Background: an optimization exercise with open tools, aiming at a short achievable clock period and few clock cycles per item. Do not read the settings as production practice. In this exercise RTL edits were held to simulation tests only and were not proved equivalent to the original. Some runs may be left out. An edit can pass the tests and still lose a function that they never use. The clock cells of runs 6 to 9 come from the design's own scripts or RTL, not from TritonCTS. The clock input has no modelled driver; a real chip could not lean on it and would need a root buffer or a full tree. Treat power and IR drop as tool artefacts here; the default activity estimate runs too high for this design.

Figure 1. Routing congestion map (run 1).
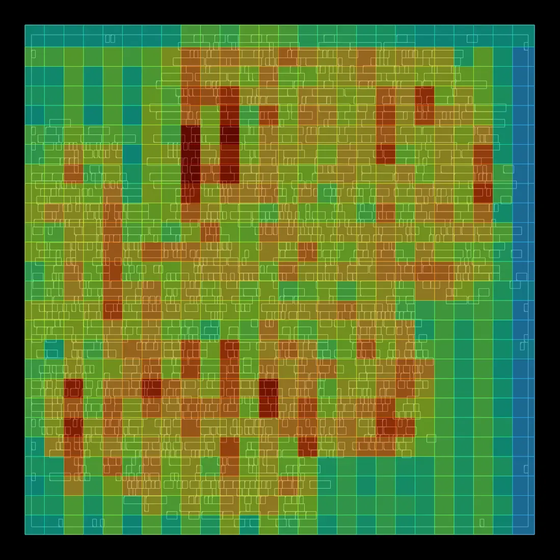
Figure 2. Sequential cells coloured by netlist name (run 1).
Scale bar: 50 um.
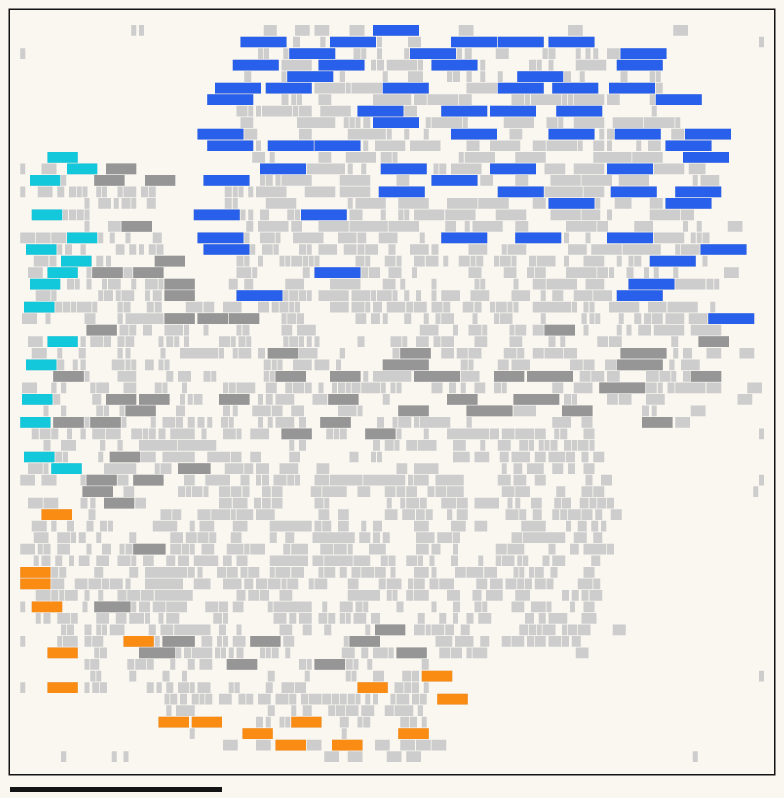
Figure 3. IR drop map (run 1).
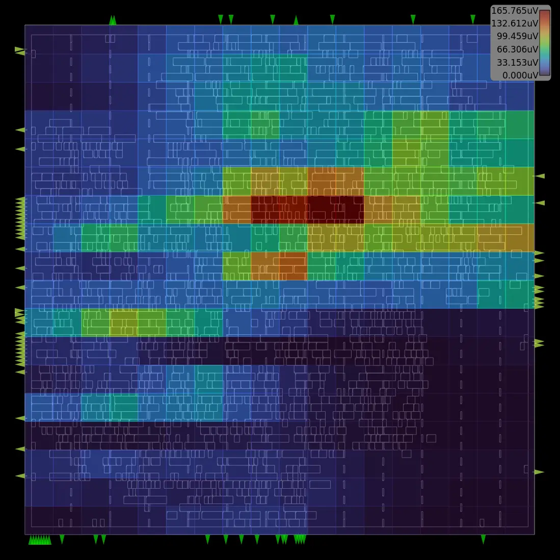
**run.sh**
```bash
#!/bin/bash
# synth_recipe.tcl (not shown) runs the flow's synth.tcl, then flattens the netlist and writes it again
# the make line also repeats each setting of config.mk as NAME=value (left out here)
make -C /OpenROAD-flow-scripts/flow DESIGN_CONFIG=/design/flow/config.mk WORK_HOME=/design/flow/orfs CLKGATE_MAP_FILE= SYNTH_SCRIPT=/design/flow/synth_recipe.tcl finish
```
**config.mk**
```make
export PLATFORM = sky130hd
export DESIGN_NAME = SOBEL
export DESIGN_NICKNAME = SOBEL
export VERILOG_FILES = /design/flow/design.v
export SDC_FILE = /design/flow/constraint.sdc
export NUM_CORES = 4
export LEC_CHECK = 0
export CAP_MARGIN = 20
export CORE_MARGIN = 2
export CORE_UTILIZATION = 40
export SLEW_MARGIN = 20
```
**constraint.sdc**
```tcl
create_clock -name core_clock -period 9.6 [get_ports {clk}]
set_input_delay 1.9200 -clock core_clock [delete_from_list [all_inputs] [get_ports {clk}]]
set_output_delay 1.9200 -clock core_clock [all_outputs]
set_load 0.01 [all_outputs]
```
**design.v**
```verilog
`timescale 1ns/10ps
module  SOBEL(clk,reset,busy,ready,iaddr,idata,cdata_rd,cdata_wr,caddr_rd,caddr_wr,cwr,crd,csel	);
	input clk,reset;
	input ready;
	input [7:0] idata;
	input [7:0] cdata_rd;
	output reg busy;
	output reg [16:0] iaddr;
	output reg [7:0] cdata_wr;
	output [15:0] caddr_rd;
	output reg [15:0] caddr_wr;
	output reg cwr;
	output crd;
	output reg [1:0] csel;
	assign caddr_rd = 16'd0;
	assign crd = 1'b0;
	localparam IDLE = 2'd0, READ = 2'd1, WRITE = 2'd2, DONE = 2'd3;
	reg [1:0] state;
	reg [3:0] count;
	reg [16:0] count_iaddr;    
	reg [16:0] w_count;        
	reg [71:0] pixel_value;    
	reg [7:0] sobel_x;
	wire [71:0] win = {idata, pixel_value[63:0]};
	wire [7:0] p0 = win[7:0],   p1 = win[15:8],  p2 = win[23:16];
	wire [7:0] p3 = win[31:24], p5 = win[47:40];
	wire [7:0] p6 = win[55:48], p7 = win[63:56], p8 = win[71:64];
	wire signed [11:0] gx = $signed({4'b0, p0}) + $signed({3'b0, p3, 1'b0}) + $signed({4'b0, p6})
	                      - $signed({3'b0, p5, 1'b0}) - $signed({4'b0, p2}) - $signed({4'b0, p8});
	wire signed [11:0] gy_r = $signed({4'b0, pixel_value[7:0]}) + $signed({3'b0, pixel_value[15:8], 1'b0}) + $signed({4'b0, pixel_value[23:16]})
	                        - $signed({3'b0, pixel_value[63:56], 1'b0}) - $signed({4'b0, pixel_value[55:48]}) - $signed({4'b0, pixel_value[71:64]});
	function [7:0] clamp(input signed [11:0] v);
		if (v > 255) clamp = 8'd255;
		else if (v < 0) clamp = 8'd0;
		else clamp = v[7:0];
	endfunction
	wire [8:0] temp_combine = sobel_x + cdata_wr + 9'd1;
	always @(posedge clk)
	begin
		if (reset) begin
			state <= IDLE;
			busy <= 1'b0;
			cwr <= 1'b0;
			csel <= 2'b00;
			count <= 4'd0;
			iaddr <= 17'd0;
			count_iaddr <= 17'd0;
			w_count <= 17'd0;
			caddr_wr <= 16'd0;
			cdata_wr <= 8'd0;
		end
		else begin
			case (state)
			IDLE: begin
				if (ready) begin
					busy <= 1'b1;
					state <= READ;
					count <= 4'd0;
					count_iaddr <= 17'd0;
					iaddr <= 17'd0;
					w_count <= 17'd0;
				end
			end
			READ: begin
				pixel_value[count*8 +: 8] <= idata;
				if (count == 4'd8) begin
					cwr <= 1'b1;
					csel <= 2'b01;
					cdata_wr <= clamp(gx);
					sobel_x <= clamp(gx);
					caddr_wr <= w_count[15:0];
					state <= WRITE;
				end
				else begin
					if (count == 4'd2 || count == 4'd5)
						iaddr <= iaddr + 17'd256;
					else
						iaddr <= iaddr + 17'd1;
					count <= count + 4'd1;
				end
			end
			WRITE: begin
				if (csel == 2'b01) begin
					csel <= 2'b10;
					cdata_wr <= clamp(gy_r);
				end
				else if (csel == 2'b10) begin
					csel <= 2'b11;
					cdata_wr <= temp_combine[8:1];
				end
				else begin
					cwr <= 1'b0;
					csel <= 2'b00;
					count <= 4'd0;
					w_count <= w_count + 17'd1;
					if (w_count == 17'd65535) begin
						busy <= 1'b0;
						state <= DONE;
					end
					else begin
						state <= READ;
						if (count_iaddr % 258 == 255) begin
							count_iaddr <= count_iaddr + 17'd3;
							iaddr <= count_iaddr + 17'd3;
						end
						else begin
							count_iaddr <= count_iaddr + 17'd1;
							iaddr <= count_iaddr + 17'd1;
						end
					end
				end
			end
			default: ;
			endcase
		end
	end
endmodule
```
==> impl_results.md, run 1 <==
- Vias in the first global route: 9783
- Multi-input gate area: 0.00795 mm2
- Post-synth top area cell: edfxtp_1
- Largest stage delay, worst path: 0.58 ns
- Initial antenna violation count: 0
- Design Area, Final: 0.0141 mm2
- Register area share after synthesis: 31.1%
- Inverters: between 100 and 150
- CTS Buf Count: 17
- Slew Limit Fails: 0
- Post-route clock period utilization: roughly 93%
- Clk buf depth: 2
- DR vias/cell: roughly 5.5
- I/O pins: 81
- Clk Latency, worst-skew pair: 0.43 ns
- Synthesized area per cell: 8.81 um2
- Clk sinks: 157
- Clk pin slew, worst setup/hold paths: roughly 0.07 ns
- Synth Warn #: 1
- Netlist Area Pre-Place: 0.0124 mm2
- Antenna cells: 0
- Setup_tns: 0 ns
- Setup Fix Bufs, Post-CTS: 0
- Startpoint types: flip-flop
- Core area: 0.0306 mm2
- First-pass GRT wire length: between 50 and 60 mm
- Fillcell total: ~3000
- Final hold viol count: 0
- #FFs+latches synth: 157
- CP arrival: 9.19 ns
- Clock Skews: 0.00819 ns
- Die area: 0.0325 mm2
- Final wirelength: 31.4 mm
- Mapped Cells: 1411
- # Max-Cap Violations: 0
- RSZ-0062 raised after global routing: false
- Slew headroom: a little over a quarter
- Status: finished clean
Testbench counts for the RTL of run 1, summed over its fixed seeds: cycles 3,145,736, pixels 262,144.
Notes on Figure 1 above:
Total Routing Usage GR: 19.3%
met2 Use GR: 29.9%
met3 Resource Use GR: 3.44%
WL per Instance: 16.8 um

Notes on Figure 2 above:
pixel_value -> blue  # sequential cells 64
caddr_wr -> cyan  # sequential cells 16
iaddr -> orange  # sequential cells 17
not coloured = 60
final core utilization: 46.2%

Notes on Figure 3 above:

==> run 1: layer usage <==
metal | part of all wire, % | routed length, um | vias up | track usage, %
met2 | 45 | 14200 | 202 | 29.9
met3 | 4.3 | 1340 | 28 | 3.44
met1 | 49 | 15500 | 4949 | 27.7
met5 | 0 | 0 | - | 0
li1 | - | - | 5084 | -
met4 | 1.2 | 372 | 0 | 5.29
==> run 1: Yosys cell counts (all sizes together), types with 11 or more instances <==
| cell | n |
|---|---|
| nor3 | 32 |
| nand2 | 164 |
| nand2b | 12 |
| o211ai | 16 |
| a21oi | 108 |
| a21o | 15 |
| nand3 | 38 |
| inv | 109 |
| fa | 64 |
| buf | 36 |
| o21ai | 68 |
| a22o | 29 |
| and3 | 19 |
| dfxtp | 85 |
| xor2 | 21 |
| nand4 | 14 |
| o31ai | 13 |
| clkbuf | 41 |
| nor2 | 144 |
| o21bai | 13 |
| a21boi | 11 |
| xnor2 | 48 |
| edfxtp | 72 |
| ha | 50 |
==> run 1: cell families after synthesis <==
family / Yosys count / synth area share [%]
adders and majority gates: 114 / 15.3
buffers and inverters: 187 / 6.68
AOI/OAI and AO/OA: 374 / 21.3
other: 1 / 0.0302
muxes: 15 / 1.26
and+or+nand+nor: 494 / 19.3
DFF: 157 / 31.1
xor gates and xnor gates: 69 / 4.98
==> run 1: placed cells by master (no fill, tap or decap), drive strengths merged, types with 37 or more instances in the layout <==
cell	netlist	layout
a21oi	108	108
xnor2	48	48
buf	36	37
nand2	164	164
o21ai	68	68
clkdlybuf4s50	0	54
fa	64	64
nor2	144	144
ha	50	50
nand3	38	38
inv	109	113
dfxtp	85	85
edfxtp	72	72
==> run 1: worst paths after layout <==
check | from | to | slack (ns) | cells past startpoint
setup / recovery | count_iaddr[12] | iaddr[16] | 0.70 | 38
hold / removal | caddr_wr[0] | caddr_wr[0] | 0.46 | 2
setup reg to reg | count_iaddr[12] | iaddr[16] | 0.70 | 38
hold reg to reg | caddr_wr[0] | caddr_wr[0] | 0.46 | 2
==> run 1: metrics by stage <==
step	util (%)	hold WS, ns	instances	setup WS (ns)
floorplan	-	0.446	1427	1.19
global placement	43.4	0.444	1823	0.477
detailed placement	43.4	0.452	1823	0.323
CTS	45.3	0.468	1855	0.238
global route	46.2	0.483	1869	0.0122
finish	46.2	0.464	1869	0.697
--- run 2 (changed files replaced; the others as in run 1) ---
==> design.v <==
`timescale 1ns/10ps
module  SOBEL(clk,reset,busy,ready,iaddr,idata,cdata_rd,cdata_wr,caddr_rd,caddr_wr,cwr,crd,csel	);
	input clk,reset;
	input ready;
	input [7:0] idata;
	input [7:0] cdata_rd;
	output reg busy;
	output reg [16:0] iaddr;
	output reg [7:0] cdata_wr;
	output [15:0] caddr_rd;
	output reg [15:0] caddr_wr;
	output reg cwr;
	output crd;
	output reg [1:0] csel;
	assign caddr_rd = 16'd0;
	assign crd = 1'b0;
	reg st_idle, st_pre, st_run;
	reg wact;                  
	reg [2:0] pk;              
	reg [5:0] ph;              
	reg [7:0] ry;              
	reg [7:0] rs;              
	reg [16:0] cb, cb2, nb;    
	reg [7:0] pb;              
	reg [9:0] pa;              
	reg d_pre;                 
	reg [2:0] d_pk;
	reg pl_d;                  
	reg [1:0] plk_d;
	reg [7:0] wr_r;
	reg [6:0] wr_s;
	reg [7:0] ireg;
	reg [7:0] r0, r1, r2;
	reg [7:0] p0, p1, p2, p3, p4, p5, p6, p7;
	reg [7:0] w00, w01, w02, w03, w10, w11, w12, w13, w20, w21, w22, w23;
	wire pl_now = (ry[7:2] == 6'b111111);    
	always @(posedge clk) begin
		if (reset) begin
			st_idle <= 1'b1;
			st_pre <= 1'b0;
			st_run <= 1'b0;
			busy <= 1'b0;
			wact <= 1'b0;
			cwr <= 1'b0;
			csel <= 2'b00;
		end
		else begin
			if (st_idle && ready) begin
				st_idle <= 1'b0;
				st_pre <= 1'b1;
				busy <= 1'b1;
			end
			if (st_pre && pk == 3'd7) begin
				st_pre <= 1'b0;
				st_run <= 1'b1;
			end
			if (st_run && ph[0] && ry == 8'd1 && rs == 8'd0)
				wact <= 1'b1;
			if (wact && ph[0] && wr_r == 8'd255 && wr_s == 7'd127)
				wact <= 1'b0;
			cwr <= wact;
			if (cwr && !wact) begin
				busy <= 1'b0;
				st_run <= 1'b0;
			end
			if (wact)
				csel <= (ph[1] | ph[4]) ? 2'd1 : (ph[2] | ph[5]) ? 2'd2 : 2'd3;
			else
				csel <= 2'd0;
		end
	end
	always @(posedge clk) begin
		d_pre <= st_pre;
		d_pk <= pk;
		if (!st_run) begin
			ph <= 6'b000001;
			ry <= 8'd0;
			rs <= 8'd0;
			pl_d <= 1'b0;
			pb <= 8'd0;
			cb <= 17'd516;
			if (!st_pre) begin
				pk <= 3'd0;
				iaddr <= 17'd0;
			end
			else begin
				pk <= pk + 3'd1;
				case (pk)
					3'd0: iaddr <= 17'd1;
					3'd1: iaddr <= 17'd2;
					3'd2: iaddr <= 17'd3;
					3'd3: iaddr <= 17'd258;
					3'd4: iaddr <= 17'd259;
					3'd5: iaddr <= 17'd260;
					3'd6: iaddr <= 17'd261;
					default: iaddr <= 17'd516;
				endcase
			end
		end
		else begin
			ph <= {ph[4:0], ph[5]};
			if (ph[5]) begin
				cb <= nb;
				if (ry == 8'd255) begin
					rs <= rs + 8'd1;
					pb <= pb + 8'd2;
				end
				ry <= ry + 8'd1;
			end
			case (1'b1)
				ph[0]: iaddr <= cb | 17'd1;
				ph[1]: iaddr <= cb2;
				ph[2]: iaddr <= cb2 | 17'd1;
				ph[3]: iaddr <= {7'd0, pa};
				ph[4]: iaddr <= {7'd0, pa} | 17'd1;
				default: iaddr <= nb;
			endcase
			pl_d <= ph[5] & pl_now;
			plk_d <= ry[1:0];
		end
		cb2 <= cb + 17'd2;
		nb <= (ry == 8'd255) ? {9'd0, pb} + 17'd518 : cb + 17'd258;
		pa <= {1'b0, ry[1], 8'd0} + {8'd0, ry[1], 1'b0} + {2'd0, pb} + {8'd0, ry[0], 1'b0} + 10'd2;
	end
	always @(posedge clk) begin
		ireg <= idata;
		if (ph[1] && st_run) r0 <= ireg;
		if (ph[2]) r1 <= ireg;
		if (ph[3]) r2 <= ireg;
		if (ph[4] && st_run) begin
			w20 <= r0; w21 <= r1; w22 <= r2; w23 <= ireg;
			if (ry == 8'd0) begin
				w00 <= p0; w01 <= p1; w02 <= p2; w03 <= p3;
				w10 <= p4; w11 <= p5; w12 <= p6; w13 <= p7;
			end
			else begin
				w00 <= w10; w01 <= w11; w02 <= w12; w03 <= w13;
				w10 <= w20; w11 <= w21; w12 <= w22; w13 <= w23;
			end
		end
		if (d_pre) begin
			case (d_pk)
				3'd0: p0 <= ireg;
				3'd1: p1 <= ireg;
				3'd2: p2 <= ireg;
				3'd3: p3 <= ireg;
				3'd4: p4 <= ireg;
				3'd5: p5 <= ireg;
				3'd6: p6 <= ireg;
				default: p7 <= ireg;
			endcase
		end
		if (ph[5] && st_run && pl_now) begin
			case (ry[1:0])
				2'd0: p0 <= ireg;
				2'd1: p2 <= ireg;
				2'd2: p4 <= ireg;
				default: p6 <= ireg;
			endcase
		end
		if (pl_d) begin
			case (plk_d)
				2'd0: p1 <= ireg;
				2'd1: p3 <= ireg;
				2'd2: p5 <= ireg;
				default: p7 <= ireg;
			endcase
		end
	end
	reg [9:0] sa0, sa1, sa2, sa3, t00, t01, t20, t21;
	reg [7:0] x0, y0, x1, y1;
	reg [7:0] c0, c1;
	function [7:0] clamp(input [10:0] v);    
		if (v[10]) clamp = 8'd0;
		else if (v[9] | v[8]) clamp = 8'd255;
		else clamp = v[7:0];
	endfunction
	wire [10:0] gx0 = {1'b0, sa0} - {1'b0, sa2};
	wire [10:0] gx1 = {1'b0, sa1} - {1'b0, sa3};
	wire [10:0] gy0 = {1'b0, t00} - {1'b0, t20};
	wire [10:0] gy1 = {1'b0, t01} - {1'b0, t21};
	wire [8:0] cs0 = {1'b0, x0} + {1'b0, y0} + 9'd1;
	wire [8:0] cs1 = {1'b0, x1} + {1'b0, y1} + 9'd1;
	always @(posedge clk) begin
		sa0 <= {2'd0, w00} + {1'b0, w10, 1'b0} + {2'd0, w20};
		sa1 <= {2'd0, w01} + {1'b0, w11, 1'b0} + {2'd0, w21};
		sa2 <= {2'd0, w02} + {1'b0, w12, 1'b0} + {2'd0, w22};
		sa3 <= {2'd0, w03} + {1'b0, w13, 1'b0} + {2'd0, w23};
		t00 <= {2'd0, w00} + {1'b0, w01, 1'b0} + {2'd0, w02};
		t01 <= {2'd0, w01} + {1'b0, w02, 1'b0} + {2'd0, w03};
		t20 <= {2'd0, w20} + {1'b0, w21, 1'b0} + {2'd0, w22};
		t21 <= {2'd0, w21} + {1'b0, w22, 1'b0} + {2'd0, w23};
		x0 <= clamp(gx0);
		x1 <= clamp(gx1);
		y0 <= clamp(gy0);
		y1 <= clamp(gy1);
		c0 <= cs0[8:1];
		c1 <= cs1[8:1];
	end
	always @(posedge clk) begin
		if (!wact) begin
			wr_r <= 8'd0;
			wr_s <= 7'd0;
		end
		else begin
			case (1'b1)
				ph[1]: cdata_wr <= x0;
				ph[2]: cdata_wr <= y0;
				ph[3]: cdata_wr <= c0;
				ph[4]: cdata_wr <= x1;
				ph[5]: cdata_wr <= y1;
				default: cdata_wr <= c1;
			endcase
			if (ph[1]) caddr_wr <= {wr_r, wr_s, 1'b0};
			if (ph[4]) caddr_wr[0] <= 1'b1;
			if (ph[0]) {wr_s, wr_r} <= {wr_s, wr_r} + 15'd1;
		end
	end
endmodule
Figure 4. IR drop map (run 2).
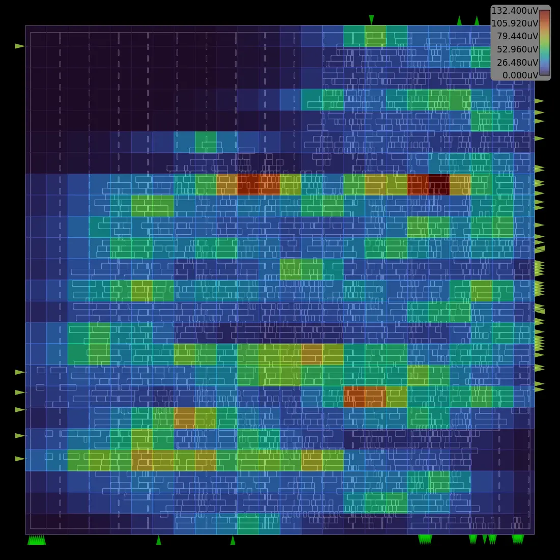

Figure 5. Cell classes on the final placement (run 2).
Scale bar: 50 um.
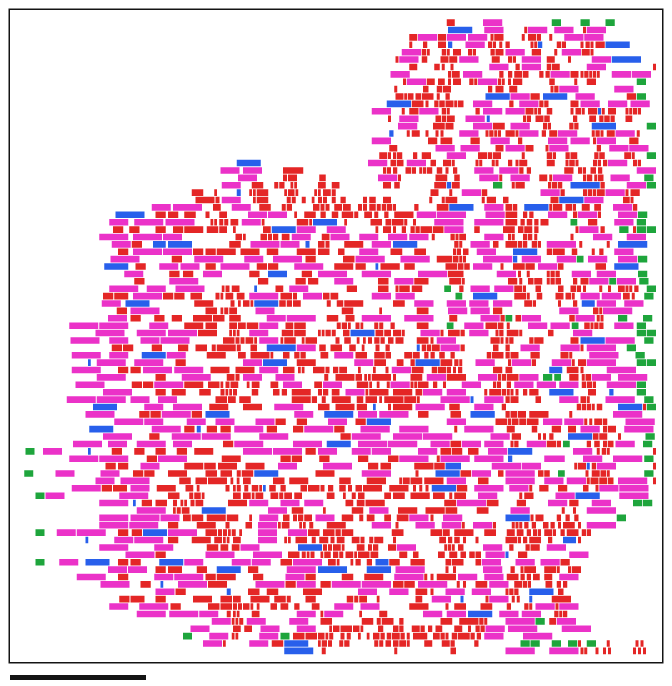
all other logic -> red  # cells 1404, share of their area 44%
clock drivers and dummy loads -> blue  # cells 93, share of their area 7.1%
other buffers and delay cells -> green  # cells 66, share of their area 2.6%
flip-flops -> magenta  # cells 483, share of their area 46%

==> run 2 against run 1 <==
Flip-flop and latch count up 326. Final area is 79% higher. Critical endpoint is now cwr. Highest routed layer unchanged.
==> impl_results.md, run 2 <==
- # rows: 86
- Yosys top cell area share: 30.0%
- CTS tree: built
- Antenna Violating Nets Remaining: 0
- Netlist Area Pre-Place: 0.0223 mm2 (+79%)
- Port Buffers: 55
- Post-route clock period utilization: 35.3% (-57 points)
- EDFF count, synth: 149
- CP Class: reg2out
- Clk sinks: 483 (+210%)
- Clk pin slew, worst setup/hold paths: 0.06 ns (about the same)
- Largest net degree at the start of global routing: 66
- Min-delay worst type: reg2reg
- Initial Util: 40.4%
- DR vias/cell: 5.00 (-8.9%)
- Antenna cells: 0 (unchanged)
- CP required: about 7.7 ns
- Register area share after synthesis: 50.1% (+19 points)
- Setup_tns: 0 ns (unchanged)
- Async set-reset flop share out of synthesis: 0%
- DP Cell Count: 2701 (+48%)
- Most frequent cells in the layout: 333 x dfxtp_1, 153 x nor2_1, 149 x edfxtp_1, 148 x a21oi_1, 143 x ha_1
- Area growth, synth to finish: 13.4%
- Clk buf depth: 3 (+1)
- Mapped Cells: 1937 (+37%)
- Routed via count: 14000
- FMAX: 295 MHz
- #FFs+latches synth: 483 (+210%)
- Share of cells above drive strength 1: 11.7%
- Startpoint types: flip-flop
- Hold-fix buffer count after cts: 0
- Nets: 2237
- First-pass GRT wire length: 75.4 mm (+47%)
- Buf+Inv Stages, Crit Path: 1
- Status: finished clean
- Final hold viol count: 0 (unchanged)
- Clk Latency, worst-skew pair: 0.60 ns (+0.17 ns)
- Total iterations of the first detailed-routing run: 4
- Synth Warn #: 1 (unchanged)
- Critical path, cell by cell: clkdlybuf4s50_1
- Layout Cells excl Fill: 2794 (+49%)
- Die span in x: 240 um
- GRT overflow: 0
- Top-count cell post-synth: dfxtp_1
- Slew headroom: 29.9% (+2.6 points)
- WL per Instance: 16.9 um (+0.56%)
- Fillcell total: 5032 (+68%)
- Drt initial violations: 777
- Die Span Y: 240 um
- Clock Skews: 0.0296 ns (+0.0214 ns)
- H-tree Lvls: 2
- RSZ-0062 raised after global routing: false
- Synthesized area per cell: 11.5 um2 (+30%)
- Slew @ Worst Pin: around 1.1 ns
- Final wirelength: 47.3 mm (+50%)
- Initial antenna violation count: 0 (unchanged)
- DP HPWL: 34.2 mm
- Post-synth top area cell: dfxtp_1
- Crit. End Element: output port
- Critical-path maximum fanout: 2
- Setup Fix Bufs, Post-CTS: 0 (unchanged)
- CP max-delay cell: clkdlybuf4s50_1
- Largest stage delay, worst path: 0.54 ns (-0.04 ns)
- Setup Viol. Count Final: 0
- Drt drc: 0
- # Max-Cap Violations: 0 (unchanged)
- Crit-path leading delay family: buffers and inverters
- CTS resizes: 0
- Commonest non-fill, non-tap cell in the layout: dfxtp_1
- Commonest cells post-synth: 334 x dfxtp_1, 153 x nor2_1, 149 x edfxtp_1
- Post-synthesis cell type count: 71
- Slew Limit Fails: 0 (unchanged)
- Synth Flop Type: dfxtp_1
- CTS Buf Count: 50 (+33)
- Dominant cells by area after synthesis: dfxtp_1 30%, edfxtp_1 20%, ha_1 8.0%, fa_1 6.3%, mux2_2 6.2%
- Root buf cell: clkbuf_16
- Routability congestion estimate from global placement: 0.878
- CP arrival: 1.47 ns (-7.72 ns)
- I/O pins: 81 (unchanged)
- Fin crit period: 3.39 ns
- Die area: 0.0576 mm2 (+77%)
- Vias in the first global route: 13900 (+42%)
- Total Routing Usage GR: 16.6% (-2.6 points)
- Core area: 0.0551 mm2 (+80%)
Testbench counts for the RTL of run 2, summed over its fixed seeds: cycles 786,504, pixels 262,144.
[run 2: cell count changes after synthesis, moves of 31 or more]
cell / delta
dfxtp_1: +249
mux2_2: +117
ha_1: +93
edfxtp_1: +77
nand2_1: -77
a21oi_1: +42
xnor2_1: +35
xor2_1: +31
[run 2: cell families (layout without fill, tap and decap cells)]
logic type                 Yosys count  after routing  synth area share [%]
buffers and inverters              178            271                  3.53
DFF                                483            483                  50.1
AOI/OAI and AO/OA                  355            355                  9.68
adders and majority gates          213            213                  14.3
other                                1             17                0.0168
muxes                              168            168                  8.40
and+or+nand+nor                    406            406                  8.68
xor gates and xnor gates           133            133                  5.23
[run 2: metal layers]
layer / global-route usage [%] / wire length, um
met1: 22.6 / 22500
met2: 27.4 / 22000
met5: 0 / 0
met3: 2.57 / 1640
met4: 4.86 / 1190
[run 2: layout make-up]
type                    count  area, um2  share of cell area [%]
multi-input cells        1292      10400                    41.1
inverters                 112        420                    1.67
clock inverters            26        350                    1.39
repair buffers             66        633                    2.51
clock buffers              67       1370                    5.41
flip-flops and latches    483      11200                    44.2
well taps                 748        936                    3.71
[run 2: path summary, 6_finish.rpt]
check,start,end,slack (ns),cells after the start
setup reg to reg,sa0[0],x0[6],6.75,10
hold / removal,cb[0],cb2[0],0.36,0
hold reg to reg,cb[0],cb2[0],0.36,0
setup / recovery,cwr,cwr,6.21,1
[run 2: through the flow]
stage	util [%]	area, um2	setup slack [ns]	hold slack (ns)
detailed placement	42.7	23500	6.13	0.354
floorplan	-	22300	6.04	0.343
finish	45.8	25200	6.21	0.362
global route	45.8	25200	6.15	0.374
CTS	45.8	25200	6.16	0.360
global placement	42.7	23500	6.10	0.353
==> run 3: changes to the inputs <==
--- a/config.mk
+++ b/config.mk
@@ -9,3 +9,5 @@
 export CORE_MARGIN = 2
 export CORE_UTILIZATION = 40
+export SETUP_SLACK_MARGIN = 5
 export SLEW_MARGIN = 20
+export TNS_END_PERCENT = 100
Figure 6. Routing congestion map (run 3).
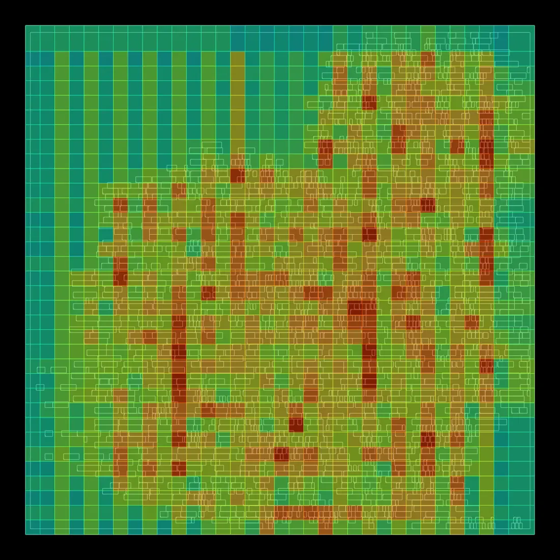
met2 Use GR: 27.4%
global-route met1 utilization: 22.6%
GRT busiest layer: met2
final core utilization: 45.8%
WL per Instance: 16.9 um

Figure 7. Gate-type map (run 3).
Scale bar: 50 um.
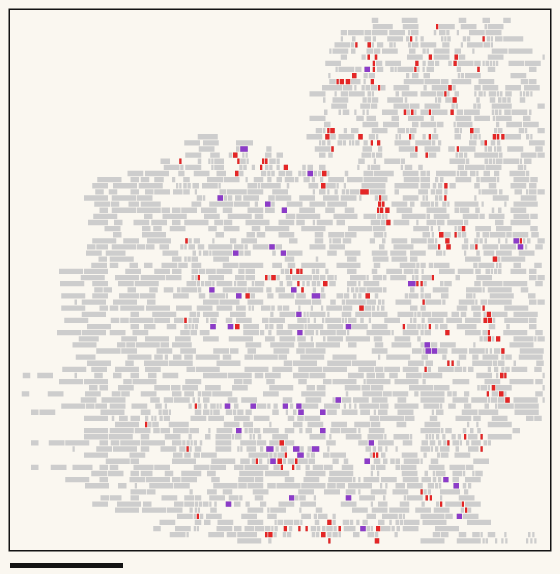
AND-OR and OR-AND gates -> purple  # cells 47, most used a21o_1
NAND gates -> red  # cells 147, most used nand2_1

==> run 3 against run 2 <==
Still clean. Cell count unchanged. Die area is the same. Setup slack unchanged. Final area did not move. Fmax unchanged. Critical path type unchanged.
==> impl_results.md, run 3 <==
- CTS Buf Count: 50 (unchanged)
- H-tree Lvls: 2 (unchanged)
- Die area: 0.0576 mm2 (unchanged)
- Main combinational cell family by area after synthesis: adder cells
- Setup_tns: 0 ns (unchanged)
- Worst slack, placed: 6.13 ns (unchanged)
- Multi-input gate area: 0.0104 mm2 (unchanged)
- Worst Hold Endpoint: cb2[0]
- Commonest cells post-synth: 334 x dfxtp_1, 153 x nor2_1, 149 x edfxtp_1
- R2R depth: 10 (unchanged)
- Initial Util: 40.4% (unchanged)
- #FFs+latches synth: 483 (unchanged)
- Final wirelength: 47.3 mm (unchanged)
- I/O pins: 81 (unchanged)
- Mapped Cells: 1937 (unchanged)
- Nets: 2237 (unchanged)
- Vias in the first global route: 13900 (unchanged)
- Clock Skews: 0.0296 ns (unchanged)
- Final hold viol count: 0 (unchanged)
- Register area share after synthesis: 50.1% (unchanged)
- Setup Viol. Count Final: 0 (unchanged)
- Critical-path maximum fanout: 2 (unchanged)
- # Max-Cap Violations: 0 (unchanged)
- Clk pin slew, worst setup/hold paths: 0.06 ns (about the same)
- CP required: 7.68 ns (about the same)
- Crit Reg-Reg Startpoint: sa0[0]
- Async set-reset flop share out of synthesis: 0% (unchanged)
- Post-synthesis cell type count: 71 (unchanged)
- Synth Area in XOR/XNOR: 5.23% (unchanged)
- Hold Path Stages: 0 (unchanged)
- Post-synth top area cell: dfxtp_1
- Drt initial violations: 777 (unchanged)
- Antenna Violating Nets Remaining: 0 (unchanged)
- Routability congestion estimate from global placement: 0.878 (unchanged)
- Min-delay worst type: reg2reg
- Total iterations of the first detailed-routing run: 4 (unchanged)
- Die Span Y: 240 um (unchanged)
- Antenna cells: 0 (unchanged)
- CTS tree: built
- Port Buffers: 55 (unchanged)
- Setup Fix Bufs, Post-CTS: 0 (unchanged)
- Crit-path leading delay family: buffers and inverters
- CP Class: reg2out
- Setup slack, reg-to-reg: 6.75 ns (about the same)
- Buf+Inv Stages, Crit Path: 1 (unchanged)
- Netlist Area Pre-Place: 0.0223 mm2 (unchanged)
- Synthesized area per cell: 11.5 um2 (unchanged)
- Status: finished clean
-- run 3: cell counts after synthesis --
Identical to the previous run, type by type.
-- run 3: cells by family after synthesis --
kind of cell / after synthesis
buffers and inverters: 178
other: 1
AOI/OAI and AO/OA: 355
DFF: 483
xor gates and xnor gates: 133
and+or+nand+nor: 406
muxes: 168
adders and majority gates: 213
-- run 3: worst max path at each step --
| stage | start | end | slack, ns |
|---|---|---|---|
| 6_report | cwr | cwr | 6.21 |
| 5_1_grt | caddr_wr[9] | caddr_wr[9] | 6.15 |
| 4_1_cts | caddr_wr[9] | caddr_wr[9] | 6.16 |
| 3_5_place_dp | reset | wact | 6.13 |
| 3_3_place_gp | reset | wact | 6.10 |
| 2_1_floorplan | st_run | w00[0] | 6.04 |
-- run 3: per-stage QoR --
| step | hold slack [ns] | util, % | std cells | area [um2] |
|---|---|---|---|---|
| global route | 0.374 | 45.8 | 2794 | 25200 |
| floorplan | 0.343 | - | 1953 | 22300 |
| detailed placement | 0.354 | 42.7 | 2701 | 23500 |
| finish | 0.362 | 45.8 | 2794 | 25200 |
| CTS | 0.360 | 45.8 | 2794 | 25200 |
| global placement | 0.353 | 42.7 | 2701 | 23500 |
-- run 3: metal layers --
metal  up-vias  GRT usage, %  wire length (um)
met5         -             0                 0
met4         0          4.86              1190
met3        75          2.57              1640
met2       246          27.4             22000
met1      6749          22.6             22500
li1       6903             -                 -
-- run 3: area by class of cell --
cell class,count,area share [%]
sequential,483,44.2
multi-input combinational,1292,41.1
clock buffer,67,5.41
tap,748,3.71
timing repair buffer,66,2.51
inverter,112,1.67
clock inverter,26,1.39
==> run 4: changes to the inputs <==
--- a/design.v
+++ b/design.v
@@ -46,8 +46,8 @@
 		end
 		else begin
+			busy <= (st_idle & ready) | st_pre | (st_run & ~(cwr & ~wact));
 			if (st_idle && ready) begin
 				st_idle <= 1'b0;
 				st_pre <= 1'b1;
-				busy <= 1'b1;
 			end
 			if (st_pre && pk == 3'd7) begin
@@ -60,8 +60,6 @@
 				wact <= 1'b0;
 			cwr <= wact;
-			if (cwr && !wact) begin
-				busy <= 1'b0;
+			if (cwr && !wact)
 				st_run <= 1'b0;
-			end
 			if (wact)
 				csel <= (ph[1] | ph[4]) ? 2'd1 : (ph[2] | ph[5]) ? 2'd2 : 2'd3;
@@ -203,17 +201,15 @@
 			wr_s <= 7'd0;
 		end
-		else begin
-			case (1'b1)
-				ph[1]: cdata_wr <= x0;
-				ph[2]: cdata_wr <= y0;
-				ph[3]: cdata_wr <= c0;
-				ph[4]: cdata_wr <= x1;
-				ph[5]: cdata_wr <= y1;
-				default: cdata_wr <= c1;
-			endcase
-			if (ph[1]) caddr_wr <= {wr_r, wr_s, 1'b0};
-			if (ph[4]) caddr_wr[0] <= 1'b1;
-			if (ph[0]) {wr_s, wr_r} <= {wr_s, wr_r} + 15'd1;
-		end
+		else if (ph[0])
+			{wr_s, wr_r} <= {wr_s, wr_r} + 15'd1;
+		case (1'b1)
+			ph[1]: cdata_wr <= x0;
+			ph[2]: cdata_wr <= y0;
+			ph[3]: cdata_wr <= c0;
+			ph[4]: cdata_wr <= x1;
+			ph[5]: cdata_wr <= y1;
+			default: cdata_wr <= c1;
+		endcase
+		caddr_wr <= {wr_r, wr_s, ph[4] | ph[5] | ph[0]};
 	end
 endmodule
--- a/config.mk
+++ b/config.mk
@@ -9,5 +9,3 @@
 export CORE_MARGIN = 2
 export CORE_UTILIZATION = 40
-export SETUP_SLACK_MARGIN = 5
 export SLEW_MARGIN = 20
-export TNS_END_PERCENT = 100
Figure 8. Signal wires by layer (run 4).
Two of the layers only.
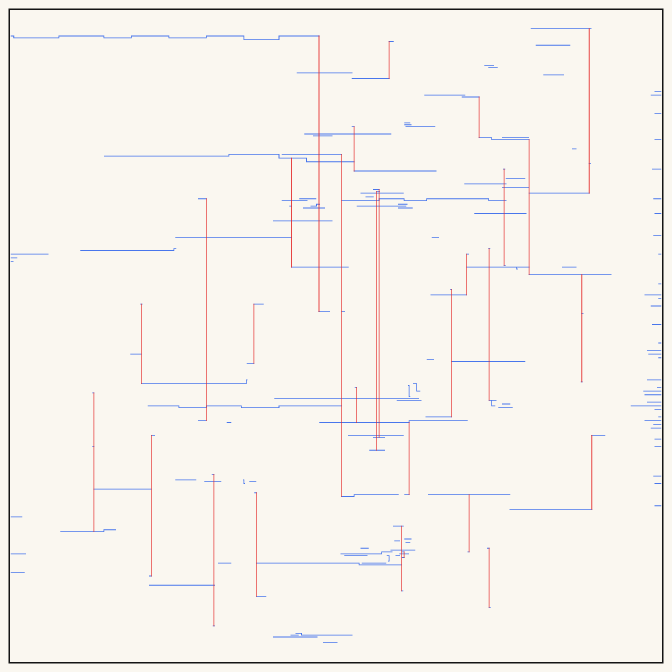
met3 -> blue  # wire length 1700 um
met4 -> red  # wire length 1270 um

Figure 9. Gate-type map (run 4).
Scale bar: 50 um.
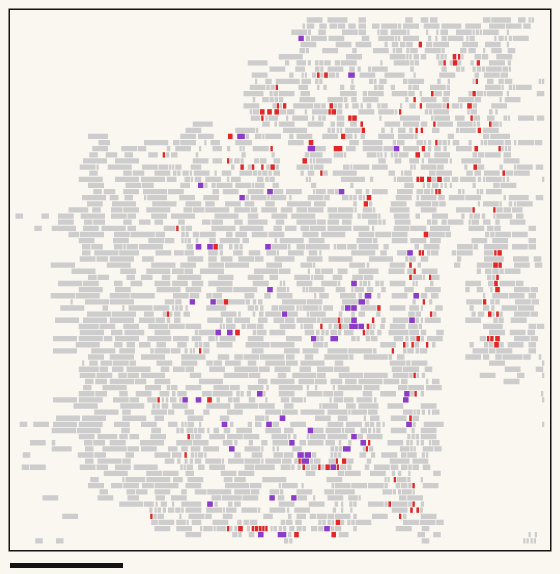
NAND gates -> red  # cells 141, most used nand2_1
AND-OR and OR-AND gates -> purple  # cells 56, most used a21o_1

==> run 4 against run 3 <==
Still clean. Fmax is 0.63% higher. Routed wire length is 1.5% lower. Via count is 1.2% lower. Flip-flop and latch count stayed put. Non-clock buffer count is 1 lower. Critical path depth stayed put. Worst hold slack better by 0.015 ns. Clock skew is 0.016 ns lower. Highest routed layer unchanged.
==> impl_results.md, run 4 <==
- CP required: 7.68 ns (about the same)
- Worst slack, placed: 5.85 ns (-0.279 ns)
- Final wirelength: 46.6 mm (-1.5%)
- Worst Setup SP: cwr
- CTS Buf Count: 51 (+2.0%)
- Setup Viol. Count Final: 0 (unchanged)
- Clk pin slew, worst setup/hold paths: 0.06 ns (about the same)
- Drt initial violations: 893 (+15%)
- Setup slack, reg-to-reg: 6.74 ns (about the same)
- Die area: 0.0575 mm2 (-0.16%)
- Register area share after synthesis: 49.1% (-1.0 points)
- Initial Util: 40.4% (about the same)
- CP Class: reg2out
- Vias in the first global route: 13600 (-2.4%)
- I/O pins: 81 (unchanged)
- Synthesized area per cell: 11.6 um2 (+0.56%)
- First-pass GRT wire length: 74.2 mm
- CTS tree: built
- Setup Fix Bufs, Post-CTS: 0 (unchanged)
- Min-delay worst type: reg2reg
- Routability congestion estimate from global placement: 0.865 (-1.5%)
- Port Buffers: 55 (unchanged)
- Crit-path leading delay family: buffers and inverters
- Area growth, synth to finish: 13.4%
- Total iterations of the first detailed-routing run: 5 (+1)
- H-tree Lvls: 2 (unchanged)
- Fin crit period: 3.37 ns
- Async set-reset flop share out of synthesis: 0% (unchanged)
- # Max-Cap Violations: 0 (unchanged)
- Critical-path maximum fanout: 2 (unchanged)
- WL per Instance: 16.7 um (-1.1%)
- Crit Reg-Reg Startpoint: sa1[0]
- Die Span Y: 240 um (about the same)
- Nets: 2223 (-0.63%)
- Mapped Cells: 1923 (-0.72%)
- Netlist Area Pre-Place: 0.0222 mm2 (-0.16%)
- Post-synth top area cell: dfxtp_1
- Post-synthesis cell type count: 71 (unchanged)
- Status: finished clean
- Commonest cells post-synth: 358 x dfxtp_1, 143 x ha_1, 140 x nor2_1
- Antenna Violating Nets Remaining: 0 (unchanged)
- Buf+Inv Stages, Crit Path: 1 (unchanged)
- Clk buf depth: 3
- Clock Skews: 0.0141 ns (-0.0155 ns)
- Final hold viol count: 0 (unchanged)
- Setup_tns: 0 ns (unchanged)
Testbench counts for the RTL of run 4, summed over its fixed seeds: cycles 786,504, pixels 262,144.
run 4: layer usage:
metal,global-route usage (%),routed length (um),vias up
met5,0,0,-
met4,5.30,1270,0
met3,2.67,1700,76
met2,26.9,21700,249
met1,22.4,21900,6615
li1,-,-,6862
run 4: worst register-to-register path: cells and delay by family (launching register included):
family                     cells  cell delay, ns
DFF                            1            0.30
AOI/OAI and AO/OA              4            1.04
adders and majority gates      2            0.58
buffers and inverters          2            0.10
and+or+nand+nor                2            0.69
run 4: cells by family after synthesis:
kind of cell | count (synthesis) | share of synthesized area (%)
flip-flops | 483 | 49.1
AND/OR/NAND/NOR | 401 | 8.73
buffers and inverters | 170 | 3.42
multiplexers | 167 | 9.25
adder cells (fa/ha/maj) | 213 | 14.4
other | 1 | 0.0169
AO/OA/AOI/OAI | 355 | 9.85
XOR/XNOR | 133 | 5.24
run 4: worst paths after layout:
kind | endpoint | cells after the start
max | cwr | 1
max reg2reg | x1[6] | 10
min | cb2[0] | 0
min reg2reg | cb2[0] | 0
run 4: final cells by class:
cell class / count / area, um2 / area share, %
sequential: 483 / 10900 / 43.3
multi-input combinational: 1286 / 10600 / 42.1
clock buffer: 80 / 1600 / 6.34
tap: 748 / 936 / 3.71
timing repair buffer: 65 / 626 / 2.48
inverter: 104 / 390 / 1.55
clock inverter: 16 / 124 / 0.491
antenna: 1 / 2.50 / 0.00993
run 4: per-stage QoR:
stage / util [%] / hold WS, ns / std cells / cell area (um2)
6_report: 45.8 / 0.377 / 2783 / 25200
3_5_place_dp: 42.7 / 0.369 / 2686 / 23500
5_1_grt: 45.8 / 0.384 / 2782 / 25200
3_3_place_gp: 42.7 / 0.355 / 2686 / 23500
4_1_cts: 45.8 / 0.377 / 2782 / 25200
2_1_floorplan: - / 0.343 / 1939 / 22300
==> run 5: changes to the inputs <==
==> flow/run.sh (new file) <==
#!/bin/bash
# Standard synthesis and layout steps, with three changes to how the layout is
# made: repair_timing aims for a larger setup margin, ports get fast buffers,
# and the clock tree is a hand-built two-level tree (flow/manual_cts.tcl).
set -euo pipefail
W=$PWD
bash standard.sh synth > synth.log 2>&1
bash standard.sh SETUP_SLACK_MARGIN=${MARGIN:-7.2} \
  "BUFFER_PORTS_ARGS=-buffer_cell sky130_fd_sc_hd__buf_4" \
  PRE_CTS_TCL=$W/flow/cts_hook.tcl finish > layout.log 2>&1
==> flow/cts_hook.tcl (new file) <==
# PRE_CTS hook: build the clock tree by hand (manual_cts.tcl) and make the
# standard CTS command that follows a no-op.
source [file join [file dirname [info script]] manual_cts.tcl]
manual_clock_tree
rename clock_tree_synthesis orig_clock_tree_synthesis
proc clock_tree_synthesis {args} {
  puts "clock tree already built by manual_cts.tcl; skipping clock_tree_synthesis $args"
}
==> flow/manual_cts.tcl (new file) <==
# Two-level clock tree built by hand: the clock port drives a few root
# buffers, each root buffer drives leaf buffers, and each leaf buffer drives a
# compact cluster of flip-flops. Clusters come from recursive median bisection
# of the flip-flop locations, so every flip-flop sees the same two buffers.
set mct_leaf_max [expr {[info exists ::env(MCT_LEAF_MAX)] ? $::env(MCT_LEAF_MAX) : 24}]
set mct_roots [expr {[info exists ::env(MCT_ROOTS)] ? $::env(MCT_ROOTS) : 4}]
set mct_leaf_cell [expr {[info exists ::env(MCT_LEAF_CELL)] ? $::env(MCT_LEAF_CELL) : "sky130_fd_sc_hd__clkbuf_16"}]
set mct_root_cell [expr {[info exists ::env(MCT_ROOT_CELL)] ? $::env(MCT_ROOT_CELL) : "sky130_fd_sc_hd__clkbuf_16"}]

proc mct_xy {it} {
  set inst [$it getInst]
  set b [$inst getBBox]
  return [list [expr {([$b xMin] + [$b xMax]) / 2}] [expr {([$b yMin] + [$b yMax]) / 2}]]
}

# split items (each {x y obj}) into groups of at most max items
proc mct_split {items max} {
  if {[llength $items] <= $max} { return [list $items] }
  set xs [lmap i $items {lindex $i 0}]
  set ys [lmap i $items {lindex $i 1}]
  set dx [expr {[tcl::mathfunc::max {*}$xs] - [tcl::mathfunc::min {*}$xs]}]
  set dy [expr {[tcl::mathfunc::max {*}$ys] - [tcl::mathfunc::min {*}$ys]}]
  set k [expr {$dx >= $dy ? 0 : 1}]
  set sorted [lsort -integer -index $k $items]
  # number of groups this set needs, split so both halves fill evenly
  set n [llength $sorted]
  set g [expr {($n + $max - 1) / $max}]
  set left [expr {($g / 2) * $n / $g}]
  return [concat [mct_split [lrange $sorted 0 [expr {$left - 1}]] $max] \
                 [mct_split [lrange $sorted $left end] $max]]
}

proc mct_centroid {items} {
  set sx 0; set sy 0
  foreach i $items { set sx [expr {$sx + [lindex $i 0]}]; set sy [expr {$sy + [lindex $i 1]}] }
  set n [llength $items]
  return [list [expr {$sx / $n}] [expr {$sy / $n}]]
}

proc mct_buffer {block master name x y innet outnet} {
  set inst [odb::dbInst_create $block $master $name]
  set w [[$inst getMaster] getWidth]
  set h [[$inst getMaster] getHeight]
  $inst setLocation [expr {$x - $w / 2}] [expr {$y - $h / 2}]
  $inst setPlacementStatus PLACED
  [$inst findITerm A] connect $innet
  [$inst findITerm X] connect $outnet
  return $inst
}

proc manual_clock_tree {} {
  global mct_leaf_max mct_roots mct_leaf_cell mct_root_cell
  set db [ord::get_db]
  set block [ord::get_db_block]
  set clknet [$block findNet clk]
  set leafm [$db findMaster $mct_leaf_cell]
  set rootm [$db findMaster $mct_root_cell]
  set sinks {}
  foreach it [$clknet getITerms] {
    lappend sinks [concat [mct_xy $it] [list $it]]
  }
  puts "manual clock tree: [llength $sinks] sinks"
  set groups [mct_split $sinks $mct_leaf_max]
  # leaf nets and buffer positions
  set leaves {}
  set i 0
  foreach g $groups {
    set net [odb::dbNet_create $block "clknet_leaf_$i"]
    $net setSigType CLOCK
    foreach s $g {
      set it [lindex $s 2]
      $it disconnect
      $it connect $net
    }
    lappend leaves [concat [mct_centroid $g] [list $net $i]]
    incr i
  }
  set per [expr {([llength $leaves] + $mct_roots - 1) / $mct_roots}]
  set rgroups [mct_split $leaves $per]
  set r 0
  foreach rg $rgroups {
    set rnet [odb::dbNet_create $block "clknet_root_$r"]
    $rnet setSigType CLOCK
    lassign [mct_centroid $rg] rx ry
    mct_buffer $block $rootm "clkbuf_root_$r" $rx $ry $clknet $rnet
    foreach l $rg {
      lassign $l lx ly lnet li
      mct_buffer $block $leafm "clkbuf_leaf_$li" $lx $ly $rnet $lnet
    }
    puts "manual clock tree: root $r drives [llength $rg] leaf buffers"
    incr r
  }
  $clknet setSigType CLOCK
  global_connect
  puts "manual clock tree: [llength $leaves] leaf buffers, $r root buffers"
}
==> standard.sh (new file) <==
#!/bin/bash
# synth_recipe.tcl (not shown) runs the flow's synth.tcl, then flattens the netlist and writes it again
# the make line also repeats each setting of config.mk as NAME=value (left out here)
make -C /OpenROAD-flow-scripts/flow DESIGN_CONFIG=/design/flow/config.mk WORK_HOME=/design/flow/orfs CLKGATE_MAP_FILE= SYNTH_SCRIPT=/design/flow/synth_recipe.tcl "${@:-finish}"
removed: run.sh
==> run 5 against run 4 <==
The run now fails in clock tree synthesis. Synthesized cell count stayed put. Synthesized area stayed put.
==> impl_results.md, run 5 <==
- Mapped Cells: 1923 (unchanged)
- Error: Error: cts.tcl, 6 can't read "mct_leaf_cell": no such variable
- Synth Warn #: 1
- Synthesized area per cell: 11.6 um2 (unchanged)
- Post-synthesis cell type count: 71 (unchanged)
- Status: aborted with a tool error
- DP HPWL: 33.8 mm
- Initial Util: 40.4% (unchanged)
- Top-count cell post-synth: dfxtp_1
- I/O pins: 81 (unchanged)
- Commonest cells post-synth: 358 x dfxtp_1, 143 x ha_1, 140 x nor2_1
- Die span in x: ~240 um
- Die Span Y: 240 um (unchanged)
- Worst slack, placed: 6.41 ns (+0.554 ns)
- Synth Flop Type: dfxtp_1
- Last step reached: clock tree synthesis
- Register area share after synthesis: 49.1% (unchanged)
- Port Buffers: 55 (unchanged)
- # rows: 86
- Routability congestion estimate from global placement: 0.884 (+2.2%)
- Dominant cells by area after synthesis: dfxtp_1 32%, edfxtp_1 17%, ha_1 8.0%, fa_1 6.3%, mux2_4 4.1%
- Post-synth top area cell: dfxtp_1
- #FFs+latches synth: 483
- Async set-reset flop share out of synthesis: 0% (unchanged)
- EDFF count, synth: 125
- Netlist Area Pre-Place: 0.0222 mm2 (unchanged)
- Yosys top cell area share: 32.2%
[run 5: worst max-delay path by stage]
stage	end	slack (ns)	from
floorplan	wact	6.91	reset
global placement	wact	6.39	reset
detailed placement	wact	6.41	reset
[run 5: through the flow]
step | instance area (um2) | utilization, % | instances
after floorplan | 22300 | - | 1939
after global placement | 23400 | 42.5 | 2686
after detailed placement | 23400 | 42.5 | 2686
[run 5: cells by family after synthesis]
| logic type | count (synthesis) | share of synthesized area, % |
|---|---|---|
| compound gates | 355 | 9.85 |
| xor+xnor | 133 | 5.24 |
| fa+ha+maj | 213 | 14.4 |
| buf+inv | 170 | 3.42 |
| flops | 483 | 49.1 |
| mux | 167 | 9.25 |
| other cells | 1 | 0.0169 |
| simple gates | 401 | 8.73 |
==> run 6: changes to the inputs <==
--- a/flow/manual_cts.tcl
+++ b/flow/manual_cts.tcl
@@ -3,8 +3,8 @@
 # compact cluster of flip-flops. Clusters come from recursive median bisection
 # of the flip-flop locations, so every flip-flop sees the same two buffers.
-set mct_leaf_max [expr {[info exists ::env(MCT_LEAF_MAX)] ? $::env(MCT_LEAF_MAX) : 24}]
-set mct_roots [expr {[info exists ::env(MCT_ROOTS)] ? $::env(MCT_ROOTS) : 4}]
-set mct_leaf_cell [expr {[info exists ::env(MCT_LEAF_CELL)] ? $::env(MCT_LEAF_CELL) : "sky130_fd_sc_hd__clkbuf_16"}]
-set mct_root_cell [expr {[info exists ::env(MCT_ROOT_CELL)] ? $::env(MCT_ROOT_CELL) : "sky130_fd_sc_hd__clkbuf_16"}]
+set ::mct_leaf_max [expr {[info exists ::env(MCT_LEAF_MAX)] ? $::env(MCT_LEAF_MAX) : 24}]
+set ::mct_roots [expr {[info exists ::env(MCT_ROOTS)] ? $::env(MCT_ROOTS) : 4}]
+set ::mct_leaf_cell [expr {[info exists ::env(MCT_LEAF_CELL)] ? $::env(MCT_LEAF_CELL) : "sky130_fd_sc_hd__clkbuf_16"}]
+set ::mct_root_cell [expr {[info exists ::env(MCT_ROOT_CELL)] ? $::env(MCT_ROOT_CELL) : "sky130_fd_sc_hd__clkbuf_16"}]
 
 proc mct_xy {it} {
Figure 10. Gate-type map (run 6).
Scale bar: 50 um.
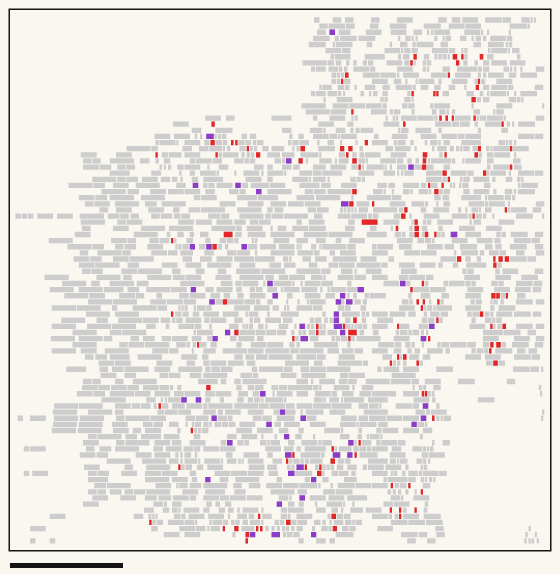
NAND gates -> red  # cells 142, most used nand2_1
AND-OR and OR-AND gates -> purple  # cells 56, most used a21o_1

Figure 11. Routing congestion map (run 6).
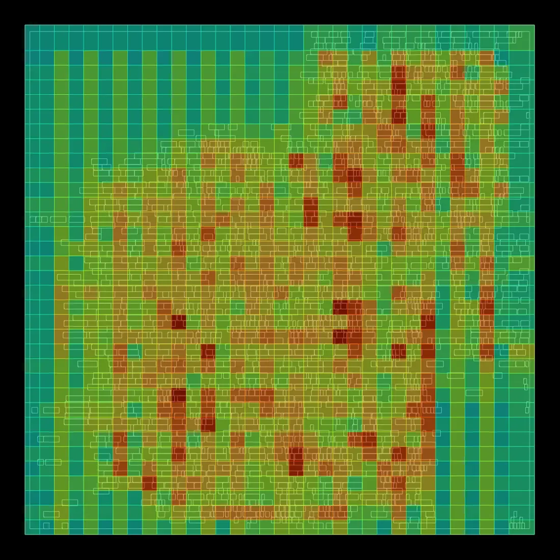
met2 Use GR: 27.9%
met3 Resource Use GR: 1.38%
Total Routing Usage GR: 16.3%
final core utilization: 46.6%
WL per Instance: 17.1 um

==> run 6 against run 5 <==
The run now finishes clean. Synthesized cell count is the same. Synthesized area unchanged.
==> impl_results.md, run 6 <==
- GRT overflow: 0
- Clk pin slew, worst setup/hold paths: 0.09 ns
- Slew @ Worst Pin: ~1.1 ns
- Drt initial violations: 749
- Critical-path maximum fanout: 1
- Clk Latency, worst-skew pair: 0.35 ns
- Routed via count: 13900
- Register area share after synthesis: 49.1% (unchanged)
- Slew Limit Fails: 0
- Async set-reset flop share out of synthesis: 0% (unchanged)
- Largest net degree at the start of global routing: 55
- Setup_tns: 0 ns
- Synthesized area per cell: 11.6 um2 (unchanged)
- Netlist Area Pre-Place: 0.0222 mm2 (unchanged)
- Post-Synth Simple-Gate Area: 8.73% (unchanged)
- Port Buffers: 55 (unchanged)
- Die span in x: 240 um (unchanged)
- Antenna Violating Nets Remaining: 0
- Main combinational cell family by area after synthesis: adder cells
- Worst slack, placed: 6.41 ns (unchanged)
- Routability congestion estimate from global placement: 0.884 (unchanged)
- Post-synth top area cell: dfxtp_1
- Mapped Cells: 1923 (unchanged)
- Die area: 0.0575 mm2
- FMAX: 369 MHz
- Slew headroom: 28.0%
- Initial Util: 40.4% (unchanged)
- CP max-delay cell: dfxtp_2
- Final hold viol count: 0
- Buf+Inv Stages, Crit Path: 1
- Min-delay worst type: reg2reg
- Most frequent cells in the layout: 308 x dfxtp_1, 134 x nor2_1, 128 x ha_1, 125 x edfxtp_1, 88 x inv_1
- Hold-fix buffer count after cts: 0
- EDFF count, synth: 125 (unchanged)
- Top-count cell post-synth: dfxtp_1
- Synth Flop Type: dfxtp_1
- Layout Cells excl Fill: 2790
- CP required: 7.68 ns
- Dominant cells by area after synthesis: dfxtp_1 32%, edfxtp_1 17%, ha_1 8.0%, fa_1 6.3%, mux2_4 4.1%
- Critical path, cell by cell: buf_6
- Commonest cells post-synth: 358 x dfxtp_1, 143 x ha_1, 140 x nor2_1
- DR vias/cell: around 5
- Post-route clock period utilization: 28.2%
- DP HPWL: 33.8 mm (unchanged)
- CP Class: reg2out
- # Max-Cap Violations: 0
- Initial antenna violation count: 3
- Clock Skews: between 0.015 and 0.02 ns
- Crit. End Element: output port
- Total iterations of the first detailed-routing run: 5
- Post-synthesis cell type count: 71 (unchanged)
- Crit-path leading delay family: flip-flops
- Yosys top cell area share: 32.2% (unchanged)
- RSZ-0062 raised after global routing: true
- Setup Viol. Count Final: 0
- Fin crit period: 2.71 ns
- Core area: 0.0550 mm2
- Vias in the first global route: 13700
- CP arrival: a little under 0.8 ns
- DP Cell Count: 2686 (unchanged)
- Startpoint types: flip-flop
- First-pass GRT wire length: 75.0 mm
- Share of cells above drive strength 1: about a quarter
- # rows: 86 (unchanged)
- Nets: 2275
- Post-Synth Adder-Cell Area: 14.4% (unchanged)
- Synth Warn #: 1 (unchanged)
- I/O pins: 81 (unchanged)
- Largest stage delay, worst path: ~0.34 ns
- Synth Area in XOR/XNOR: 5.24% (unchanged)
- Area growth, synth to finish: 15.2%
- Synth Area in Compound Gates: 9.85% (unchanged)
- Final wirelength: 47.7 mm
- Drt drc: 0
- Die Span Y: 240 um (unchanged)
- Mux cell area share after synthesis: 9.25% (unchanged)
- Worst setup margin: 6.89 ns
- Status: finished clean
- Commonest non-fill, non-tap cell in the layout: dfxtp_1
- #FFs+latches synth: 483 (unchanged)
-- run 6: cell counts after synthesis --
No cell type changed its count.
-- run 6: cells by family (layout without fill, tap and decap cells) --
family / Yosys count / in the layout
AOI/OAI and AO/OA: 355 / 355
xor gates and xnor gates: 133 / 133
adders and majority gates: 213 / 213
buffers and inverters: 170 / 271
DFF: 483 / 483
muxes: 167 / 167
other: 1 / 18
and+or+nand+nor: 401 / 402
-- run 6: timing repair --
item,CTS,global route
buffers inserted,34,42
endpoints found under the setup margin,126,214
gates resized for setup,107,182
pin swaps,52,98
cloned,1,0
-- run 6: final cells by class --
type | instances | area, um2
fillers | 4923 | 29400
multi-input cells | 1287 | 11300
flip-flops and latches | 483 | 11000
repair buffers | 142 | 1350
well taps | 748 | 936
plain buffers | 25 | 626
inverters | 104 | 390
diodes | 1 | 2.50
-- run 6: routing by layer --
layer	vias up	global-route usage [%]	share of wire, %
met5	-	0	0.025
met4	2	3.56	2.4
met3	65	1.38	2.9
met2	196	27.9	48
met1	6757	22.3	47
li1	6921	-	-
-- run 6: path summary, 6_finish.rpt --
kind | from | end | slack [ns] | cells past startpoint
setup / recovery | cdata_wr[1] | cdata_wr[1] | 6.89 | 1
hold / removal | cb[0] | cb2[0] | 0.37 | 0
setup reg to reg | w22[2] | t20[8] | 6.97 | 9
hold reg to reg | cb[0] | cb2[0] | 0.37 | 0
-- run 6: through the flow --
stage	cell area, um2	hold WS (ns)	util (%)
global placement	23400	0.350	42.5
detailed placement	23400	0.362	42.5
global route	25600	0.378	46.6
floorplan	22300	0.343	-
CTS	24700	0.364	44.8
finish	25600	0.371	46.6
==> run 7: changes to the inputs <==
--- a/design.v
+++ b/design.v
@@ -17,4 +17,5 @@
 	reg st_idle, st_pre, st_run;
 	reg wact;                  
+	reg wstart, wstop;         
 	reg [2:0] pk;              
 	reg [5:0] ph;              
@@ -55,16 +56,17 @@
 				st_run <= 1'b1;
 			end
-			if (st_run && ph[0] && ry == 8'd1 && rs == 8'd0)
-				wact <= 1'b1;
-			if (wact && ph[0] && wr_r == 8'd255 && wr_s == 7'd127)
-				wact <= 1'b0;
+			wact <= (wstart & st_run) | (wact & ~wstop);
 			cwr <= wact;
 			if (cwr && !wact)
 				st_run <= 1'b0;
 			if (wact)
-				csel <= (ph[1] | ph[4]) ? 2'd1 : (ph[2] | ph[5]) ? 2'd2 : 2'd3;
+				csel <= (ph[2] | ph[5]) ? 2'd1 : (ph[3] | ph[0]) ? 2'd2 : 2'd3;
 			else
 				csel <= 2'd0;
 		end
+	end
+	always @(posedge clk) begin
+		wstart <= st_run & ph[0] & (ry == 8'd1) & (rs == 8'd0);
+		wstop <= ph[0] & (wr_r == 8'd255) & (wr_s == 7'd127);
 	end
 	always @(posedge clk) begin
@@ -166,4 +168,5 @@
 		end
 	end
+	reg [8:0] ua0, ua1, ua2, ua3, u00, u01, u20, u21;
 	reg [9:0] sa0, sa1, sa2, sa3, t00, t01, t20, t21;
 	reg [7:0] x0, y0, x1, y1;
@@ -181,12 +184,20 @@
 	wire [8:0] cs1 = {1'b0, x1} + {1'b0, y1} + 9'd1;
 	always @(posedge clk) begin
-		sa0 <= {2'd0, w00} + {1'b0, w10, 1'b0} + {2'd0, w20};
-		sa1 <= {2'd0, w01} + {1'b0, w11, 1'b0} + {2'd0, w21};
-		sa2 <= {2'd0, w02} + {1'b0, w12, 1'b0} + {2'd0, w22};
-		sa3 <= {2'd0, w03} + {1'b0, w13, 1'b0} + {2'd0, w23};
-		t00 <= {2'd0, w00} + {1'b0, w01, 1'b0} + {2'd0, w02};
-		t01 <= {2'd0, w01} + {1'b0, w02, 1'b0} + {2'd0, w03};
-		t20 <= {2'd0, w20} + {1'b0, w21, 1'b0} + {2'd0, w22};
-		t21 <= {2'd0, w21} + {1'b0, w22, 1'b0} + {2'd0, w23};
+		ua0 <= {1'b0, w00} + {1'b0, w20};
+		ua1 <= {1'b0, w01} + {1'b0, w21};
+		ua2 <= {1'b0, w02} + {1'b0, w22};
+		ua3 <= {1'b0, w03} + {1'b0, w23};
+		u00 <= {1'b0, w00} + {1'b0, w02};
+		u01 <= {1'b0, w01} + {1'b0, w03};
+		u20 <= {1'b0, w20} + {1'b0, w22};
+		u21 <= {1'b0, w21} + {1'b0, w23};
+		sa0 <= {1'b0, ua0} + {1'b0, w10, 1'b0};
+		sa1 <= {1'b0, ua1} + {1'b0, w11, 1'b0};
+		sa2 <= {1'b0, ua2} + {1'b0, w12, 1'b0};
+		sa3 <= {1'b0, ua3} + {1'b0, w13, 1'b0};
+		t00 <= {1'b0, u00} + {1'b0, w01, 1'b0};
+		t01 <= {1'b0, u01} + {1'b0, w02, 1'b0};
+		t20 <= {1'b0, u20} + {1'b0, w21, 1'b0};
+		t21 <= {1'b0, u21} + {1'b0, w22, 1'b0};
 		x0 <= clamp(gx0);
 		x1 <= clamp(gx1);
@@ -201,15 +212,15 @@
 			wr_s <= 7'd0;
 		end
-		else if (ph[0])
+		else if (ph[1])
 			{wr_s, wr_r} <= {wr_s, wr_r} + 15'd1;
 		case (1'b1)
-			ph[1]: cdata_wr <= x0;
-			ph[2]: cdata_wr <= y0;
-			ph[3]: cdata_wr <= c0;
-			ph[4]: cdata_wr <= x1;
-			ph[5]: cdata_wr <= y1;
+			ph[2]: cdata_wr <= x0;
+			ph[3]: cdata_wr <= y0;
+			ph[4]: cdata_wr <= c0;
+			ph[5]: cdata_wr <= x1;
+			ph[0]: cdata_wr <= y1;
 			default: cdata_wr <= c1;
 		endcase
-		caddr_wr <= {wr_r, wr_s, ph[4] | ph[5] | ph[0]};
+		caddr_wr <= {wr_r, wr_s, ph[5] | ph[0] | ph[1]};
 	end
 endmodule
--- a/flow/run.sh
+++ b/flow/run.sh
@@ -5,4 +5,6 @@
 set -euo pipefail
 W=$PWD
+# hand-built clock tree: leaf buffers of up to 12 flip-flops
+export MCT_LEAF_MAX=12 MCT_LEAF_CELL=sky130_fd_sc_hd__buf_6 MCT_ROOT_CELL=sky130_fd_sc_hd__buf_16
 bash standard.sh synth > synth.log 2>&1
 bash standard.sh SETUP_SLACK_MARGIN=${MARGIN:-7.2} \
Figure 12. IR drop map (run 7).
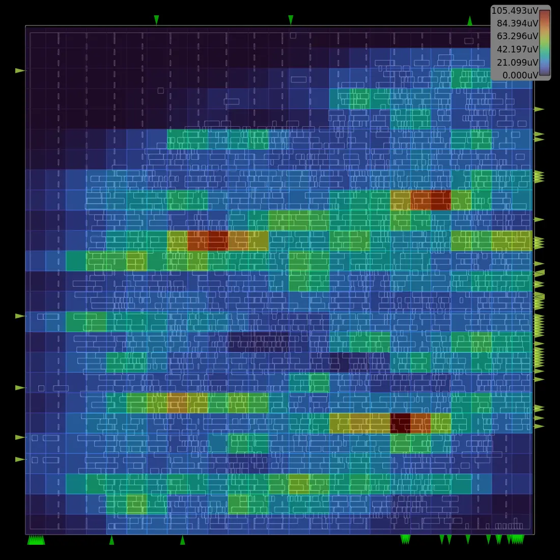

Figure 13. Signal wires by layer (run 7).
Two of the layers only.
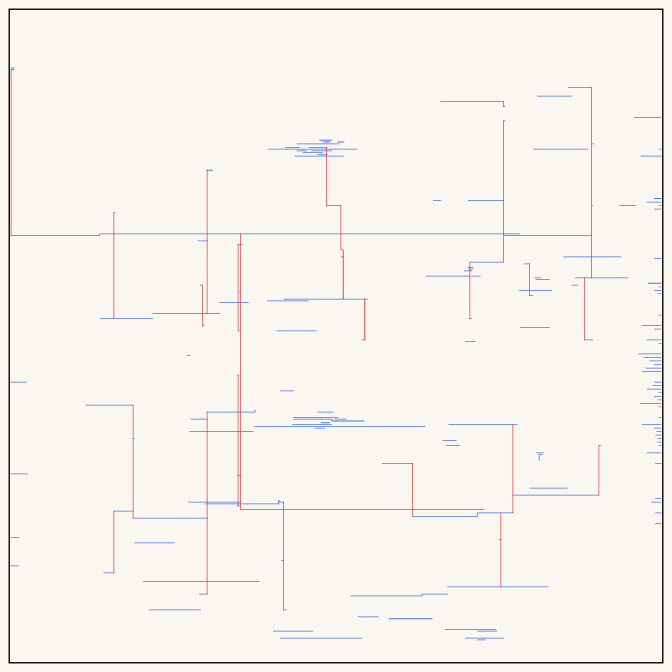
met3 -> blue  # wire length 1690 um
met4 -> red  # wire length 907 um
Total Routing Usage GR: 15.9%
WL per Instance: 17.2 um
final wirelength: 52.1 mm

==> run 7 against run 6 <==
Cell count grew 8.8%. Routed wire length up 9.1%. Die area is 9.7% higher. Sequential share of layout area increased by 3.3 points. Critical path depth unchanged. Worst hold slack got worse by 0.042 ns. Highest routed layer is now met4. Fmax increased by 1.0%. Synthesized area grew 9.9%.
==> impl_results.md, run 7 <==
- Crit Reg-Reg Startpoint: sa1[0]
- Synth Flop Type: dfxtp_1
- First-pass GRT wire length: 81.7 mm (+8.9%)
- HP Start: u01[0]
- Largest stage delay, worst path: 0.33 ns (about the same)
- Share of cells above drive strength 1: 17.4% (-6.7 points)
- CP required: 7.68 ns (about the same)
- Initial Util: 40.5% (about the same)
- Post-synth top area cell: dfxtp_1
- RSZ-0062 raised after global routing: true
- Synth Warn #: 1 (unchanged)
- Critical-path maximum fanout: 2 (+1)
- Area growth, synth to finish: 10.4%
- # rows: 90 (+4.7%)
- Final hold viol count: 0 (unchanged)
- Status: finished clean
- Hold Path Stages: 0 (unchanged)
- Post-synthesis cell type count: 73 (+2.8%)
- Setup Viol. Count Final: 0 (unchanged)
- FMAX: 373 MHz (+1.0%)
- #FFs+latches synth: 557 (+15%)
- Async set-reset flop share out of synthesis: 0% (unchanged)
- DP HPWL: 38.4 mm (+14%)
- Routability congestion estimate from global placement: 0.825 (-6.7%)
- GRT overflow: 0 (unchanged)
- Met2 wire length: 24.7 mm (+8.1%)
- Clk Latency, worst-skew pair: 0.32 ns (-0.03 ns)
- Yosys top cell area share: 35.4% (+3.2 points)
- Antenna Violating Nets Remaining: 0 (unchanged)
- DR vias/cell: 5.08 (+1.7%)
- Commonest non-fill, non-tap cell in the layout: dfxtp_1
- Die area: 0.0631 mm2 (+9.7%)
- Clk pin slew, worst setup/hold paths: 0.09 ns (about the same)
- Slew headroom: 28.7% (+0.72 points)
- Fin crit period: 2.68 ns (-0.0270 ns)
- CP max-delay cell: dfxtp_2
- Post-DP Area: 0.0256 mm2 (+9.7%)
- Most frequent cells in the layout: 387 x dfxtp_1, 196 x ha_1, 165 x nor2_1, 146 x a21oi_1, 129 x mux2_2
- Dominant cells by area after synthesis: dfxtp_1 35%, edfxtp_1 15%, ha_1 10%, mux2_2 5.9%, xnor2_1 4.6%
- Top-count cell post-synth: dfxtp_1
- Critical path, cell by cell: buf_6
- Die Span Y: 251 um (+4.7%)
- Register area share after synthesis: 50.8% (+1.6 points)
Testbench counts for the RTL of run 7, summed over its fixed seeds: cycles 786,508, pixels 262,144.
-- run 7: cell count changes after synthesis, moves of 25 or more --
cell	before	now
mux2_2	68	129
ha_1	143	199
xnor2_1	88	128
fa_1	70	22
mux2_4	60	0
nor2_1	140	165
dfxtp_1	358	432
-- run 7: area by class of cell --
cell class | instances | area (um2) | share of cell area, %
plain buffers | 51 | 639 | 2.37
inverters | 96 | 360 | 1.34
multi-input cells | 1467 | 11700 | 43.3
flip-flops and latches | 557 | 12500 | 46.2
well taps | 782 | 978 | 3.63
repair buffers | 82 | 841 | 3.12
-- run 7: what timing repair did --
item | 4_1_cts | 5_1_grt
setup buffers | 4 | 13
resized for setup | 21 | 133
setup endpoints to repair | 40 | 153
pin swaps | 7 | 43
gates cloned | 0 | 0
-- run 7: through the flow --
stage | setup slack, ns | hold slack [ns]
floorplan | 7.27 | 0.310
global placement | 7.08 | 0.311
detailed placement | 7.08 | 0.313
CTS | 7.16 | 0.313
global route | 6.88 | 0.336
finish | 6.92 | 0.329
-- run 7: kinds of logic after synthesis --
logic type | count (synthesis) | synth area share, %
flops | 557 | 50.8
simple gates | 446 | 8.64
compound gates | 432 | 11.6
fa+ha+maj | 221 | 12.0
xor+xnor | 182 | 6.53
mux | 169 | 7.59
buf+inv | 162 | 2.90
other cells | 1 | 0.0154
-- run 7: worst max-delay path by stage --
stage                       end  cells past startpoint
global placement           busy                      4
CTS                        busy                      4
floorplan                st_pre                      3
global route        cdata_wr[4]                      1
finish                      cwr                      1
detailed placement        x1[5]                     10
-- run 7: layer usage --
metal	up-vias	global-route usage, %
met5	-	0
met4	0	2.43
met3	64	1.43
met2	233	28.0
met1	7354	21.6
li1	7777	-
==> run 8: changes to the inputs <==
--- a/config.mk
+++ b/config.mk
@@ -8,4 +8,5 @@
 export CAP_MARGIN = 20
 export CORE_MARGIN = 2
-export CORE_UTILIZATION = 40
+export CORE_UTILIZATION = 65
+export PLACE_DENSITY = 0.75
 export SLEW_MARGIN = 20
Figure 14. Gate-type map (run 8).
Scale bar: 50 um.
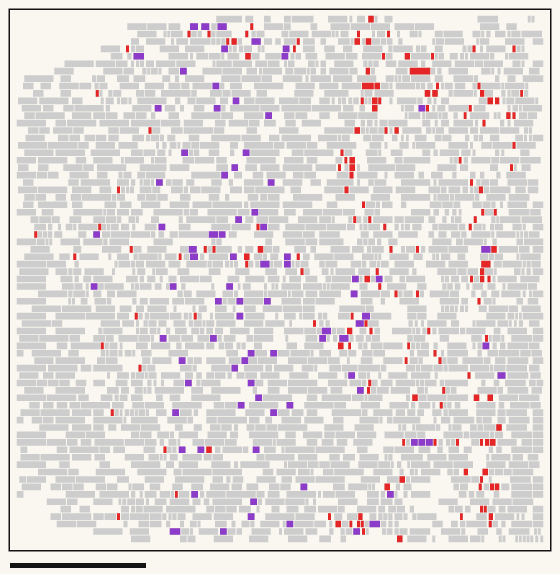
NAND gates -> red  # cells 153, most used nand2_1
AND-OR and OR-AND gates -> purple  # cells 84, most used a21o_1

Figure 15. Signal metal coverage by tile (run 8).
Scale bar: 50 um. The die is cut into 40 by 40 equal tiles; dark blue is low, red is high, scaled to the fullest tile. Values are wire area over tile area, all layers added.
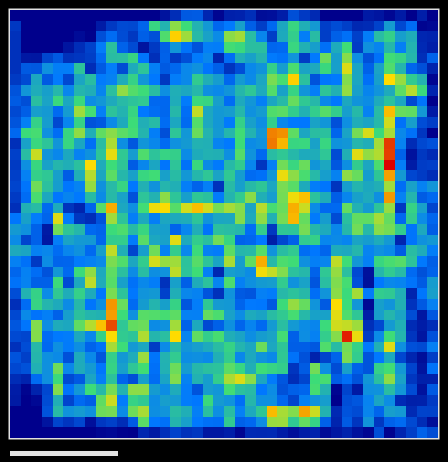
densest ninth of the die = centre
mean over tiles = 0.20
nearly empty tiles = 4.4%

==> run 8 against run 7 <==
Still clean on timing, DRC and antenna. Worst hold slack lost 0.013 ns. Critical path depth unchanged. Synthesized area unchanged. Setup slack better by 0.0079 ns. Synthesized cell count stayed put. Flip-flop and latch count unchanged. Final area shrank 1.9%. Register-to-register slack gained 0.05 ns.
==> impl_results.md, run 8 <==
- Top-count cell post-synth: dfxtp_1
- Routed via count: roughly 16000
- Initial Util: 65.5% (+25 points)
- Die Span Y: 198 um (-21%)
- Crit. End Element: output port
- Yosys top cell area share: 35.4% (unchanged)
- Setup_tns: 0 ns
- Mapped Cells: 2170
- Largest stage delay, worst path: 0.32 ns (about the same)
- Fin crit period: 2.67 ns (-0.00786 ns)
- First-pass GRT wire length: 77.8 mm (-4.7%)
- Clk Latency, worst-skew pair: 0.32 ns (about the same)
- Antenna cells: 0
- Die span in x: a little under 200 um
- Vias in the first global route: between 15000 and 20000
- DP HPWL: 35.5 mm (-7.5%)
- Worst slack, placed: 7.04 ns (-0.0389 ns)
- Die area: 0.0391 mm2 (-38%)
- Synth Flop Type: dfxtp_1
- Crit-path leading delay family: flip-flops
- Commonest non-fill, non-tap cell in the layout: dfxtp_1
- Clk pin slew, worst setup/hold paths: 0.09 ns (about the same)
- WL per Instance: 18.0 um (+4.7%)
- Register area share after synthesis: 50.8% (unchanged)
- Worst setup margin: 6.93 ns (+0.00786 ns)
- Commonest cells post-synth: 432 x dfxtp_1, 199 x ha_1, 165 x nor2_1
- CP arrival: 0.75 ns
- Status: finished clean
- Antenna Violating Nets Remaining: 0 (unchanged)
- # Max-Cap Violations: 0
- Area growth, synth to finish: 8.35%
- DR vias/cell: 5.71 (+12%)
- Worst Setup SP: iaddr[11]
- Initial antenna violation count: 0
- Crit Reg-Reg Startpoint: t01[0]
- Post-synth top area cell: dfxtp_1
- Core area: ~0.037 mm2
- Design Area, Final: between 0.02 and 0.03 mm2
- Netlist Area Pre-Place: 0.0244 mm2
- Hold-fix buffer count after cts: 0
- Clock Skews: around 0.028 ns
- Critical path, cell by cell: buf_6
- Total iterations of the first detailed-routing run: 6
- Slew Limit Fails: 0
- Total Routing Usage GR: 24.7% (+8.8 points)
- Share of cells above drive strength 1: 16.8% (-0.66 points)
- Synthesized area per cell: 11.3 um2
- Largest net degree at the start of global routing: 80
- Routability congestion estimate from global placement: 0.878 (+6.4%)
- Post-route clock period utilization: between 20 and 30%
- Critical-path maximum fanout: 1 (-1)
- FMAX: 374 MHz (+0.29%)
- Slew headroom: 36.5% (+7.8 points)
- RSZ-0062 raised after global routing: true
- Post-DP Area: 0.0252 mm2 (-1.5%)
- Final hold viol count: 0 (unchanged)
- Post-synthesis cell type count: 73 (unchanged)
- GRT overflow: 0 (unchanged)
- Dominant cells by area after synthesis: dfxtp_1 35%, edfxtp_1 15%, ha_1 10%, mux2_2 5.9%, xnor2_1 4.6%
- Min-delay worst type: reg2reg
- Async set-reset flop share out of synthesis: 0% (unchanged)
- Drt drc: 0
- Nets: 2494
- Slew @ Worst Pin: about 0.95 ns
- R2r endpoint: y1[4]
- CP Class: reg2out
- Multi-input gate area: 0.0116 mm2 (-0.71%)
- #FFs+latches synth: 557 (unchanged)
- Most frequent cells in the layout: 388 x dfxtp_1, 196 x ha_1, 165 x nor2_1, 146 x a21oi_1, 129 x mux2_2
- # rows: 71 (-21%)
- CP required: 7.68 ns (about the same)
- Critical path capture point: iaddr[11]
- Startpoint types: flip-flop
- EDFF count, synth: 125
- Setup Viol. Count Final: 0 (unchanged)
- Reg area: 0.0125 mm2 (about the same)
- R2R depth: 11
- I/O pins: 81
- Setup slack, reg-to-reg: 7.24 ns
- Port Buffers: 55
- CP max-delay cell: dfxtp_2
- Fillcell total: about 2700
- Synth Warn #: 1 (unchanged)
- Buf+Inv Stages, Crit Path: 1
- Drt initial violations: 722
- Final wirelength: 49.0 mm (-5.9%)
- Levels on crit path: 1 (unchanged)
## run 8: cell types whose count changed in the layout (fill, tap and decap cells not counted), sizes merged
cell and delta:
inv +1, buf -1, clkinv -1
## run 8: layout make-up
class | instances | area share (%)
Buffer | 51 | 2.42
Multi-Input combinational cell | 1467 | 43.9
Sequential cell | 557 | 47.1
Timing Repair Buffer | 81 | 3.04
Tap cell | 474 | 2.24
Inverter | 96 | 1.36
## run 8: through the flow
| step | hold WS (ns) | cells | utilization (%) |
|---|---|---|---|
| after global routing | 0.328 | 2726 | 70.9 |
| final | 0.316 | 2726 | 70.9 |
| after global placement | 0.311 | 2659 | 67.6 |
| after floorplan | 0.310 | 2186 | - |
| after CTS | 0.312 | 2713 | 69.6 |
| after detailed placement | 0.312 | 2659 | 67.6 |
## run 8: cell families after synthesis
group	share of synthesized area [%]
AO/OA/AOI/OAI	11.6
XOR/XNOR	6.53
adder cells (fa/ha/maj)	12.0
buffers and inverters	2.90
flip-flops	50.8
multiplexers	7.59
other	0.0154
AND/OR/NAND/NOR	8.64
## run 8: per-layer routing
layer	share of wire (%)	vias up	track usage, %
met3	3.0	80	2.08
met4	3.0	0	7.07
met2	48	282	42.8
met5	0	-	0
met1	46	7420	33.3
li1	-	7784	-
## run 8: timing repair
action / CTS / global route
setup buffers: 3 / 13
pin swaps: 11 / 34
resized for setup: 20 / 117
setup endpoints to repair: 30 / 145
## run 8: worst min path at each step
stage	startpoint	to	slack [ns]	depth (start not counted)
detailed placement	u21[0]	t21[0]	0.31	0
floorplan	ua0[0]	sa0[0]	0.31	0
finish	u21[0]	t21[0]	0.32	0
global placement	ua0[0]	sa0[0]	0.31	0
global route	u21[0]	t21[0]	0.33	0
CTS	u21[0]	t21[0]	0.31	0
==> run 9: changes to the inputs <==
--- a/flow/run.sh
+++ b/flow/run.sh
@@ -5,6 +5,6 @@
 set -euo pipefail
 W=$PWD
-# hand-built clock tree: leaf buffers of up to 12 flip-flops
-export MCT_LEAF_MAX=12 MCT_LEAF_CELL=sky130_fd_sc_hd__buf_6 MCT_ROOT_CELL=sky130_fd_sc_hd__buf_16
+# hand-built clock tree: leaf buffers of up to 16 flip-flops
+export MCT_LEAF_MAX=16 MCT_LEAF_CELL=sky130_fd_sc_hd__buf_8 MCT_ROOT_CELL=sky130_fd_sc_hd__buf_16
 bash standard.sh synth > synth.log 2>&1
 bash standard.sh SETUP_SLACK_MARGIN=${MARGIN:-7.2} \
Figure 16. Gate-type map (run 9).
Scale bar: 50 um.
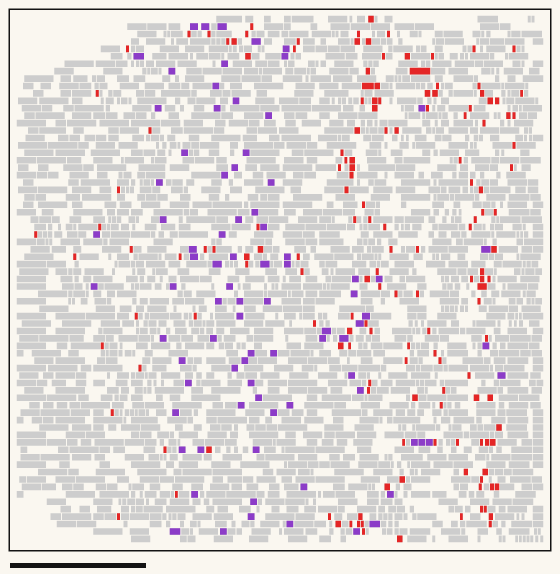
AND-OR and OR-AND gates -> purple  # cells 84, most used a21o_1
NAND gates -> red  # cells 153, most used nand2_1

Figure 17. Routing congestion map (run 9).
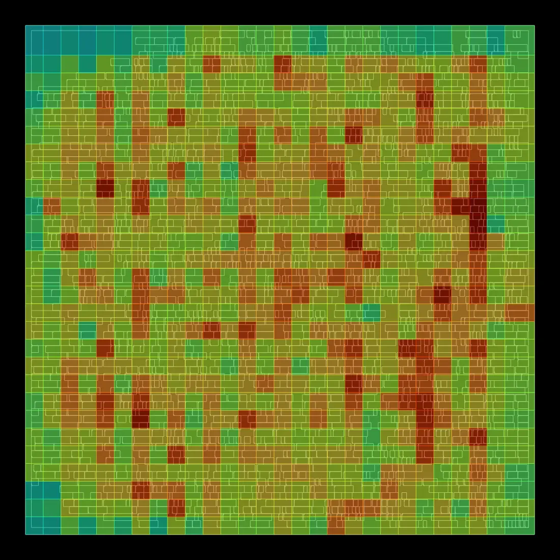
met2 Use GR: 43.4%
final core utilization: 71.1%
global-route met1 utilization: 33.6%
WL per Instance: 18.1 um
Total Routing Usage GR: 24.7%

==> run 9 against run 8 <==
Still clean on timing, DRC and antenna. Critical path depth did not move. Clock skew rose by 0.0055 ns. Worst hold slack improved by 0.0090 ns. Critical path type unchanged. Largest cell class unchanged. Highest routed layer unchanged.
==> impl_results.md, run 9 <==
- Crit-path leading delay family: flip-flops
- Most frequent cells in the layout: 387 x dfxtp_1, 196 x ha_1, 165 x nor2_1, 146 x a21oi_1, 129 x mux2_2
- Initial antenna violation count: 0 (unchanged)
- Initial Util: 65.5% (unchanged)
- Multi-input gate area: 0.0116 mm2 (+0.11%)
- #FFs+latches synth: 557 (unchanged)
- Yosys top cell area share: 35.4% (unchanged)
- Post-synthesis cell type count: 73 (unchanged)
- Drt drc: 0 (unchanged)
- CP arrival: 0.77 ns (+0.02 ns)
- # rows: 71 (unchanged)
- DP HPWL: 35.5 mm (unchanged)
- GRT busiest layer: met2
- Buf+Inv Stages, Crit Path: 1 (unchanged)
- Post-DP Area: 0.0252 mm2 (unchanged)
- Commonest cells post-synth: 432 x dfxtp_1, 199 x ha_1, 165 x nor2_1
- Area growth, synth to finish: 8.66%
- CP max-delay cell: dfxtp_2
- Mapped Cells: 2170 (unchanged)
- Die area: 0.0391 mm2 (unchanged)
- Synthesized area per cell: 11.3 um2 (unchanged)
- Synth Warn #: 1 (unchanged)
- Synth Flop Type: dfxtp_1
- Slew @ Worst Pin: 0.932 ns (-0.0140 ns)
- Setup_tns: 0 ns (unchanged)
- Die Span Y: 198 um (unchanged)
- First-pass GRT wire length: 78.0 mm (+0.20%)
- Met3 Resource Use GR: 2.04% (-0.034 points)
- Largest stage delay, worst path: 0.35 ns (+0.03 ns)
- I/O pins: 81 (unchanged)
- Nets: 2487 (-0.28%)
- Post-route clock period utilization: 28.1% (+0.19 points)
- Status: finished clean
- Fillcell total: 2722 (-0.58%)
- Reg area: 0.0125 mm2 (about the same)
- CP required: 7.68 ns (about the same)
- Final hold viol count: 0 (unchanged)
- Min-delay worst type: reg2reg
- Drt initial violations: 768 (+6.4%)
- Largest net degree at the start of global routing: 80 (unchanged)
- Startpoint types: flip-flop
==> run 9: cell counts after synthesis <==
No cell type changed its count.
==> run 9: worst paths after layout <==
check / from / end / slack (ns) / cells after the start
min reg2reg: u21[0] / t21[0] / 0.33 / 0
min: u21[0] / t21[0] / 0.33 / 0
max reg2reg: sa1[0] / x1[5] / 7.24 / 11
max: iaddr[16] / iaddr[16] / 6.91 / 1
==> run 9: layer usage <==
layer | wire, um | vias up | share of wire [%]
li1 | - | 7769 | -
met2 | 23800 | 272 | 48
met4 | 1020 | 0 | 2.1
met1 | 22700 | 7382 | 46
met5 | 0 | - | 0
met3 | 1610 | 64 | 3.3
==> run 9: cells by family (layout without fill, tap and decap cells) <==
logic type      count (synthesis)  in the layout  synth area share (%)
mux                           169            169                  7.59
buf+inv                       162            221                  2.90
compound gates                432            432                  11.6
fa+ha+maj                     221            221                  12.0
flops                         557            557                  50.8
xor+xnor                      182            182                  6.53
other cells                     1             17                0.0154
simple gates                  446            446                  8.64
==> run 9: cell type report <==
type / count / area share (%)
multi-input cells: 1467 / 43.8
well taps: 474 / 2.23
plain buffers: 39 / 2.40
inverters: 96 / 1.36
repair buffers: 86 / 3.28
flip-flops and latches: 557 / 47.0
==> run 9: what timing repair did <==
item                       CTS  global route
hold buffers                 0             0
buffers inserted             3            17
resized for setup           21           119
pin swaps                   11            34
setup endpoints to repair   32            81
==> run 9: metrics by stage <==
step                      util [%]  instances  worst slack, ns  hold slack, ns
after floorplan                  -       2186             7.27           0.310
after global placement        67.6       2659             7.08           0.311
after detailed placement      67.6       2659             7.04           0.312
after CTS                     69.6       2701             7.14           0.312
after global routing          71.1       2719             6.87           0.335
final                         71.1       2719             6.91           0.325

re-timing with driven ports:
Ports are ideal in the flow. The routed layouts listed here were re-timed in OpenROAD. Step 1 assumes that a clkbuf_16 drives the clock port and a buf_2 every other input. Step 2 also shifts input and output timing later by t, the mid clock arrival at the registers, as if the neighbouring blocks saw the same clock. a / b / c = no drivers / after step 1 / after step 2; a / b = the first two.
| run | shift t [ns] | setup WS [ns] | worst slew at a driven data input, ns |
|---|---|---|---|
| run 1 | 0.478 | 0.697 / 0.697 / 0.697 | 0.04 |
| run 2 | 0.643 | 6.209 / 6.151 / 6.088 | 0.07 |
| run 3 | 0.643 | 6.209 / 6.151 / 6.088 | 0.07 |
| run 4 | 0.643 | 6.231 / 6.175 / 5.807 | 0.03 |
| run 6 | 0.463 | 6.890 / 6.765 / 6.623 | 0.06 |
| run 7 | 0.457 | 6.917 / 6.773 / 7.129 | 0.05 |
| run 8 | 0.443 | 6.925 / 6.791 / 7.100 | 0.06 |
| run 9 | 0.437 | 6.907 / 6.774 / 7.106 | 0.06 |
After both steps setup and hold are still met in every run listed. The setup slack of run 4, which loses most, moves by -0.056 ns with the drivers and by -0.424 ns with both steps.
